This design comes from an exercise in tuning for small area on the open sky130 flow, not from production work. At most, simulation tests tie the RTL to the original design; equivalence was not proved. Not every run is shown, and edits may drop behaviour that the tests do not exercise. For runs 3 to 8, only the layout was checked, not whether the RTL still works. Power and IR-drop figures of this design are not reliable: the tool's default activity estimate is inflated in some of its runs.

<file path="flow/flow/run.sh">
#!/bin/bash
# Standard ORFS layout with smaller port buffers and a clock tree without
# dummy loads. Each step's full output goes to a log file in this folder.
set -euo pipefail
bash standard.sh \
  "BUFFER_PORTS_ARGS=-buffer_cell sky130_fd_sc_hd__buf_1" \
  "CTS_ARGS=-sink_clustering_enable -repair_clock_nets -dont_use_dummy_load -buf_list sky130_fd_sc_hd__clkbuf_8 -sink_clustering_size 30 -sink_clustering_max_diameter 100" \
  finish > standard_flow.log 2>&1
</file>
<file path="flow/standard.sh">
#!/bin/bash
# synth_recipe.tcl (not shown) runs the flow's synth.tcl, then flattens the netlist and writes it again
# the make line also repeats each setting of config.mk as NAME=value (left out here)
make -C /OpenROAD-flow-scripts/flow DESIGN_CONFIG=/design/flow/config.mk WORK_HOME=/design/flow/orfs CLKGATE_MAP_FILE= SYNTH_SCRIPT=/design/flow/synth_recipe.tcl "${@:-finish}"
</file>
<file path="flow/config.mk">
export PLATFORM = sky130hd
export DESIGN_NAME = lidar_ground_segmentation_top
export DESIGN_NICKNAME = lidar_ground_segmentation_top
export VERILOG_FILES = /design/flow/design.v
export SDC_FILE = /design/flow/constraint.sdc
export NUM_CORES = 4
export LEC_CHECK = 0
export CAP_MARGIN = 20
export CORE_MARGIN = 2
export CORE_UTILIZATION = 40
export SLEW_MARGIN = 20
export SYNTH_HIERARCHICAL = 1
export SYNTH_MINIMUM_KEEP_SIZE = 0
</file>
<file path="flow/constraint.sdc">
create_clock -name core_clock -period 10.0 [get_ports {clk}]
set_input_delay 2.0000 -clock core_clock [delete_from_list [all_inputs] [get_ports {clk}]]
set_output_delay 2.0000 -clock core_clock [all_outputs]
set_load 0.01 [all_outputs]
</file>
<file path="flow/design.v">
module lidar_fa (input wire a, b, c, output wire s, co);
    assign s  = a ^ b ^ c;
    assign co = (a & b) | (a & c) | (b & c);
endmodule
module lidar_ha (input wire a, b, output wire s, co);
    assign s  = a ^ b;
    assign co = a & b;
endmodule
module lg_maj3 (input wire a, b, c, output wire y);
    assign y = (a & b) | (a & c) | (b & c);
endmodule
module lg_inv (input wire a, output wire y);
    assign y = ~a;
endmodule
module lg_nand2 (input wire a, b, output wire y);
    assign y = ~(a & b);
endmodule
module lg_nor2 (input wire a, b, output wire y);
    assign y = ~(a | b);
endmodule
module lg_and2 (input wire a, b, output wire y);
    assign y = a & b;
endmodule
module lg_or2 (input wire a, b, output wire y);
    assign y = a | b;
endmodule
module lg_or3 (input wire a, b, c, output wire y);
    assign y = a | b | c;
endmodule
module lg_xor2 (input wire a, b, output wire y);
    assign y = a ^ b;
endmodule
module lg_xnor2 (input wire a, b, output wire y);
    assign y = ~(a ^ b);
endmodule
module lidar_ground_segmentation_top #(parameter DATA_WIDTH = 16)(
    input wire clk,
    input wire rst_n,
    input wire data_valid_in,
    input wire [DATA_WIDTH-1:0] raw_z_in,
    input wire [DATA_WIDTH-1:0] raw_r_in,
    output wire segmentation_result,
    output wire result_valid
);
    genvar i;
    reg [3:0] st;
    wire st_inc = ~st[3] & (data_valid_in | (st[2] & st[1]));
    always @(posedge clk or negedge rst_n) begin
        if (!rst_n) st <= 4'd0;
        else if (st_inc) st <= st + 4'd1;
    end
    wire run;
    lg_or2 g_run (.a(st[3]), .b(st[0]), .y(run));
    wire zin15;
    lg_inv g_zin (.a(raw_z_in[15]), .y(zin15));
    reg [15:0] p0, p1, p2, p3, p4;
    always @(posedge clk) begin
        if (data_valid_in) begin
            p4 <= p3; p3 <= p2; p2 <= p1; p1 <= p0;
            p0 <= {zin15, raw_z_in[14:0]};
        end
    end
    wire [16:0] u, v, cu, cv;
    lidar_ha hu0 (.a(p1[0]), .b(p3[0]), .s(u[0]), .co(cu[1]));
    lidar_ha hv0 (.a(p0[0]), .b(p4[0]), .s(v[0]), .co(cv[1]));
    generate for (i = 1; i < 16; i = i + 1) begin : g_uv
        lidar_fa fu (.a(p1[i]), .b(p3[i]), .c(cu[i]), .s(u[i]), .co(cu[i+1]));
        lidar_fa fv (.a(p0[i]), .b(p4[i]), .c(cv[i]), .s(v[i]), .co(cv[i+1]));
    end endgenerate
    assign u[16] = cu[16];
    assign v[16] = cv[16];
    wire [19:0] w, cw;
    wire [16:2] vn;
    assign w[0] = v[0];
    lg_xor2 g_w1 (.a(v[1]), .b(v[0]), .y(w[1]));
    lg_nor2 g_cw2 (.a(v[1]), .b(v[0]), .y(cw[2]));
    generate for (i = 2; i < 17; i = i + 1) begin : g_w
        lg_inv gi (.a(v[i]), .y(vn[i]));
        lidar_fa fw (.a(u[i-2]), .b(vn[i]), .c(cw[i]), .s(w[i]), .co(cw[i+1]));
    end endgenerate
    lidar_ha hw17 (.a(u[15]), .b(cw[17]), .s(w[17]), .co(cw[18]));
    lidar_ha hw18 (.a(u[16]), .b(cw[18]), .s(w[18]), .co(w[19]));
    wire [16:0] z;
    assign z[16] = p2[15];
    lg_inv g_z15 (.a(p2[15]), .y(z[15]));
    assign z[14:0] = p2[14:0];
    wire [20:0] r, cr;
    assign r[3:0] = z[3:0];
    lidar_ha hr4 (.a(z[4]), .b(z[0]), .s(r[4]), .co(cr[5]));
    generate for (i = 5; i < 17; i = i + 1) begin : g_r
        lidar_fa fr (.a(z[i]), .b(z[i-4]), .c(cr[i]), .s(r[i]), .co(cr[i+1]));
    end endgenerate
    generate for (i = 17; i < 20; i = i + 1) begin : g_r2
        lidar_ha hr (.a(z[i-4]), .b(cr[i]), .s(r[i]), .co(cr[i+1]));
    end endgenerate
    wire [20:1] xs;
    wire [20:2] xc;
    generate for (i = 1; i < 20; i = i + 1) begin : g_x
        lidar_fa fx (.a(w[i]), .b(w[i-1]), .c(r[i]), .s(xs[i]), .co(xc[i+1]));
    end endgenerate
    wire [20:1] sc;
    wire [20:5] s;
    lg_and2 g_sc1 (.a(w[0]), .b(r[0]), .y(sc[1]));
    lg_and2 g_sc2 (.a(xs[1]), .b(sc[1]), .y(sc[2]));
    generate for (i = 2; i < 5; i = i + 1) begin : g_sl
        lg_maj3 gm (.a(xs[i]), .b(xc[i]), .c(sc[i]), .y(sc[i+1]));
    end endgenerate
    generate for (i = 5; i < 20; i = i + 1) begin : g_s
        lidar_fa fs (.a(xs[i]), .b(xc[i]), .c(sc[i]), .s(s[i]), .co(sc[i+1]));
    end endgenerate
    wire e1, e2, e3;
    lg_xor2 g_e1 (.a(z[16]), .b(cr[20]), .y(e1));
    lg_xor2 g_e2 (.a(e1), .b(w[19]), .y(e2));
    lg_xor2 g_e3 (.a(e2), .b(xc[20]), .y(e3));
    lg_xor2 g_e4 (.a(e3), .b(sc[20]), .y(s[20]));
    reg [15:0] a, bn;
    wire [15:0] bnd;
    generate for (i = 0; i < 16; i = i + 1) begin : g_bn
        lg_nand2 gn (.a(a[i]), .b(run), .y(bnd[i]));
    end endgenerate
    always @(posedge clk) begin
        a  <= s[20:5];
        bn <= bnd;
    end
    wire [15:0] d;
    wire [16:0] cd;
    lg_xnor2 g_d0 (.a(a[0]), .b(bn[0]), .y(d[0]));
    lg_or2 g_cd1 (.a(a[0]), .b(bn[0]), .y(cd[1]));
    generate for (i = 1; i < 16; i = i + 1) begin : g_d
        lidar_fa fd (.a(a[i]), .b(bn[i]), .c(cd[i]), .s(d[i]), .co(cd[i+1]));
    end endgenerate
    wire cd15n, sgn;
    lg_inv g_cd15 (.a(cd[15]), .y(cd15n));
    lg_maj3 g_sgn (.a(a[15]), .b(bn[15]), .c(cd15n), .y(sgn));
    wire [12:0] o, un, qv, qnd;
    lg_or3 g_o0 (.a(d[0]), .b(d[1]), .c(d[2]), .y(o[0]));
    generate for (i = 1; i < 13; i = i + 1) begin : g_o
        lg_or2 go (.a(o[i-1]), .b(d[i+2]), .y(o[i]));
    end endgenerate
    generate for (i = 0; i < 13; i = i + 1) begin : g_q
        lg_nand2 gu (.a(sgn), .b(o[i]), .y(un[i]));
        lg_xnor2 gq (.a(d[i+3]), .b(un[i]), .y(qv[i]));
        lg_nand2 gg (.a(qv[i]), .b(run), .y(qnd[i]));
    end endgenerate
    reg [12:0] qn;
    always @(posedge clk) qn <= qnd;
    wire [15:0] prd;
    generate for (i = 0; i < 16; i = i + 1) begin : g_pr
        lg_nand2 gp (.a(raw_r_in[i]), .b(run), .y(prd[i]));
    end endgenerate
    reg [15:0] prn;
    always @(posedge clk) prn <= prd;
    wire [15:0] dm;    
    wire [16:0] cm;
    lidar_ha hm0 (.a(raw_r_in[0]), .b(prn[0]), .s(dm[0]), .co(cm[1]));
    generate for (i = 1; i < 16; i = i + 1) begin : g_m
        lidar_fa fm (.a(raw_r_in[i]), .b(prn[i]), .c(cm[i]), .s(dm[i]), .co(cm[i+1]));
    end endgenerate
    wire [12:0] q;
    wire [16:1] kp, kq;
    lg_or2 g_kp1 (.a(dm[0]), .b(qn[0]), .y(kp[1]));
    lg_inv g_q0 (.a(qn[0]), .y(q[0]));
    lg_or2 g_kq1 (.a(dm[0]), .b(q[0]), .y(kq[1]));
    generate for (i = 1; i < 13; i = i + 1) begin : g_k
        lg_inv gi (.a(qn[i]), .y(q[i]));
        lg_maj3 gp (.a(dm[i]), .b(qn[i]), .c(kp[i]), .y(kp[i+1]));
        lg_maj3 gq (.a(dm[i]), .b(q[i]), .c(kq[i]), .y(kq[i+1]));
    end endgenerate
    generate for (i = 13; i < 16; i = i + 1) begin : g_k2
        lg_or2 gp (.a(dm[i]), .b(kp[i]), .y(kp[i+1]));
        lg_and2 gq (.a(dm[i]), .b(kq[i]), .y(kq[i+1]));
    end endgenerate
    wire gt = cm[16];    
    reg is_ground;
    always @(posedge clk) is_ground <= gt ? kp[16] : ~kq[16];
    assign segmentation_result = is_ground;
    assign result_valid = st[3];
endmodule
</file>
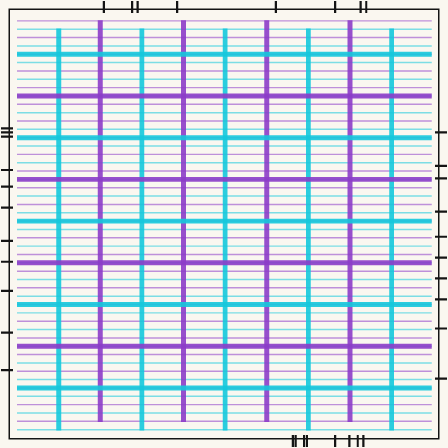
Run 1: floorplan with the power grid
Pins as bars on the die edge.
[purple] VDD
[cyan] VSS
signal pins: 37
rows: 49

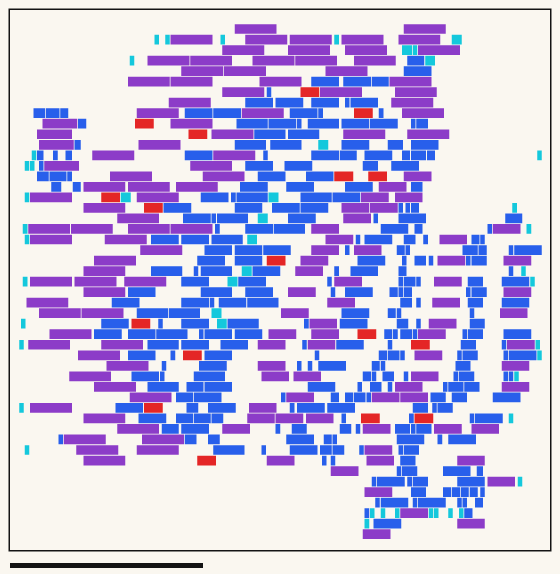
Run 1: cells colored by class
Bar = 50 microns.
[cyan] other buffers and delay cells | cells: 47
[purple] flip-flops | cells: 146
[red] cells driving clock nets | cells: 17
[blue] all other logic | cells: 307

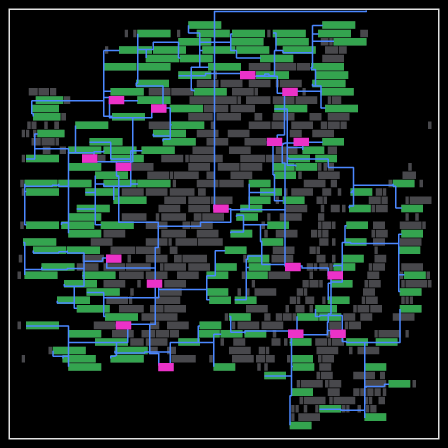
Run 1: clock network drawn from the DEF
[green] flip-flops | count: 146
[magenta] cells driving clock nets | count: 17
[blue] clock wires | length: 1750 microns
routed clock nets: 18
flops lie: all over the die

==> results.txt, run 1 <==
Synth Area in XOR/XNOR=2.38%; top cell category=sequential cells; Metal-1 WL=4590 microns; design area=8150 sq um; drt wl/cell=13.6 microns; adder-cell share of the synthesized area=39.0%; WP data arrival=10050 ps; Multi-In Gates=276; die height=140 microns; filler instances=1617; Rel. slew slack=34.4%; cell count after synthesis=453; Fin Hold WS=392 ps; top sig layer=met4; share of the synthesized area in the top cell type=33.0%; largest family of logic cells by synthesized area=adder cells; Top FF cell, synth=edfxtp_1; fraction of area in registers=45.9%; first-pass GRT wire length=17600 microns; number of synthesized flops with an enable pin=80; final cycle utilization of the critical path=97.4%; gr usage total=11.6%; CP endpoint=a[15]; IO Count=37; most frequent cell after synthesis=fa_1; crit-path max cell delay=530 ps; worst flop-to-flop path endpoint=a[15]; CTS resizes=12; DRT iter0 DRCs=125; flops & latches, synth=146; clock buffers=17; row cnt=49; DR vias/cell=4.52; CP endpoint kind=register; Slew @ Worst Pin=984 ps; Synth cell types=21; clock insertion delay at the later pin of the skew report=450 ps; sequential area share after synthesis=50.9%; vias in the first global route=3730; Hold-fix buffers, CTS=0; minimum clock period=9740 ps; met3 Resource Use GR=3.20%; Die Wd=140 microns; Seq. cell area=3740 sq um; tapcell count=229; Inst Count DP=720; Post-DRT Antenna Nets=0; commonest non-fill, non-tap cells in the layout=98 x fa_1, 80 x edfxtp_1, 62 x dfxtp_1, 59 x nand2_1, 35 x buf_1; met2 usage=18.8%; CTS tree=yes; Root Driver=clkbuf_8; Synthesis Warnings=7; met1 GRT Util=14.7%; initial antenna violation count=0; fraction of area in multi-input gates=43.5%; NonClk Buf Share=2.72%; Multi-input gate area=3550 sq um; number of non-filler instances in the completed layout=746; H-tree Lvls=4; Synth area leaders=fa_1 33%, edfxtp_1 33%, dfxtp_1 17%; Crit path depth=25; Hold Path Cell Cnt=1; Routed WL=10200 microns; Mapped Nets=619; Buffers, non-clock=47; Final Hold Viols=0; DR WL met2=5090 microns; Worst setup startpoint=p0[0]; hold path endpoint=bn[2]; crit-path leading delay family=adder cells; Max Cap Viol=0; worst setup margin=258 ps; Hold WC Path Type=register to register; top post-synthesis cells by count=121 x fa_1, 80 x edfxtp_1, 62 x dfxtp_1; HPWL Detailed=7630 microns; synth-to-layout area growth=10.9%; startpoint types=register; clk buf depth=2; Clk pin slew, worst setup/hold paths=80 ps; post-CTS setup buffer count=6; core area=18000 sq um; Simple-Gate Fraction of Synth Area=5.62%; skew final=27.0 ps; run status=finished clean; ys async rst share=2.74%; Non-clk invs=31; Syn Std Cell Area=7350 sq um; via count=3372; CTS buffer count=17; initial core utilization=40.8%; mux contribution to synthesized area=0%; largest net degree at the start of global routing=80; busiest layer in global routing=met2; Slew Limit Fails=0; setup TNS=0 ps; die area=19500 sq um; Antenna Cells=0; min-delay src=a[2]; Placed Area=7790 sq um; Critical Path Fanout Max=2; gpl congestion=0.746; CP most frequent cell=fa_1; TritonCTS sink count=146; Reg2Reg Setup Slack=260 ps; kind of critical path=register to register; worst path bufs/invs=1; IO Port Bufs=36; reg2reg path depth=25; most common cell after layout, fill and taps aside=fa_1; Residual DRC=0; syn avg cell area=16.2 sq um; r2r startpoint=p0[0]; DRT Pass-1 Iters=4; layout cell share with drive strength beyond 1=15.7%; Peak Freq=103 MHz; seq_cells=146; Clock Network Area Fraction=2.87%
Run 1, static IR drop:
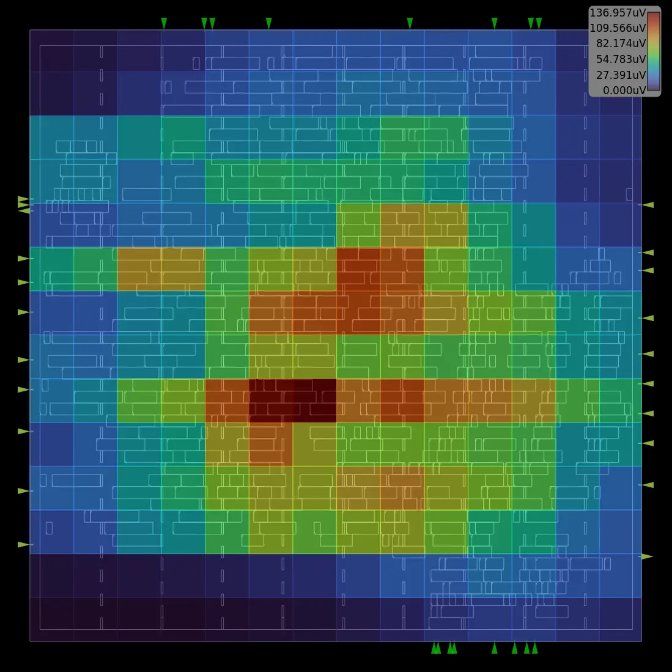

## Run 2: what changed since run 1
--- a/flow/design.v
+++ b/flow/design.v
@@ -26,6 +26,15 @@
 endmodule
 module lg_or3 (input wire a, b, c, output wire y);
     assign y = a | b | c;
+endmodule
+module lg_nor4 (input wire a, b, c, d, output wire y);
+    assign y = ~(a | b | c | d);
+endmodule
+module lg_nand4 (input wire a, b, c, d, output wire y);
+    assign y = ~(a & b & c & d);
+endmodule
+module lg_mux2 (input wire a, b, s, output wire y);
+    assign y = s ? b : a;
 endmodule
 module lg_xor2 (input wire a, b, output wire y);
     assign y = a ^ b;
@@ -132,21 +141,20 @@
     wire cd15n, sgn;
     lg_inv g_cd15 (.a(cd[15]), .y(cd15n));
     lg_maj3 g_sgn (.a(a[15]), .b(bn[15]), .c(cd15n), .y(sgn));
-    wire [12:0] o, un, qv, qnd;
+    wire [12:0] o, un, qnd;
     lg_or3 g_o0 (.a(d[0]), .b(d[1]), .c(d[2]), .y(o[0]));
     generate for (i = 1; i < 13; i = i + 1) begin : g_o
         lg_or2 go (.a(o[i-1]), .b(d[i+2]), .y(o[i]));
     end endgenerate
     generate for (i = 0; i < 13; i = i + 1) begin : g_q
         lg_nand2 gu (.a(sgn), .b(o[i]), .y(un[i]));
-        lg_xnor2 gq (.a(d[i+3]), .b(un[i]), .y(qv[i]));
-        lg_nand2 gg (.a(qv[i]), .b(run), .y(qnd[i]));
+        lg_xor2 gq (.a(d[i+3]), .b(un[i]), .y(qnd[i]));
     end endgenerate
     reg [12:0] qn;
     always @(posedge clk) qn <= qnd;
     wire [15:0] prd;
     generate for (i = 0; i < 16; i = i + 1) begin : g_pr
-        lg_nand2 gp (.a(raw_r_in[i]), .b(run), .y(prd[i]));
+        lg_inv gp (.a(raw_r_in[i]), .y(prd[i]));
     end endgenerate
     reg [15:0] prn;
     always @(posedge clk) prn <= prd;
@@ -171,8 +179,17 @@
         lg_and2 gq (.a(dm[i]), .b(kq[i]), .y(kq[i+1]));
     end endgenerate
     wire gt = cm[16];    
+    wire [3:0] rz;
+    wire rnz, kqn, ig1, ig;
+    generate for (i = 0; i < 4; i = i + 1) begin : g_rz
+        lg_nor4 gz (.a(raw_r_in[4*i]), .b(raw_r_in[4*i+1]), .c(raw_r_in[4*i+2]), .d(raw_r_in[4*i+3]), .y(rz[i]));
+    end endgenerate
+    lg_nand4 g_rnz (.a(rz[0]), .b(rz[1]), .c(rz[2]), .d(rz[3]), .y(rnz));
+    lg_inv g_kqn (.a(kq[16]), .y(kqn));
+    lg_mux2 g_ig1 (.a(kqn), .b(kp[16]), .s(gt), .y(ig1));
+    lg_mux2 g_ig (.a(rnz), .b(ig1), .s(st[3]), .y(ig));
     reg is_ground;
-    always @(posedge clk) is_ground <= gt ? kp[16] : ~kq[16];
+    always @(posedge clk) is_ground <= ig;
     assign segmentation_result = is_ground;
     assign result_valid = st[3];
 endmodule
==> flow/flow/run.sh (replaced) <==
#!/bin/bash
# Standard ORFS layout with three changes: combinational cells that synthesis
# mapped at drive 2 or 4 start at drive 1 (timing repair upsizes them where
# needed), ports get the smallest buffer, and the clock tree has no dummy
# loads. Each step's full output goes to a log file in this folder.
set -euo pipefail
RES=orfs/results/sky130hd/lidar_ground_segmentation_top/base
bash standard.sh synth > flow_synth.log 2>&1
cp $RES/1_2_yosys.v flow_synth_netlist.v
sed -i -E 's/\bsky130_fd_sc_hd__(maj3|nor4|nand4|nor3|nand3|nor2|nand2|and2|or2|and3|or3|and4|or4|mux2|mux2i|a21o|a31o|o21a|a21oi|o21ai|xor2|xnor2|inv|buf)_(2|4) /sky130_fd_sc_hd__\1_1 /' $RES/1_2_yosys.v
bash standard.sh \
  "BUFFER_PORTS_ARGS=-buffer_cell sky130_fd_sc_hd__buf_1" \
  "CTS_ARGS=-sink_clustering_enable -repair_clock_nets -dont_use_dummy_load -buf_list sky130_fd_sc_hd__clkbuf_8" \
  finish > flow_layout.log 2>&1
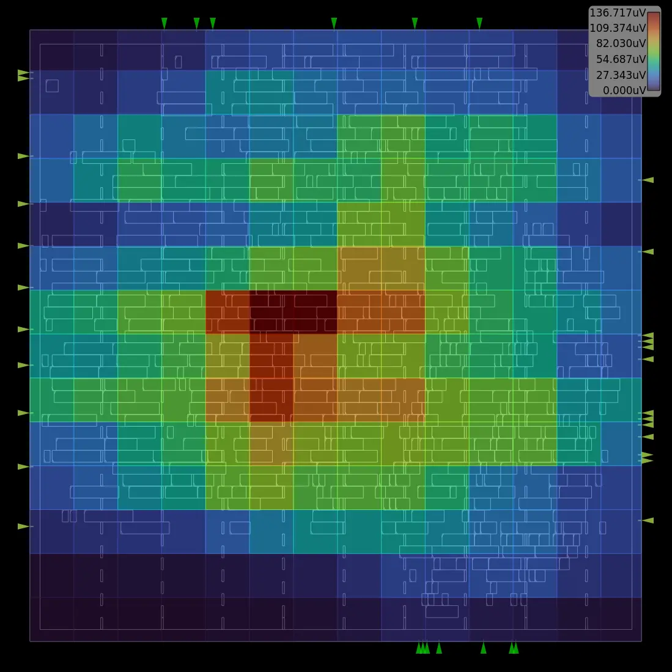
Run 2: static IR drop

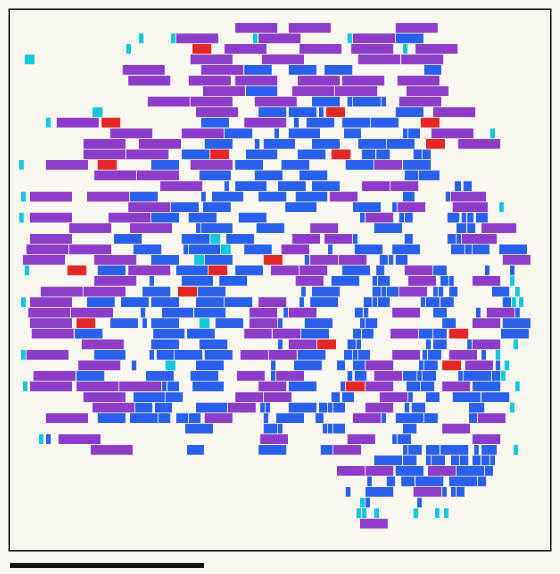
Run 2: cells colored by class
Bar = 50 microns.
[purple] flip-flops | cells: 146
[blue] all other logic | cells: 300
[cyan] other buffers and delay cells | cells: 42
[red] cells driving clock nets | cells: 17

==> run 2 against run 1 <==
- critical path depth unchanged
- utilization decreased by 0.28 points
- final cell count decreased by 1.6%
- sequential share of layout area increased by 0.44 points
- worst hold slack improved by 16 ps
- highest routed layer unchanged
- critical path type unchanged
==> results.txt, run 2 <==
run status=finished clean; drt wl/cell=13.8 microns; # setup viols final=0; cell count after synthesis=446; fraction of area in registers=46.4%; Post-DRT Antenna Nets=0; CP most frequent cell=fa_1; worst path bufs/invs=1; worst setup margin=259 ps; DRT iter0 DRCs=120; share of the synthesized area in the top cell type=32.8%; largest family of logic cells by synthesized area=adder cells; Max Cap Viol=0; H-tree Lvls=4; Residual DRC=0; number of non-filler instances in the completed layout=734; worst flop-to-flop path endpoint=a[15]; Top FF cell, synth=edfxtp_1; Mapped Nets=612; setup TNS=0 ps; first-pass GRT wire length=17600 microns; fraction of area in multi-input gates=42.7%; commonest non-fill, non-tap cells in the layout=101 x fa_1, 80 x edfxtp_1, 62 x dfxtp_1, 48 x inv_1, 35 x buf_1; Seq. cell area=3740 sq um; r2r startpoint=p0[0]; Clock Network Area Fraction=2.90%; Final Hold Viols=0; Synth cell types=23; kind of critical path=register to register; clk buf depth=2; Hold Path Cell Cnt=1; Reg2Reg Setup Slack=260 ps; met1 GRT Util=15.0%; TritonCTS sink count=146; most common cell after layout, fill and taps aside=fa_1; largest net degree at the start of global routing=54; Multi-In Gates=252; Synth Area in XOR/XNOR=2.37%; crit-path leading delay family=adder cells; CTS tree=yes; final cycle utilization of the critical path=97.4%; gr usage total=11.7%; Hold-fix buffers, CTS=0; CP endpoint=a[15]; Metal-1 WL=4580 microns; WP data arrival=10060 ps; Slew @ Worst Pin=652 ps; met3 Resource Use GR=4.06%; Syn Std Cell Area=7310 sq um; tapcell count=229; reg2reg path depth=25; post-CTS setup buffer count=5; Synthesis Warnings=7; top cell category=sequential cells; Worst setup startpoint=p0[0]; die height=139 microns; Rel. slew slack=56.6%; Synth area leaders=fa_1 33%, edfxtp_1 33%, dfxtp_1 17%; sequential area share after synthesis=50.7%; Routed WL=10100 microns; Peak Freq=103 MHz; Die Wd=139 microns; Simple-Gate Fraction of Synth Area=4.83%; Buffers, non-clock=42; Slew Limit Fails=0; mux contribution to synthesized area=0.407%; number of synthesized flops with an enable pin=80; core area=18000 sq um; Hold WC Path Type=register to register; synth-to-layout area growth=10.3%; DRT Pass-1 Iters=4; clock buffers=17; CTS resizes=13; flops & latches, synth=146; filler instances=1587; Root Driver=clkbuf_8; most frequent cell after synthesis=fa_1; HPWL Detailed=7960 microns; top sig layer=met4; syn avg cell area=16.4 sq um; min-delay src=a[7]; minimum clock period=9740 ps; CP endpoint kind=register; Non-clk invs=48; layout cell share with drive strength beyond 1=8.91%; clock insertion delay at the later pin of the skew report=430 ps; Multi-input gate area=3440 sq um; hold path endpoint=bn[7]; Antenna Cells=0; adder-cell share of the synthesized area=38.8%; ys async rst share=2.74%; skew final=14.1 ps; DR WL met2=5060 microns; Fin Hold WS=408 ps; Crit path depth=25; CTS buffer count=17; met2 usage=18.6%; DR vias/cell=4.50; NonClk Buf Share=2.28%; Placed Area=7750 sq um; crit-path max cell delay=570 ps; gpl congestion=0.751; die area=19400 sq um; initial core utilization=40.7%; top post-synthesis cells by count=121 x fa_1, 80 x edfxtp_1, 62 x dfxtp_1; via count=3305; Clk pin slew, worst setup/hold paths=70 ps
Run 2, floorplan with the power grid:
Pins as bars on the die edge.
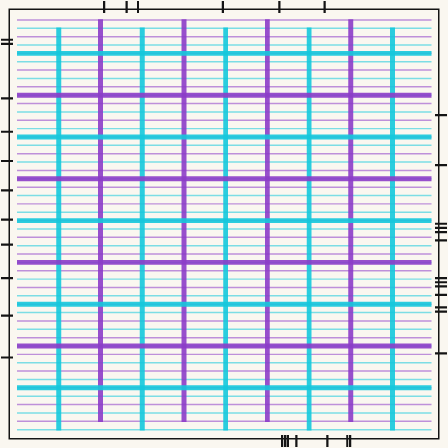

## Run 3: what changed since run 2
==> flow/design.v (replaced) <==
module window_buffer #(parameter DATA_WIDTH = 16)(
    input wire clk,
    input wire rst_n,
    input wire valid_in,
    input wire [DATA_WIDTH-1:0] data_in,
    output reg [DATA_WIDTH-1:0] p0, p1, p2, p3, p4,
    output reg valid_out
);
    reg [2:0] counter;
    always @(posedge clk or negedge rst_n) begin
        if (!rst_n) begin
            p0 <= 0; p1 <= 0; p2 <= 0; p3 <= 0; p4 <= 0;
            valid_out <= 0; counter <= 0;
        end else if (valid_in) begin
            p4 <= p3; p3 <= p2; p2 <= p1; p1 <= p0; p0 <= data_in;
            if (counter < 5) counter <= counter + 1;
            else valid_out <= 1;
        end
    end
endmodule
module savitzky_golay_filter #(parameter DATA_WIDTH = 16)(
    input wire clk, rst_n, valid_in,
    input wire signed [DATA_WIDTH-1:0] p0, p1, p2, p3, p4,
    output reg signed [DATA_WIDTH-1:0] filtered_val,
    output reg valid_out
);
    reg signed [DATA_WIDTH+5:0] sum;
    always @(posedge clk or negedge rst_n) begin
        if (!rst_n) begin
            sum <= 0; filtered_val <= 0; valid_out <= 0;
        end else if (valid_in) begin
            sum <= (17 * p2) + (12 * p3) + (12 * p1) - (3 * p4) - (3 * p0);
            filtered_val <= sum >>> 5; 
            valid_out <= 1;
        end else valid_out <= 0;
    end
endmodule
module segmentation_logic #(parameter DATA_WIDTH = 16, parameter SLOPE_THRESHOLD = 8)(
    input wire clk, rst_n, valid_in,
    input wire signed [DATA_WIDTH-1:0] current_z,
    input wire [DATA_WIDTH-1:0] current_r,
    output reg is_ground,
    output reg valid_out
);
    reg signed [DATA_WIDTH-1:0] prev_z;
    reg [DATA_WIDTH-1:0] prev_r;
    reg [DATA_WIDTH-1:0] delta_z, delta_r;
    always @(posedge clk or negedge rst_n) begin
        if (!rst_n) begin
            prev_z <= 0; prev_r <= 0; is_ground <= 0; valid_out <= 0;
        end else if (valid_in) begin
            prev_z <= current_z;
            prev_r <= current_r;
            delta_z = (current_z > prev_z) ? (current_z - prev_z) : (prev_z - current_z);
            delta_r = (current_r > prev_r) ? (current_r - prev_r) : (prev_r - current_r);
            if (delta_z < (delta_r * SLOPE_THRESHOLD)) 
                is_ground <= 1'b1; 
            else 
                is_ground <= 1'b0;
            valid_out <= 1'b1;
        end else valid_out <= 0;
    end
endmodule
module lidar_ground_segmentation_top #(parameter DATA_WIDTH = 16)(
    input wire clk,
    input wire rst_n,
    input wire data_valid_in,
    input wire [DATA_WIDTH-1:0] raw_z_in,
    input wire [DATA_WIDTH-1:0] raw_r_in,
    output wire segmentation_result,
    output wire result_valid
);
    wire [DATA_WIDTH-1:0] w_p0, w_p1, w_p2, w_p3, w_p4;
    wire buffer_valid, filter_valid;
    wire [DATA_WIDTH-1:0] filtered_z;
    window_buffer #(.DATA_WIDTH(DATA_WIDTH)) u_buffer (
        .clk(clk), .rst_n(rst_n), .valid_in(data_valid_in), .data_in(raw_z_in),
        .p0(w_p0), .p1(w_p1), .p2(w_p2), .p3(w_p3), .p4(w_p4),
        .valid_out(buffer_valid)
    );
    savitzky_golay_filter #(.DATA_WIDTH(DATA_WIDTH)) u_filter (
        .clk(clk), .rst_n(rst_n), .valid_in(buffer_valid),
        .p0(w_p0), .p1(w_p1), .p2(w_p2), .p3(w_p3), .p4(w_p4),
        .filtered_val(filtered_z),
        .valid_out(filter_valid)
    );
    segmentation_logic #(.DATA_WIDTH(DATA_WIDTH)) u_seg (
        .clk(clk), .rst_n(rst_n), .valid_in(filter_valid),
        .current_z(filtered_z), .current_r(raw_r_in), 
        .is_ground(segmentation_result), .valid_out(result_valid)
    );
endmodule
==> flow/run.sh (new file) <==
#!/bin/bash
# synth_recipe.tcl (not shown) runs the flow's synth.tcl, then flattens the netlist and writes it again
# the make line also repeats each setting of config.mk as NAME=value (left out here)
make -C /OpenROAD-flow-scripts/flow DESIGN_CONFIG=/design/flow/config.mk WORK_HOME=/design/flow/orfs CLKGATE_MAP_FILE= SYNTH_SCRIPT=/design/flow/synth_recipe.tcl finish
--- a/flow/config.mk
+++ b/flow/config.mk
@@ -9,5 +9,3 @@
 export CORE_MARGIN = 2
 export CORE_UTILIZATION = 40
 export SLEW_MARGIN = 20
-export SYNTH_HIERARCHICAL = 1
-export SYNTH_MINIMUM_KEEP_SIZE = 0
removed: flow/flow/run.sh
removed: flow/standard.sh
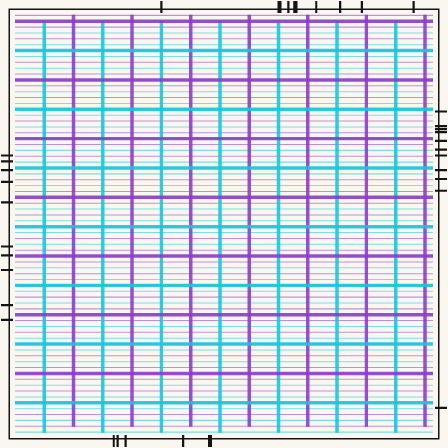
Run 3: floorplan with the power grid
Pins as bars on the die edge.
die height: 198 microns

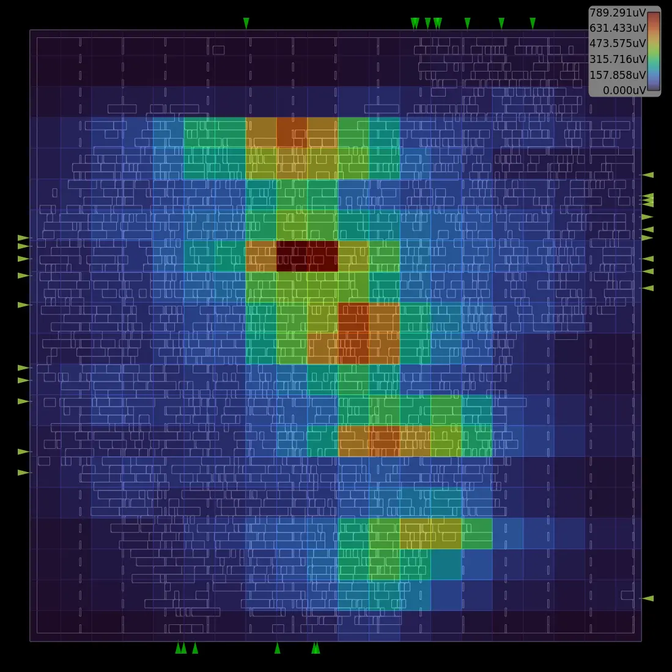
Run 3: static IR drop

==> run 3 against run 2 <==
- still clean on timing, DRC and antenna
- die area up 100%
- worst setup slack better by 2500 ps
- critical path depth is 3 higher
- final cell count rose to 2.9 times the previous value
- utilization decreased by 0.62 points
- critical endpoint is now u_filter.sum[20]
- largest cell class is now multi-input combinational cells
==> results.txt, run 3 <==
Final nets=2000; sequential area share after synthesis=25.0%; gr usage total=16.2%; routed wire length on met3=706 microns; met1 GRT Util=21.8%; Mapped Nets=1978; commonest non-fill, non-tap cells in the layout=314 x inv_1, 251 x ha_1, 150 x dfrtp_1, 108 x o21ai_0, 105 x nand2_1; DRT iter0 DRCs=417; syn avg cell area=9.44 sq um; Multi-In Gates=1099; H-tree Lvls=4; Root Driver=clkbuf_16; seq_cells=151; first-pass GRT wire length=51000 microns; total congestion overflow=0; Synth area leader=dfrtp_1; Synth Area in XOR/XNOR=5.28%; unrepaired setup endpoints after global routing=no; via count=10554; Buffers, non-clock=40; share of the synthesized area in the top cell type=25.0%; CTS tree=yes; reg2reg path depth=28; Simple-Gate Fraction of Synth Area=7.45%; run status=finished clean; clock insertion delay at the later pin of the skew report=450 ps; final cycle utilization of the critical path=72.1%; Metal-1 WL=14900 microns; startpoint types=register; Final Hold Viols=0; Clock Network Area Fraction=3.60%; vias in the first global route=10742; Max Cap Viol=0; min-delay src=u_filter.sum[14]; initial antenna violation count=0; Placed Area=16000 sq um; busiest layer in global routing=met2; design area=16600 sq um; largest net degree at the start of global routing=88; kind of critical path=register to register; Syn Std Cell Area=15100 sq um; Peak Freq=139 MHz; WP data arrival=7540 ps; Synthesis Warnings=3; WP data required=10330 ps; adder-cell share of the synthesized area=32.9%; Hold WC Path Type=register to register; worst setup margin=2790 ps; Clk pin slew, worst setup/hold paths=70 ps; top cell category=multi-input combinational cells; minimum clock period=7210 ps; TritonCTS sink count=151; number of non-filler instances in the completed layout=2145; Rel. slew slack=34.6%; CP endpoint kind=register; crit-path leading delay family=adder cells; synth-to-layout area growth=9.72%; gpl congestion=0.854; setup TNS=0 ps; # setup viols final=0; worst path bufs/invs=5; HPWL Detailed=23800 microns; Reg2Reg Setup Slack=2790 ps; Final Util=44.3%; filler instances=3641; Antenna Cells=0; clk buf depth=2; post-CTS setup buffer count=0; Residual DRC=0; clock buffers=22; row cnt=71; Worst setup startpoint=u_buffer.p1[1]; tapcell count=511; largest family of logic cells by synthesized area=adder cells; DR vias/cell=4.92; Hold Path Cell Cnt=2; worst flop-to-flop path endpoint=u_filter.sum[20]; crit-path max cell delay=530 ps; CTS buffer count=17; CTS resizes=0; Slew Limit Fails=0; hold path endpoint=u_filter.filtered_val[9]; Synth area leaders=dfrtp_1 25%, ha_1 21%, fa_1 12%; r2r startpoint=u_buffer.p1[1]; most frequent cell after synthesis=inv_1; DR WL met2=13700 microns; ys async rst share=100%; Hold-fix buffers, CTS=0; IO Count=37; CP endpoint=u_filter.sum[20]; met3 Resource Use GR=2.64%; Top FF cell, synth=dfrtp_1; layout cell share with drive strength beyond 1=8.14%; met2 usage=26.8%; core area=37400 sq um; fraction of area in multi-input gates=60.3%; drt wl/cell=13.9 microns; Die Wd=198 microns; number of synthesized flops with an enable pin=0; Critical Path Fanout Max=4; DRT Pass-1 Iters=5; die area=39300 sq um; Post-DRT Antenna Nets=0; Non-clk invs=314; skew final=14.4 ps; NonClk Buf Share=2.37%; mux contribution to synthesized area=7.25%; Crit path depth=28; fraction of area in registers=22.8%; Routed WL=29700 microns; flops & latches, synth=151; Fin Hold WS=478 ps; Slew @ Worst Pin=982 ps; Multi-input gate area=9990 sq um; Placement Setup Slack=2760 ps; cell count after synthesis=1601; Synth cell types=68; Slowest cell on crit path=fa_1; fraction of the mapped netlist area in compound gates=13.3%; Inst Count DP=2115; most common cell after layout, fill and taps aside=inv_1; top sig layer=met4; IO Port Bufs=36; Seq. cell area=3780 sq um; top post-synthesis cells by count=314 x inv_1, 251 x ha_1, 151 x dfrtp_1; initial core utilization=40.4%
Run 3, metal layers overlaid:
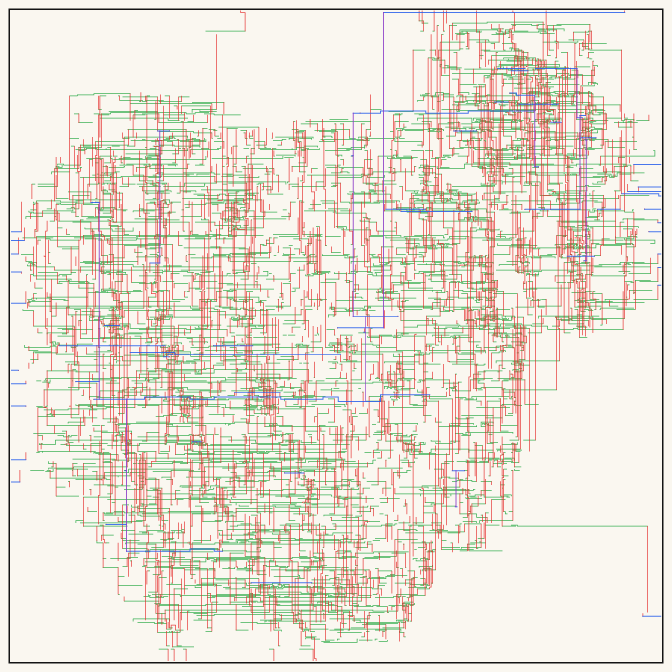

--- run 4 (changed files replaced; the others as in run 3) ---
==> flow/design.v <==
module lidar_fa (input wire a, b, c, output wire s, co);
    assign s  = a ^ b ^ c;
    assign co = (a & b) | (a & c) | (b & c);
endmodule
module lidar_ha (input wire a, b, output wire s, co);
    assign s  = a ^ b;
    assign co = a & b;
endmodule
module lidar_ground_segmentation_top #(parameter DATA_WIDTH = 16)(
    input wire clk,
    input wire rst_n,
    input wire data_valid_in,
    input wire [DATA_WIDTH-1:0] raw_z_in,
    input wire [DATA_WIDTH-1:0] raw_r_in,
    output wire segmentation_result,
    output wire result_valid
);
    genvar i;
    reg [3:0] st;
    wire st_inc = ~st[3] & (data_valid_in | (st[2] & st[1]));
    always @(posedge clk or negedge rst_n) begin
        if (!rst_n) st <= 4'd0;
        else if (st_inc) st <= st + 4'd1;
    end
    wire run = st[3] | st[0];
    reg [15:0] p0, p1, p2, p3, p4;
    always @(posedge clk) begin
        if (data_valid_in) begin
            p4 <= p3; p3 <= p2; p2 <= p1; p1 <= p0;
            p0 <= {~raw_z_in[15], raw_z_in[14:0]};
        end
    end
    wire [16:0] u, v;
    wire [16:0] cu, cv;
    lidar_ha hu0 (.a(p1[0]), .b(p3[0]), .s(u[0]), .co(cu[1]));
    lidar_ha hv0 (.a(p0[0]), .b(p4[0]), .s(v[0]), .co(cv[1]));
    generate for (i = 1; i < 16; i = i + 1) begin : g_uv
        lidar_fa fu (.a(p1[i]), .b(p3[i]), .c(cu[i]), .s(u[i]), .co(cu[i+1]));
        lidar_fa fv (.a(p0[i]), .b(p4[i]), .c(cv[i]), .s(v[i]), .co(cv[i+1]));
    end endgenerate
    assign u[16] = cu[16];
    assign v[16] = cv[16];
    wire [19:0] w;
    wire [19:0] cw;
    assign w[0] = v[0];
    assign w[1] = v[1] ^ v[0];
    assign cw[2] = ~(v[1] | v[0]);
    generate for (i = 2; i < 17; i = i + 1) begin : g_w
        lidar_fa fw (.a(u[i-2]), .b(~v[i]), .c(cw[i]), .s(w[i]), .co(cw[i+1]));
    end endgenerate
    lidar_ha hw17 (.a(u[15]), .b(cw[17]), .s(w[17]), .co(cw[18]));
    lidar_ha hw18 (.a(u[16]), .b(cw[18]), .s(w[18]), .co(w[19]));
    wire [20:0] t;
    wire [20:0] ct;
    assign t[0] = w[0];
    lidar_ha ht1 (.a(w[1]), .b(w[0]), .s(t[1]), .co(ct[2]));
    generate for (i = 2; i < 20; i = i + 1) begin : g_t
        lidar_fa ft (.a(w[i]), .b(w[i-1]), .c(ct[i]), .s(t[i]), .co(ct[i+1]));
    end endgenerate
    assign t[20] = w[19] ^ ct[20];
    wire [16:0] z = {p2[15], ~p2[15], p2[14:0]};
    wire [20:0] r17;
    wire [20:0] cr;
    assign r17[3:0] = z[3:0];
    lidar_ha hr4 (.a(z[4]), .b(z[0]), .s(r17[4]), .co(cr[5]));
    generate for (i = 5; i < 17; i = i + 1) begin : g_r
        lidar_fa fr (.a(z[i]), .b(z[i-4]), .c(cr[i]), .s(r17[i]), .co(cr[i+1]));
    end endgenerate
    generate for (i = 17; i < 20; i = i + 1) begin : g_r2
        lidar_ha hr (.a(z[i-4]), .b(cr[i]), .s(r17[i]), .co(cr[i+1]));
    end endgenerate
    assign r17[20] = z[16] ^ cr[20];
    wire [20:5] s;
    wire [21:0] cs;
    assign cs[1] = t[0] & r17[0];
    generate for (i = 1; i < 5; i = i + 1) begin : g_s0
        assign cs[i+1] = (t[i] & r17[i]) | (t[i] & cs[i]) | (r17[i] & cs[i]);
    end endgenerate
    generate for (i = 5; i < 20; i = i + 1) begin : g_s
        lidar_fa fs (.a(t[i]), .b(r17[i]), .c(cs[i]), .s(s[i]), .co(cs[i+1]));
    end endgenerate
    assign s[20] = t[20] ^ r17[20] ^ cs[20];
    wire [15:0] g = s[20:5];
    reg [15:0] a, bn;
    always @(posedge clk) begin
        a  <= g;
        bn <= ~(a & {16{run}});
    end
    wire [15:0] d;
    wire [16:0] cd;
    assign d[0]  = ~(a[0] ^ bn[0]);
    assign cd[1] = a[0] | bn[0];
    generate for (i = 1; i < 16; i = i + 1) begin : g_d
        lidar_fa fd (.a(a[i]), .b(bn[i]), .c(cd[i]), .s(d[i]), .co(cd[i+1]));
    end endgenerate
    wire sgn = (a[15] & bn[15]) | (a[15] & ~cd[15]) | (bn[15] & ~cd[15]);
    wire [12:0] y = d[15:3] ^ {13{sgn}};
    wire inc = sgn & ~(d[2] | d[1] | d[0]);
    wire [12:0] q = y + {12'd0, inc};
    reg [12:0] qn;
    always @(posedge clk) qn <= ~(q & {13{run}});
    reg [15:0] prn;    
    always @(posedge clk) prn <= ~(raw_r_in & {16{run}});
    wire [15:0] dm;    
    wire [16:0] cm;
    lidar_ha hm0 (.a(raw_r_in[0]), .b(prn[0]), .s(dm[0]), .co(cm[1]));
    generate for (i = 1; i < 16; i = i + 1) begin : g_m
        lidar_fa fm (.a(raw_r_in[i]), .b(prn[i]), .c(cm[i]), .s(dm[i]), .co(cm[i+1]));
    end endgenerate
    wire gt = cm[16];                        
    wire [15:0] nq = {3'b111, qn};
    wire [16:0] kp, kn;
    assign kp[0] = 1'b1;
    assign kn[0] = 1'b0;
    generate for (i = 0; i < 16; i = i + 1) begin : g_c
        assign kp[i+1] = (dm[i] & nq[i]) | (kp[i] & (dm[i] | nq[i]));
        assign kn[i+1] = (~dm[i] & nq[i]) | (kn[i] & (~dm[i] | nq[i]));
    end endgenerate
    reg is_ground;
    always @(posedge clk) is_ground <= gt ? kp[16] : kn[16];
    assign segmentation_result = is_ground;
    assign result_valid = st[3];
endmodule
==> flow/config.mk <==
export PLATFORM = sky130hd
export DESIGN_NAME = lidar_ground_segmentation_top
export DESIGN_NICKNAME = lidar_ground_segmentation_top
export VERILOG_FILES = /design/flow/design.v
export SDC_FILE = /design/flow/constraint.sdc
export NUM_CORES = 4
export LEC_CHECK = 0
export CAP_MARGIN = 20
export CORE_MARGIN = 2
export CORE_UTILIZATION = 40
export SLEW_MARGIN = 20
export SYNTH_HIERARCHICAL = 1
export SYNTH_MINIMUM_KEEP_SIZE = 0
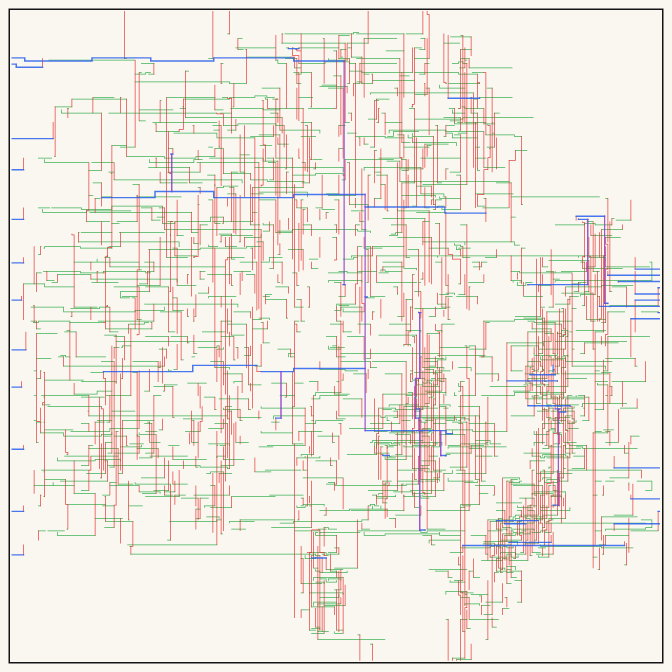
Run 4: metal layers overlaid
[green] met1 | wire length: 5200 microns
[blue] met3 | wire length: 495 microns
[red] met2 | wire length: 6160 microns
[purple] met4 | wire length: 229 microns

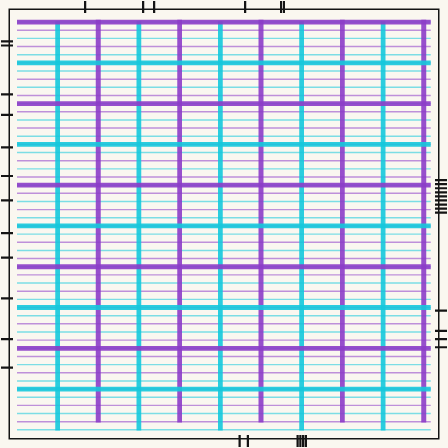
Run 4: floorplan with the power grid
Pins as bars on the die edge.
[purple] VDD
[cyan] VSS
met5 straps: 10
signal pins: 37

==> run 4 against run 3 <==
- flip-flop and latch count shrank 5
- worst setup slack lost 2500 ps
- sequential share of layout area grew 18 points
- first-iteration DRC count shrank 61%
- still clean on timing, DRC and antenna
- synthesized area shrank 49%
- die area shrank 48%
- highest routed layer unchanged
- count of clock-buffer cells in the layout shrank 3
- worst hold slack lost 99 ps
==> results.txt, run 4 <==
crit-path leading delay family=adder cells; skew final=7.96 ps; clock buffers=19; initial antenna violation count=0; ys async rst share=2.74%; top sig layer=met4; drt wl/cell=14.5 microns; mux contribution to synthesized area=0.390%; reg2reg path depth=27; Rel. slew slack=44.6%; Final Hold Viols=0; met1 GRT Util=16.4%; tapcell count=234; worst path bufs/invs=1; busiest layer in global routing=met2; Simple-Gate Fraction of Synth Area=6.56%; largest family of logic cells by synthesized area=adder cells; fraction of the mapped netlist area in compound gates=5.22%; Hold-fix buffers, CTS=0; Multi-In Gates=331; initial core utilization=41.0%; worst setup margin=267 ps; Synth Area in XOR/XNOR=2.39%; Die Wd=143 microns; number of synthesized flops with an enable pin=80; minimum clock period=9730 ps; gpl congestion=0.837; Slowest cell on crit path=fa_2; Multi-input gate area=3900 sq um; CTS resizes=29; hold path endpoint=bn[0]; top cell category=multi-input combinational cells; filler instances=1620; Syn Std Cell Area=7700 sq um; NonClk Buf Share=5.28%; Placed Area=8440 sq um; Antenna Cells=0; WP data arrival=10030 ps; H-tree Lvls=4; Synth cell types=52; largest net degree at the start of global routing=62; min-delay src=a[0]; WP data required=10300 ps; Final nets=755; Non-clk invs=36; r2r startpoint=p0[0]; DRT iter0 DRCs=163; Metal-1 WL=5200 microns; Routed WL=12100 microns; # setup viols final=0; DRT Pass-1 Iters=4; Clk pin slew, worst setup/hold paths=60 ps; adder-cell share of the synthesized area=34.8%; Max Cap Viol=0; CP endpoint kind=register; via count=4075; share of the synthesized area in the top cell type=31.2%; met3 Resource Use GR=4.09%; Critical Path Fanout Max=2; fraction of area in registers=40.7%; CTS buffer count=17; run status=finished clean; Synth area leader=edfxtp_1; first-pass GRT wire length=20900 microns; total congestion overflow=0; Top FF cell, synth=edfxtp_1; CP most frequent cell=fa_2; startpoint types=register; flops & latches, synth=146; row cnt=50
Run 4, static IR drop:
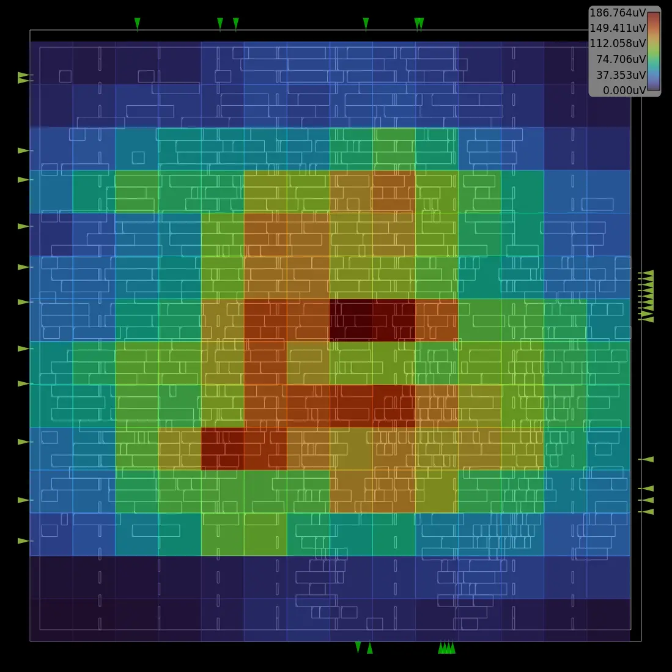

## Run 5: what changed since run 4
--- a/flow/config.mk
+++ b/flow/config.mk
@@ -8,6 +8,9 @@
 export CAP_MARGIN = 20
 export CORE_MARGIN = 2
 export CORE_UTILIZATION = 40
+export CTS_BUF_LIST = sky130_fd_sc_hd__clkbuf_8
+export CTS_CLUSTER_DIAMETER = 200
+export CTS_CLUSTER_SIZE = 50
 export SLEW_MARGIN = 20
 export SYNTH_HIERARCHICAL = 1
 export SYNTH_MINIMUM_KEEP_SIZE = 0
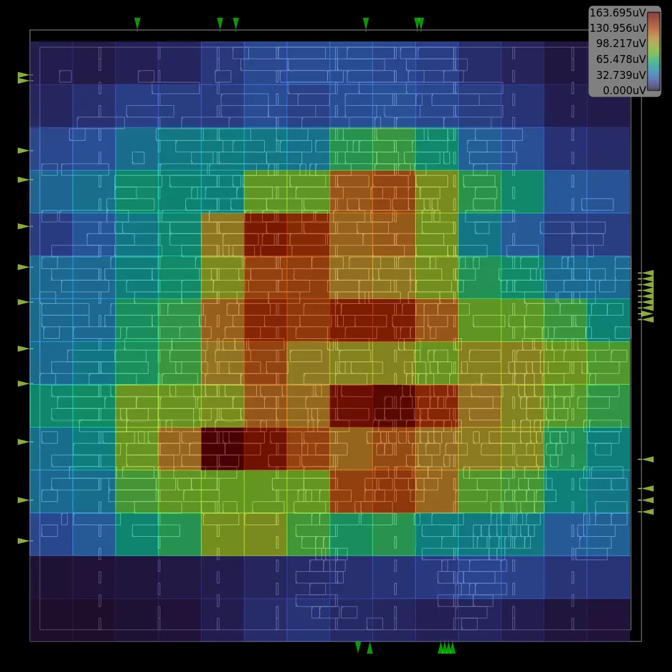
Run 5: static IR drop

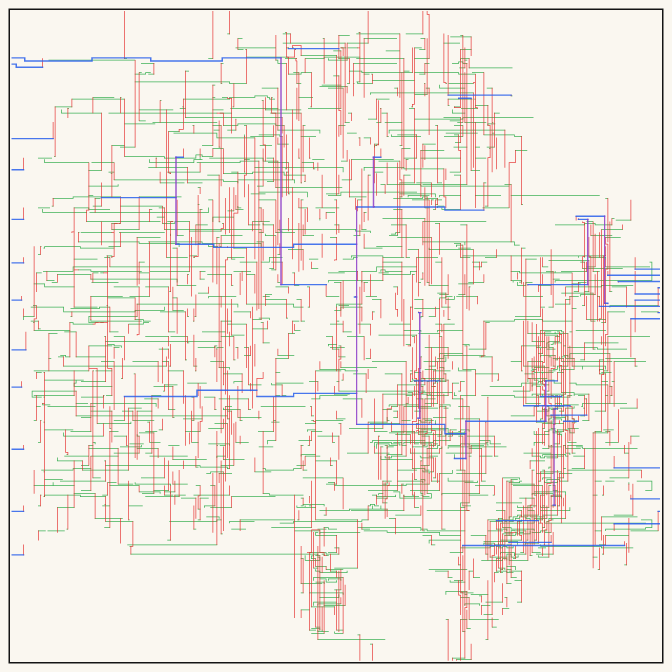
Run 5: metal layers overlaid
[blue] met3 | wire length: 519 microns
[green] met1 | wire length: 5170 microns
[purple] met4 | wire length: 222 microns
[red] met2 | wire length: 6050 microns

==> run 5 against run 4 <==
- non-clock buffer count rose by 2
- design area is 1.8% lower
- flip-flop and latch count is the same
- synthesized area is the same
- via count shrank 0.29%
- first-iteration DRC count increased by 20%
- utilization decreased by 0.89 points
- largest cell class unchanged
- count of clock-buffer cells in the layout fell by 2
- sequential share of layout area rose by 0.75 points
- global-route usage decreased by 0.17 points
==> results.txt, run 5 <==
# setup viols final=0; Multi-input gate area=3910 sq um; Hold WC Path Type=register to register; Fin Hold WS=386 ps; initial antenna violation count=0; Synth Area in XOR/XNOR=2.39%; Post-DRT Antenna Nets=0; row cnt=50; Slew @ Worst Pin=828 ps; routed wire length on met3=518 microns; largest net degree at the start of global routing=62; drt wl/cell=14.3 microns; Buffers, non-clock=55; minimum clock period=9740 ps; Synth area leaders=edfxtp_1 31%, fa_1 31%, dfxtp_1 16%; first-pass GRT wire length=20600 microns; Placed Area=8440 sq um; core area=18800 sq um; clk buf depth=2; most common cell after layout, fill and taps aside=edfxtp_1; sequential area share after synthesis=48.6%; Final Util=48.1%; fraction of the mapped netlist area in compound gates=5.22%; top post-synthesis cells by count=120 x fa_1, 80 x edfxtp_1, 62 x dfxtp_1; layout cell share with drive strength beyond 1=18.3%; largest family of logic cells by synthesized area=adder cells; design area=9030 sq um; gr usage total=13.1%; Non-clk invs=36; seq_cells=146; Clk pin slew, worst setup/hold paths=80 ps; DR WL met2=6050 microns; Crit path depth=27; fraction of area in multi-input gates=43.3%; cell count after synthesis=519; Final Hold Viols=0; filler instances=1654; via count=4063; met2 usage=21.6%; Synth area leader=edfxtp_1; Routed WL=12000 microns; top cell category=multi-input combinational cells; ys async rst share=2.74%; run status=finished clean; HPWL Detailed=9060 microns; number of synthesized flops with an enable pin=80; CTS buffer count=17; tapcell count=234; met1 GRT Util=16.3%; hold path endpoint=bn[0]; IO Port Bufs=36; Metal-1 WL=5170 microns; met3 Resource Use GR=3.99%; mux contribution to synthesized area=0.390%; Slowest cell on crit path=fa_2; Final nets=757; share of the synthesized area in the top cell type=31.2%; clock insertion delay at the later pin of the skew report=440 ps; total congestion overflow=0; fraction of area in registers=41.4%; flops & latches, synth=146; DRT iter0 DRCs=196; CP endpoint=a[15]; die height=143 microns; CTS tree=yes; Hold Path Cell Cnt=1; NonClk Buf Share=5.54%; Rel. slew slack=44.8%; vias in the first global route=4437; r2r startpoint=p0[0]; Synthesis Warnings=7; H-tree Lvls=4; Inst Count DP=798; Hold-fix buffers, CTS=0; Root Driver=clkbuf_8; startpoint types=register; initial core utilization=41.0%; DR vias/cell=4.87; number of non-filler instances in the completed layout=834; CTS resizes=34; Multi-In Gates=331; Peak Freq=103 MHz; skew final=13.0 ps; Placement Setup Slack=-322 ps; syn avg cell area=14.8 sq um; worst path bufs/invs=1; Simple-Gate Fraction of Synth Area=6.56%; kind of critical path=register to register; worst setup margin=256 ps; Seq. cell area=3740 sq um; clock buffers=17; Synth cell types=52; top sig layer=met4; die area=20400 sq um; Max Cap Viol=0; Reg2Reg Setup Slack=260 ps; worst flop-to-flop path endpoint=a[15]; IO Count=37; CP endpoint kind=register; Die Wd=143 microns; post-CTS setup buffer count=3; Mapped Nets=689; WP data required=10370 ps; crit-path leading delay family=adder cells; setup TNS=0 ps; reg2reg path depth=27; adder-cell share of the synthesized area=34.8%; CP most frequent cell=fa_2; Syn Std Cell Area=7700 sq um; commonest non-fill, non-tap cells in the layout=80 x edfxtp_1, 77 x fa_1, 62 x dfxtp_1, 58 x nand2_1, 43 x fa_2; busiest layer in global routing=met2; most frequent cell after synthesis=fa_1; crit-path max cell delay=520 ps; synth-to-layout area growth=17.3%; gpl congestion=0.837; Residual DRC=0; DRT Pass-1 Iters=4; final cycle utilization of the critical path=97.4%; Worst setup startpoint=p0[0]; Clock Network Area Fraction=4.96%; Slew Limit Fails=0; TritonCTS sink count=146; Critical Path Fanout Max=2; Antenna Cells=0; Top FF cell, synth=edfxtp_1; min-delay src=a[0]; WP data arrival=10110 ps
Run 5, cells colored by class:
Bar = 50 microns.
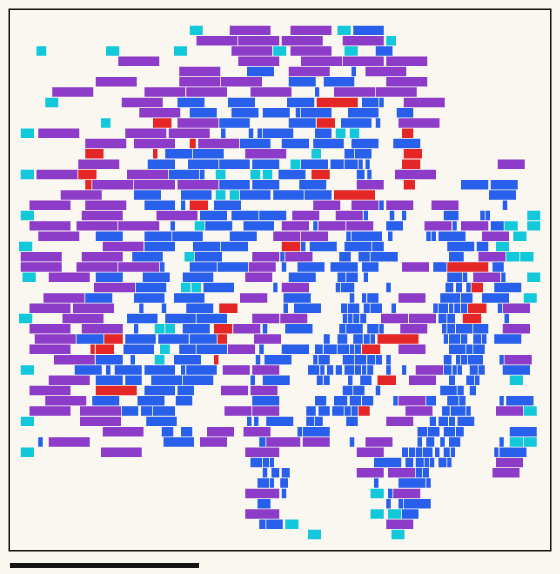

## Run 6: what changed since run 5
==> flow/flow/run.sh (new file) <==
#!/bin/bash
# Standard ORFS layout with smaller port buffers and a clock tree without
# dummy loads. Each step's full output goes to a log file in this folder.
set -euo pipefail
bash standard.sh \
  "BUFFER_PORTS_ARGS=-buffer_cell sky130_fd_sc_hd__buf_1" \
  "CTS_ARGS=-sink_clustering_enable -repair_clock_nets -dont_use_dummy_load -buf_list sky130_fd_sc_hd__clkbuf_8 -sink_clustering_size 30 -sink_clustering_max_diameter 100" \
  finish > standard_flow.log 2>&1
==> flow/standard.sh (new file) <==
#!/bin/bash
# synth_recipe.tcl (not shown) runs the flow's synth.tcl, then flattens the netlist and writes it again
# the make line also repeats each setting of config.mk as NAME=value (left out here)
make -C /OpenROAD-flow-scripts/flow DESIGN_CONFIG=/design/flow/config.mk WORK_HOME=/design/flow/orfs CLKGATE_MAP_FILE= SYNTH_SCRIPT=/design/flow/synth_recipe.tcl "${@:-finish}"
--- a/flow/config.mk
+++ b/flow/config.mk
@@ -8,9 +8,6 @@
 export CAP_MARGIN = 20
 export CORE_MARGIN = 2
 export CORE_UTILIZATION = 40
-export CTS_BUF_LIST = sky130_fd_sc_hd__clkbuf_8
-export CTS_CLUSTER_DIAMETER = 200
-export CTS_CLUSTER_SIZE = 50
 export SLEW_MARGIN = 20
 export SYNTH_HIERARCHICAL = 1
 export SYNTH_MINIMUM_KEEP_SIZE = 0
removed: flow/run.sh
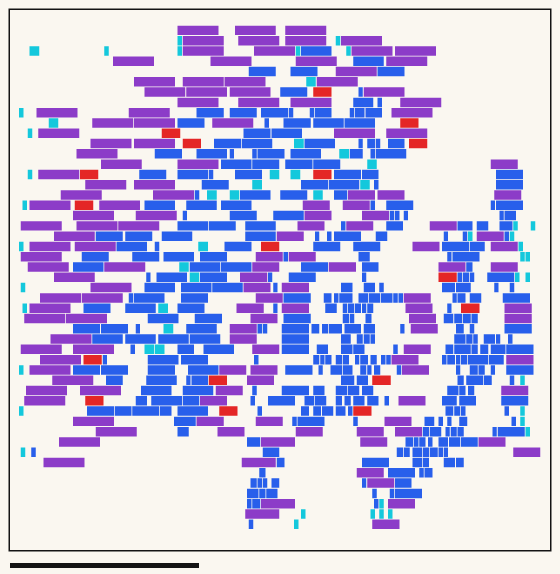
Run 6: cells colored by class
Bar = 50 microns.
[blue] all other logic | cells: 367
[red] cells driving clock nets | cells: 17
[purple] flip-flops | cells: 146
[cyan] other buffers and delay cells | cells: 55

==> run 6 against run 5 <==
- utilization shrank 2.2 points
- highest routed layer unchanged
- clock skew grew 12 ps
- still clean
- maximum frequency grew 0.38%
- design area shrank 4.7%
- final cell count shrank 1.8%
==> results.txt, run 6 <==
run status=finished clean; CP endpoint kind=register; worst flop-to-flop path endpoint=a[15]; kind of critical path=register to register; r2r startpoint=p0[0]; row cnt=50; Metal-1 WL=5240 microns; Routed WL=11900 microns; skew final=24.7 ps; seq_cells=146; Root Driver=clkbuf_8; tapcell count=234; Synth cell types=52; Rel. slew slack=46.5%; TritonCTS sink count=146; number of synthesized flops with an enable pin=80; post-CTS setup buffer count=3; worst path bufs/invs=1; IO Count=37; HPWL Detailed=9310 microns; CP most frequent cell=fa_2; setup TNS=0 ps; core area=18800 sq um; drt wl/cell=14.5 microns; flops & latches, synth=146; min-delay src=a[0]; Post-DRT Antenna Nets=0; initial antenna violation count=0; Top FF cell, synth=edfxtp_1; gpl congestion=0.843; top sig layer=met4; commonest non-fill, non-tap cells in the layout=80 x edfxtp_1, 73 x fa_1, 62 x dfxtp_1, 58 x nand2_1, 47 x fa_2; filler instances=1681; clock insertion delay at the later pin of the skew report=440 ps; top cell category=multi-input combinational cells; mux contribution to synthesized area=0.390%; Slew @ Worst Pin=803 ps; initial core utilization=41.0%; CP endpoint=a[15]; NonClk Buf Share=3.27%; Seq. cell area=3740 sq um; Die Wd=143 microns; fraction of area in registers=43.5%; die area=20400 sq um; Critical Path Fanout Max=2; die height=143 microns; adder-cell share of the synthesized area=34.8%; Antenna Cells=0; Placement Setup Slack=-371 ps; minimum clock period=9710 ps; syn avg cell area=14.8 sq um; Final nets=757; Reg2Reg Setup Slack=290 ps; Hold-fix buffers, CTS=0; met1 GRT Util=16.1%; Residual DRC=0; Hold Path Cell Cnt=1; DR WL met2=6080 microns; Multi-In Gates=331; startpoint types=register; fraction of the mapped netlist area in compound gates=5.22%; Buffers, non-clock=55; IO Port Bufs=36; DRT Pass-1 Iters=4; largest net degree at the start of global routing=62; share of the synthesized area in the top cell type=31.2%; busiest layer in global routing=met2
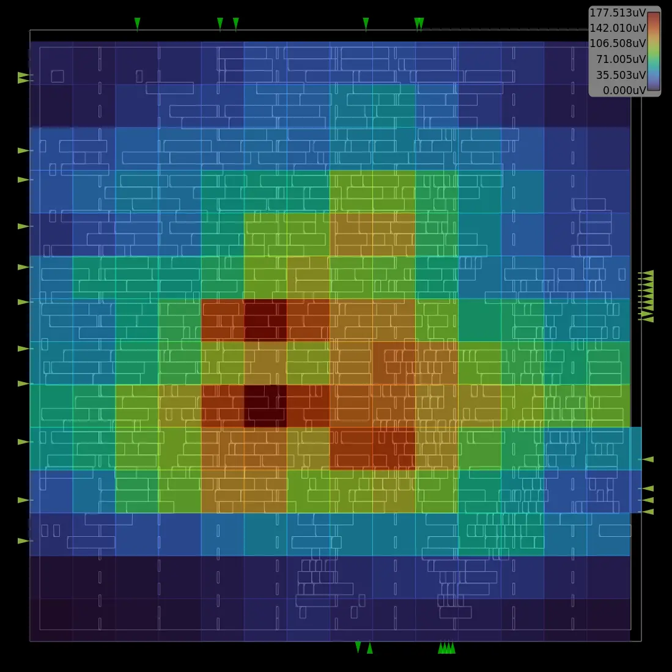
Run 6: static IR drop

Run 6, metal layers overlaid:
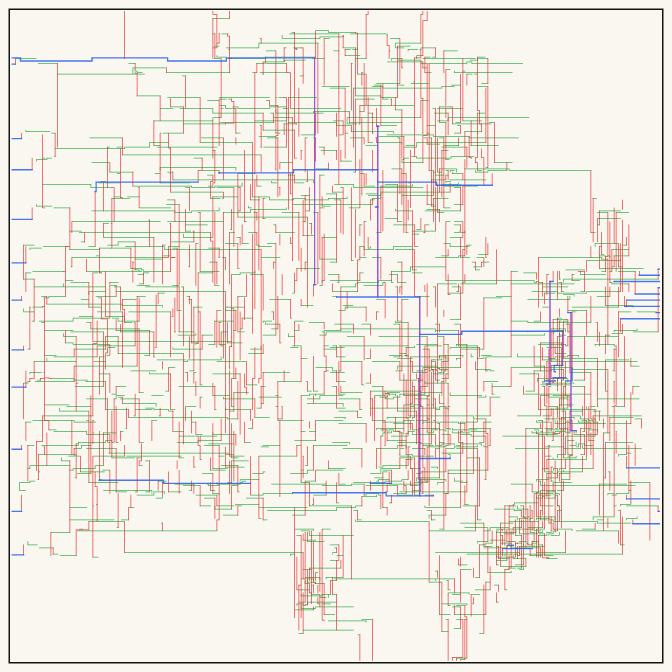

## Run 7: what changed since run 6
--- a/flow/config.mk
+++ b/flow/config.mk
@@ -8,6 +8,7 @@
 export CAP_MARGIN = 20
 export CORE_MARGIN = 2
 export CORE_UTILIZATION = 40
+export GPL_TIMING_DRIVEN = 0
 export SLEW_MARGIN = 20
 export SYNTH_HIERARCHICAL = 1
 export SYNTH_MINIMUM_KEEP_SIZE = 0
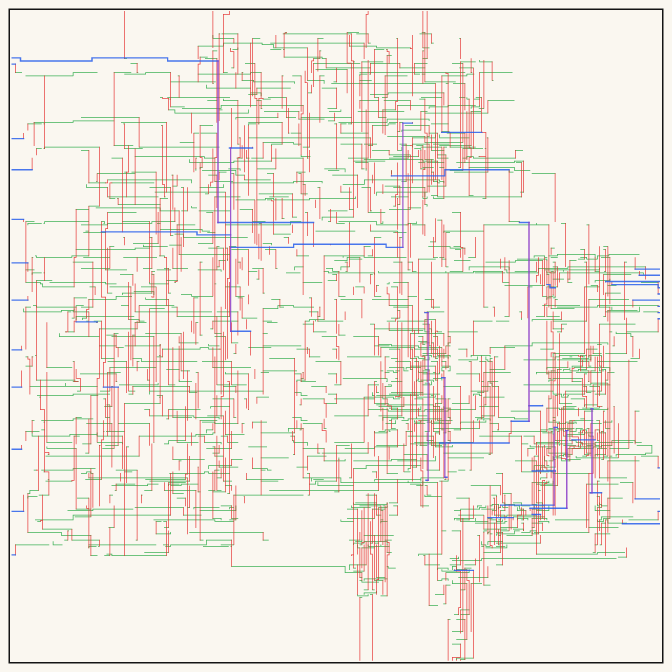
Run 7: metal layers overlaid
via count: 3993
Routed WL: 11900 microns
gr usage total: 13.3%
drt wl/cell: 14.6 microns

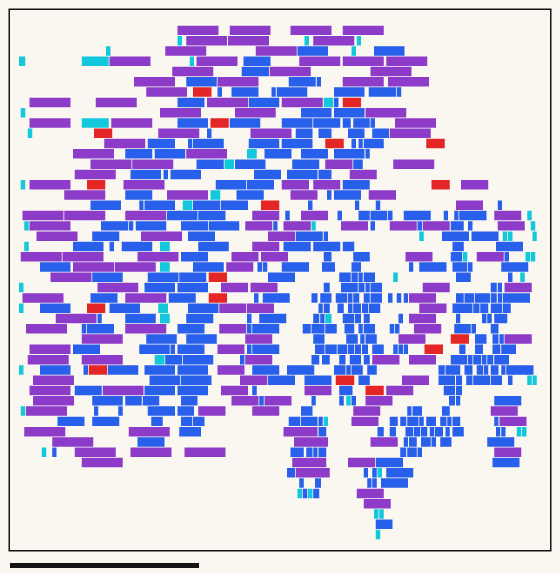
Run 7: cells colored by class
Bar = 50 microns.
design area: 8620 sq um
fraction of area in registers: 43.4%

==> run 7 against run 6 <==
- still clean
- count of clock-buffer cells in the layout unchanged
- first-iteration DRC count up 15%
- flip-flop and latch count unchanged
- register-to-register slack gained 20 ps
- clock skew decreased by 3.9 ps
- critical path depth did not move
- global-route usage grew 0.14 points
- routed wire length about the same
- utilization is essentially flat
- largest cell class unchanged
==> results.txt, run 7 <==
Clock Network Area Fraction=2.71%; Seq. cell area=3740 sq um; share of the synthesized area in the top cell type=31.2%; min-delay src=a[0]; synth-to-layout area growth=11.9%; Worst setup startpoint=p0[0]; total congestion overflow=0; met3 Resource Use GR=3.35%; unrepaired setup endpoints after global routing=yes; met1 GRT Util=16.6%; Slew @ Worst Pin=624 ps; top sig layer=met4; setup TNS=0 ps; WP data required=10370 ps; vias in the first global route=4483; top cell category=multi-input combinational cells; run status=finished clean; Residual DRC=0; crit-path max cell delay=570 ps; Slowest cell on crit path=fa_2; CP endpoint kind=register; Synth area leaders=edfxtp_1 31%, fa_1 31%, dfxtp_1 16%; adder-cell share of the synthesized area=34.8%; CP endpoint=a[15]; top post-synthesis cells by count=120 x fa_1, 80 x edfxtp_1, 62 x dfxtp_1; busiest layer in global routing=met2; # setup viols final=0; most frequent cell after synthesis=fa_1; Fin Hold WS=388 ps; Simple-Gate Fraction of Synth Area=6.56%; Buffers, non-clock=54; Non-clk invs=36; largest family of logic cells by synthesized area=adder cells; routed wire length on met3=343 microns; TritonCTS sink count=146; ys async rst share=2.74%; met2 usage=21.9%; Synthesis Warnings=7; Rel. slew slack=58.4%; core area=18800 sq um; r2r startpoint=p0[0]; fraction of area in multi-input gates=45.7%; Die Wd=143 microns; worst path bufs/invs=1; Placed Area=8170 sq um; syn avg cell area=14.8 sq um; Max Cap Viol=0; Metal-1 WL=5300 microns; Synth cell types=52; DRT Pass-1 Iters=4; Multi-In Gates=331; Mapped Nets=689; minimum clock period=9690 ps; CP most frequent cell=fa_2; initial core utilization=41.0%; clock buffers=17; post-CTS setup buffer count=10; WP data arrival=10060 ps; reg2reg path depth=27; number of non-filler instances in the completed layout=818; most common cell after layout, fill and taps aside=edfxtp_1; Post-DRT Antenna Nets=0; Hold Path Cell Cnt=1; Hold WC Path Type=register to register; NonClk Buf Share=3.19%; HPWL Detailed=9350 microns; Synth area leader=edfxtp_1; kind of critical path=register to register; DR WL met2=6000 microns; die area=20400 sq um; IO Port Bufs=36; sequential area share after synthesis=48.6%; Final nets=756; Synth Area in XOR/XNOR=2.39%; Final Util=45.9%; hold path endpoint=bn[0]; first-pass GRT wire length=20900 microns; filler instances=1681; clock insertion delay at the later pin of the skew report=440 ps; cell count after synthesis=519; CTS buffer count=17; layout cell share with drive strength beyond 1=17.5%; clk buf depth=2; tapcell count=234; CTS tree=yes; largest net degree at the start of global routing=31; Multi-input gate area=3940 sq um; commonest non-fill, non-tap cells in the layout=80 x edfxtp_1, 68 x fa_1, 62 x dfxtp_1, 58 x nand2_1, 52 x fa_2; Antenna Cells=0; Crit path depth=27; Syn Std Cell Area=7700 sq um; flops & latches, synth=146; gpl congestion=0.807; DR vias/cell=4.88; worst flop-to-flop path endpoint=a[15]; number of synthesized flops with an enable pin=80; mux contribution to synthesized area=0.390%; H-tree Lvls=4; Root Driver=clkbuf_8; IO Count=37; Inst Count DP=791; fraction of the mapped netlist area in compound gates=5.22%; worst setup margin=314 ps; die height=143 microns; Slew Limit Fails=0; Top FF cell, synth=edfxtp_1; Peak Freq=103 MHz; row cnt=50; initial antenna violation count=0; final cycle utilization of the critical path=96.9%; crit-path leading delay family=adder cells; DRT iter0 DRCs=151; skew final=20.8 ps; Hold-fix buffers, CTS=0; Clk pin slew, worst setup/hold paths=70 ps; seq_cells=146; Final Hold Viols=0; Placement Setup Slack=-558 ps
Run 7, static IR drop:
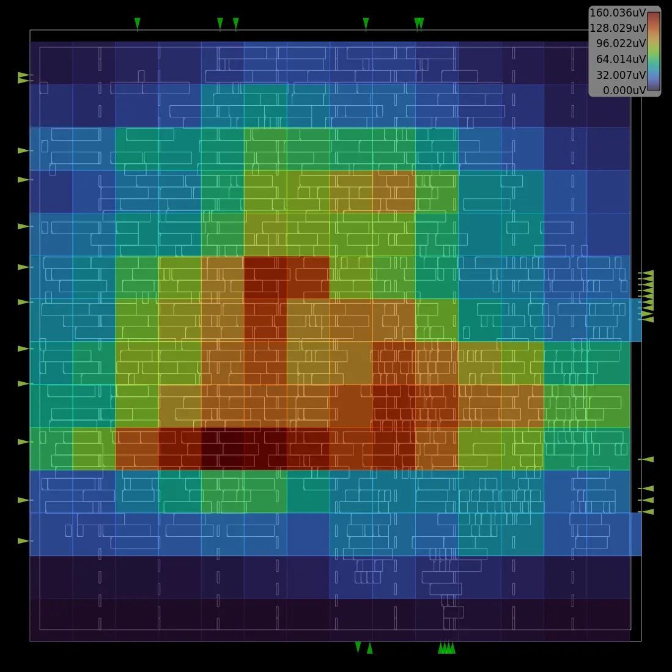

## Run 8: what changed since run 7
--- a/flow/config.mk
+++ b/flow/config.mk
@@ -7,7 +7,7 @@
 export LEC_CHECK = 0
 export CAP_MARGIN = 20
 export CORE_MARGIN = 2
-export CORE_UTILIZATION = 40
+export CORE_UTILIZATION = 65
 export GPL_TIMING_DRIVEN = 0
 export SLEW_MARGIN = 20
 export SYNTH_HIERARCHICAL = 1
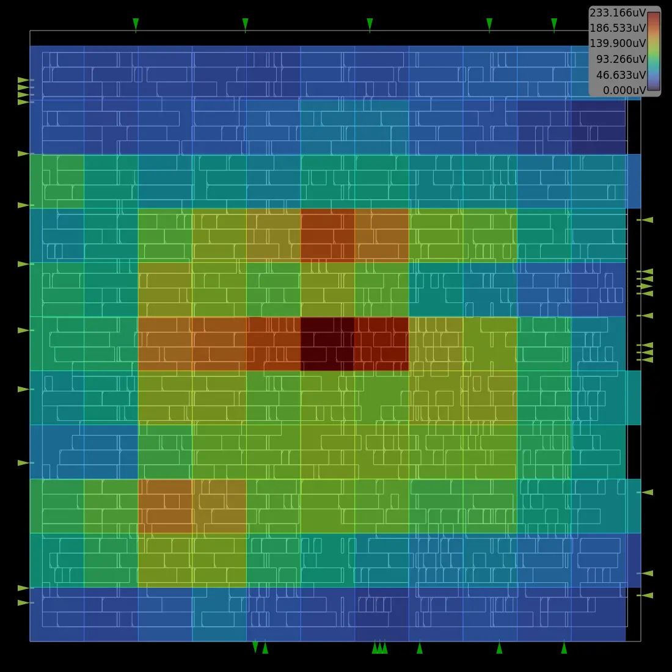
Run 8: static IR drop

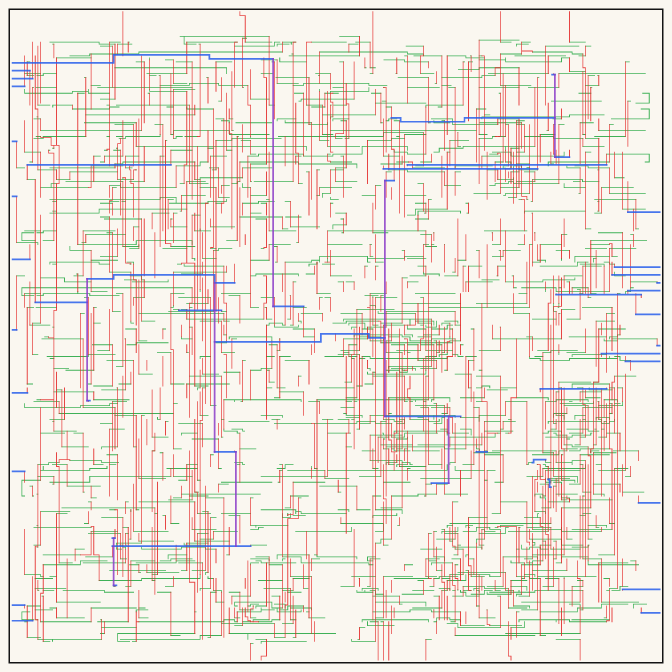
Run 8: metal layers overlaid
[purple] met4 | wire length: 184 microns
[red] met2 | wire length: 5930 microns
[blue] met3 | wire length: 410 microns
[green] met1 | wire length: 4900 microns

==> run 8 against run 7 <==
- routed wire length shrank 4.0%
- non-clock buffer count grew 4
==> results.txt, run 8 <==
run status=finished clean; Multi-In Gates=331; row cnt=39; TritonCTS sink count=146; die area=12700 sq um; CP endpoint=a[15]; Buffers, non-clock=58; worst setup margin=278 ps; Inst Count DP=700; CP most frequent cell=fa_2; cell count after synthesis=519; gr usage total=20.8%; DRT Pass-1 Iters=4; ys async rst share=2.74%; clk buf depth=2; CTS tree=yes; Routed WL=11400 microns; WP data arrival=10050 ps; Peak Freq=103 MHz; setup TNS=0 ps; r2r startpoint=p0[0]; Max Cap Viol=0; clock insertion delay at the later pin of the skew report=460 ps; adder-cell share of the synthesized area=34.8%; Hold WC Path Type=register to register; HPWL Detailed=8990 microns; top sig layer=met4; crit-path max cell delay=580 ps; largest net degree at the start of global routing=40; Multi-input gate area=3940 sq um; most frequent cell after synthesis=fa_1; CP endpoint kind=register; mux contribution to synthesized area=0.390%; Critical Path Fanout Max=2; design area=8530 sq um; flops & latches, synth=146; number of synthesized flops with an enable pin=80; Final Util=74.4%; routed wire length on met3=409 microns; Rel. slew slack=62.9%; Hold Path Cell Cnt=1; tapcell count=143; min-delay src=a[0]; Final Hold Viols=0; Worst setup startpoint=p0[0]; core area=11500 sq um; Hold-fix buffers, CTS=0; DR vias/cell=5.48; IO Port Bufs=36; Slew @ Worst Pin=556 ps; Synthesis Warnings=7; number of non-filler instances in the completed layout=731; via count=4009; Synth area leader=edfxtp_1; initial antenna violation count=0; reg2reg path depth=27; met1 GRT Util=27.0%; top cell category=multi-input combinational cells; Final nets=760; busiest layer in global routing=met2; Root Driver=clkbuf_8; Slew Limit Fails=0; share of the synthesized area in the top cell type=31.2%; Seq. cell area=3740 sq um; post-CTS setup buffer count=10; Syn Std Cell Area=7700 sq um; DR WL met2=5930 microns; fraction of the mapped netlist area in compound gates=5.22%

==> screenshots <==
Cells colored by class.
(a)
Bar = 20 microns.
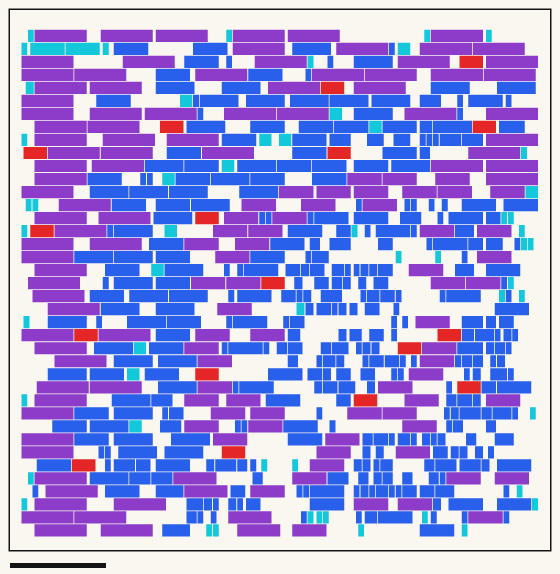
(b)
Bar = 50 microns.
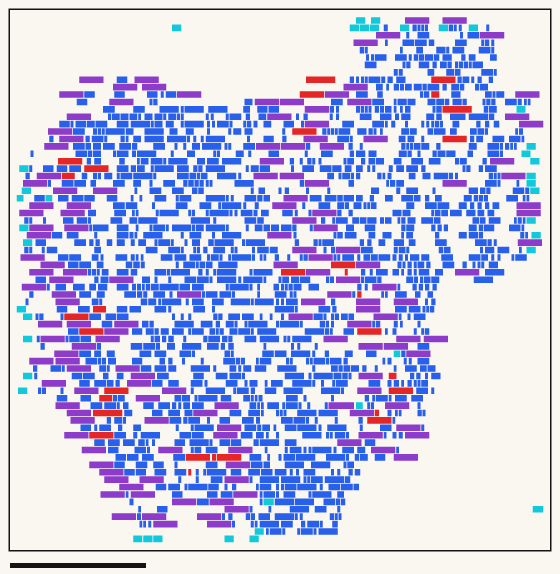
(c)
Bar = 50 microns.
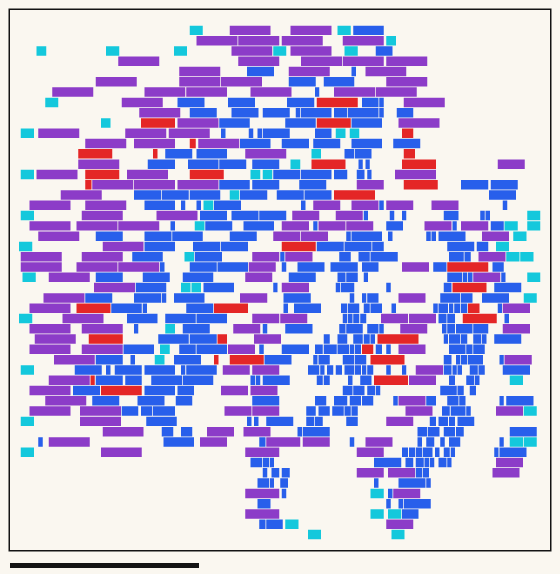
- highest utilization: (a)
- largest die: (b)
(c) comes from run 4.
(b) comes from run 3.
(a) comes from run 8.


==> screenshots <==
Clock network drawn from the DEF.
picture 1
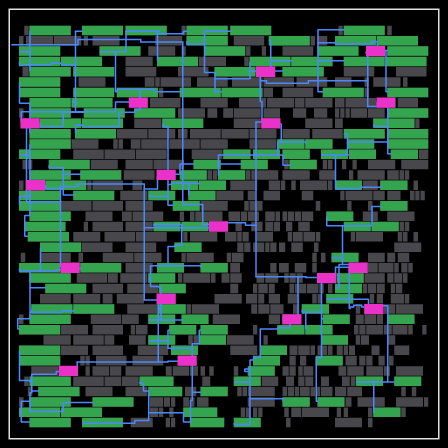
picture 2
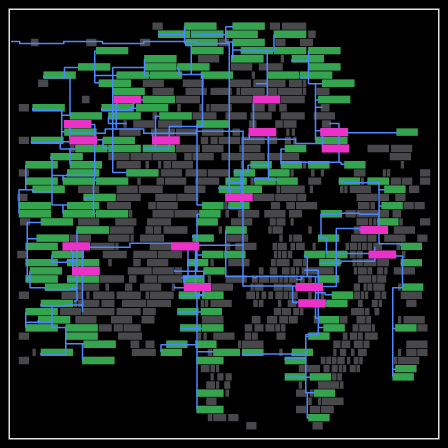
picture 3
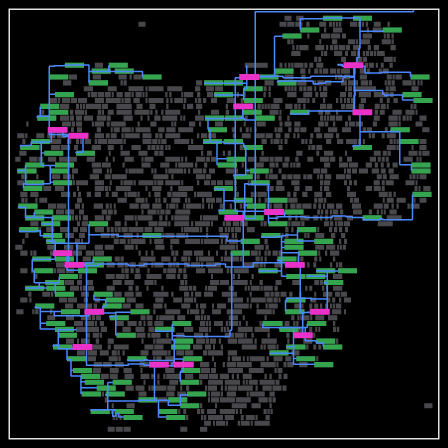
run 8: picture 1
run 4: picture 2
run 3: picture 3

Key to picture 3:
[green] flip-flops | count: 151
[blue] clock wires | length: 2480 microns
[magenta] cells driving clock nets | count: 17
routed clock nets: 18

## afterwards: timing with drivers on the ports
The flow's constraints put no driver on any port. The routed layouts listed below were extracted and timed again, unchanged, in two steps.
Step 1, drivers: a clkbuf_16 drives clk and a buf_2 each remaining input, both assumed.
Step 2 times the ports against the registers' clock, not the clock port: input delays grow and output delays shrink by t, the midpoint of the rising clock arrivals with the driver on.
Three values: ideal, step 1, step 2; two values: the first two.
run	t (ns)	setup slack, ns	hold slack, ns	clock arrival spread, ns	worst slew at a driven data input, ns
run 1	0.468	0.258 / 0.258 / 0.258	0.392 / 0.392 / 0.392	0.027 / 0.028	0.03
run 2	0.463	0.259 / 0.259 / 0.259	0.408 / 0.408 / 0.408	0.014 / 0.014	0.03
run 3	0.494	2.795 / 2.795 / 2.795	0.478 / 0.478 / 0.478	0.015 / 0.015	0.05
run 4	0.454	0.267 / 0.267 / 0.267	0.379 / 0.379 / 0.379	0.008 / 0.008	0.04
run 5	0.472	0.256 / 0.256 / 0.256	0.386 / 0.386 / 0.386	0.013 / 0.013	0.04
run 6	0.468	0.293 / 0.293 / 0.293	0.394 / 0.394 / 0.394	0.029 / 0.028	0.04
run 7	0.465	0.314 / 0.314 / 0.314	0.388 / 0.388 / 0.388	0.030 / 0.029	0.04
run 8	0.481	0.278 / 0.278 / 0.278	0.364 / 0.364 / 0.364	0.033 / 0.033	0.03
After both steps every run listed still meets setup and hold.
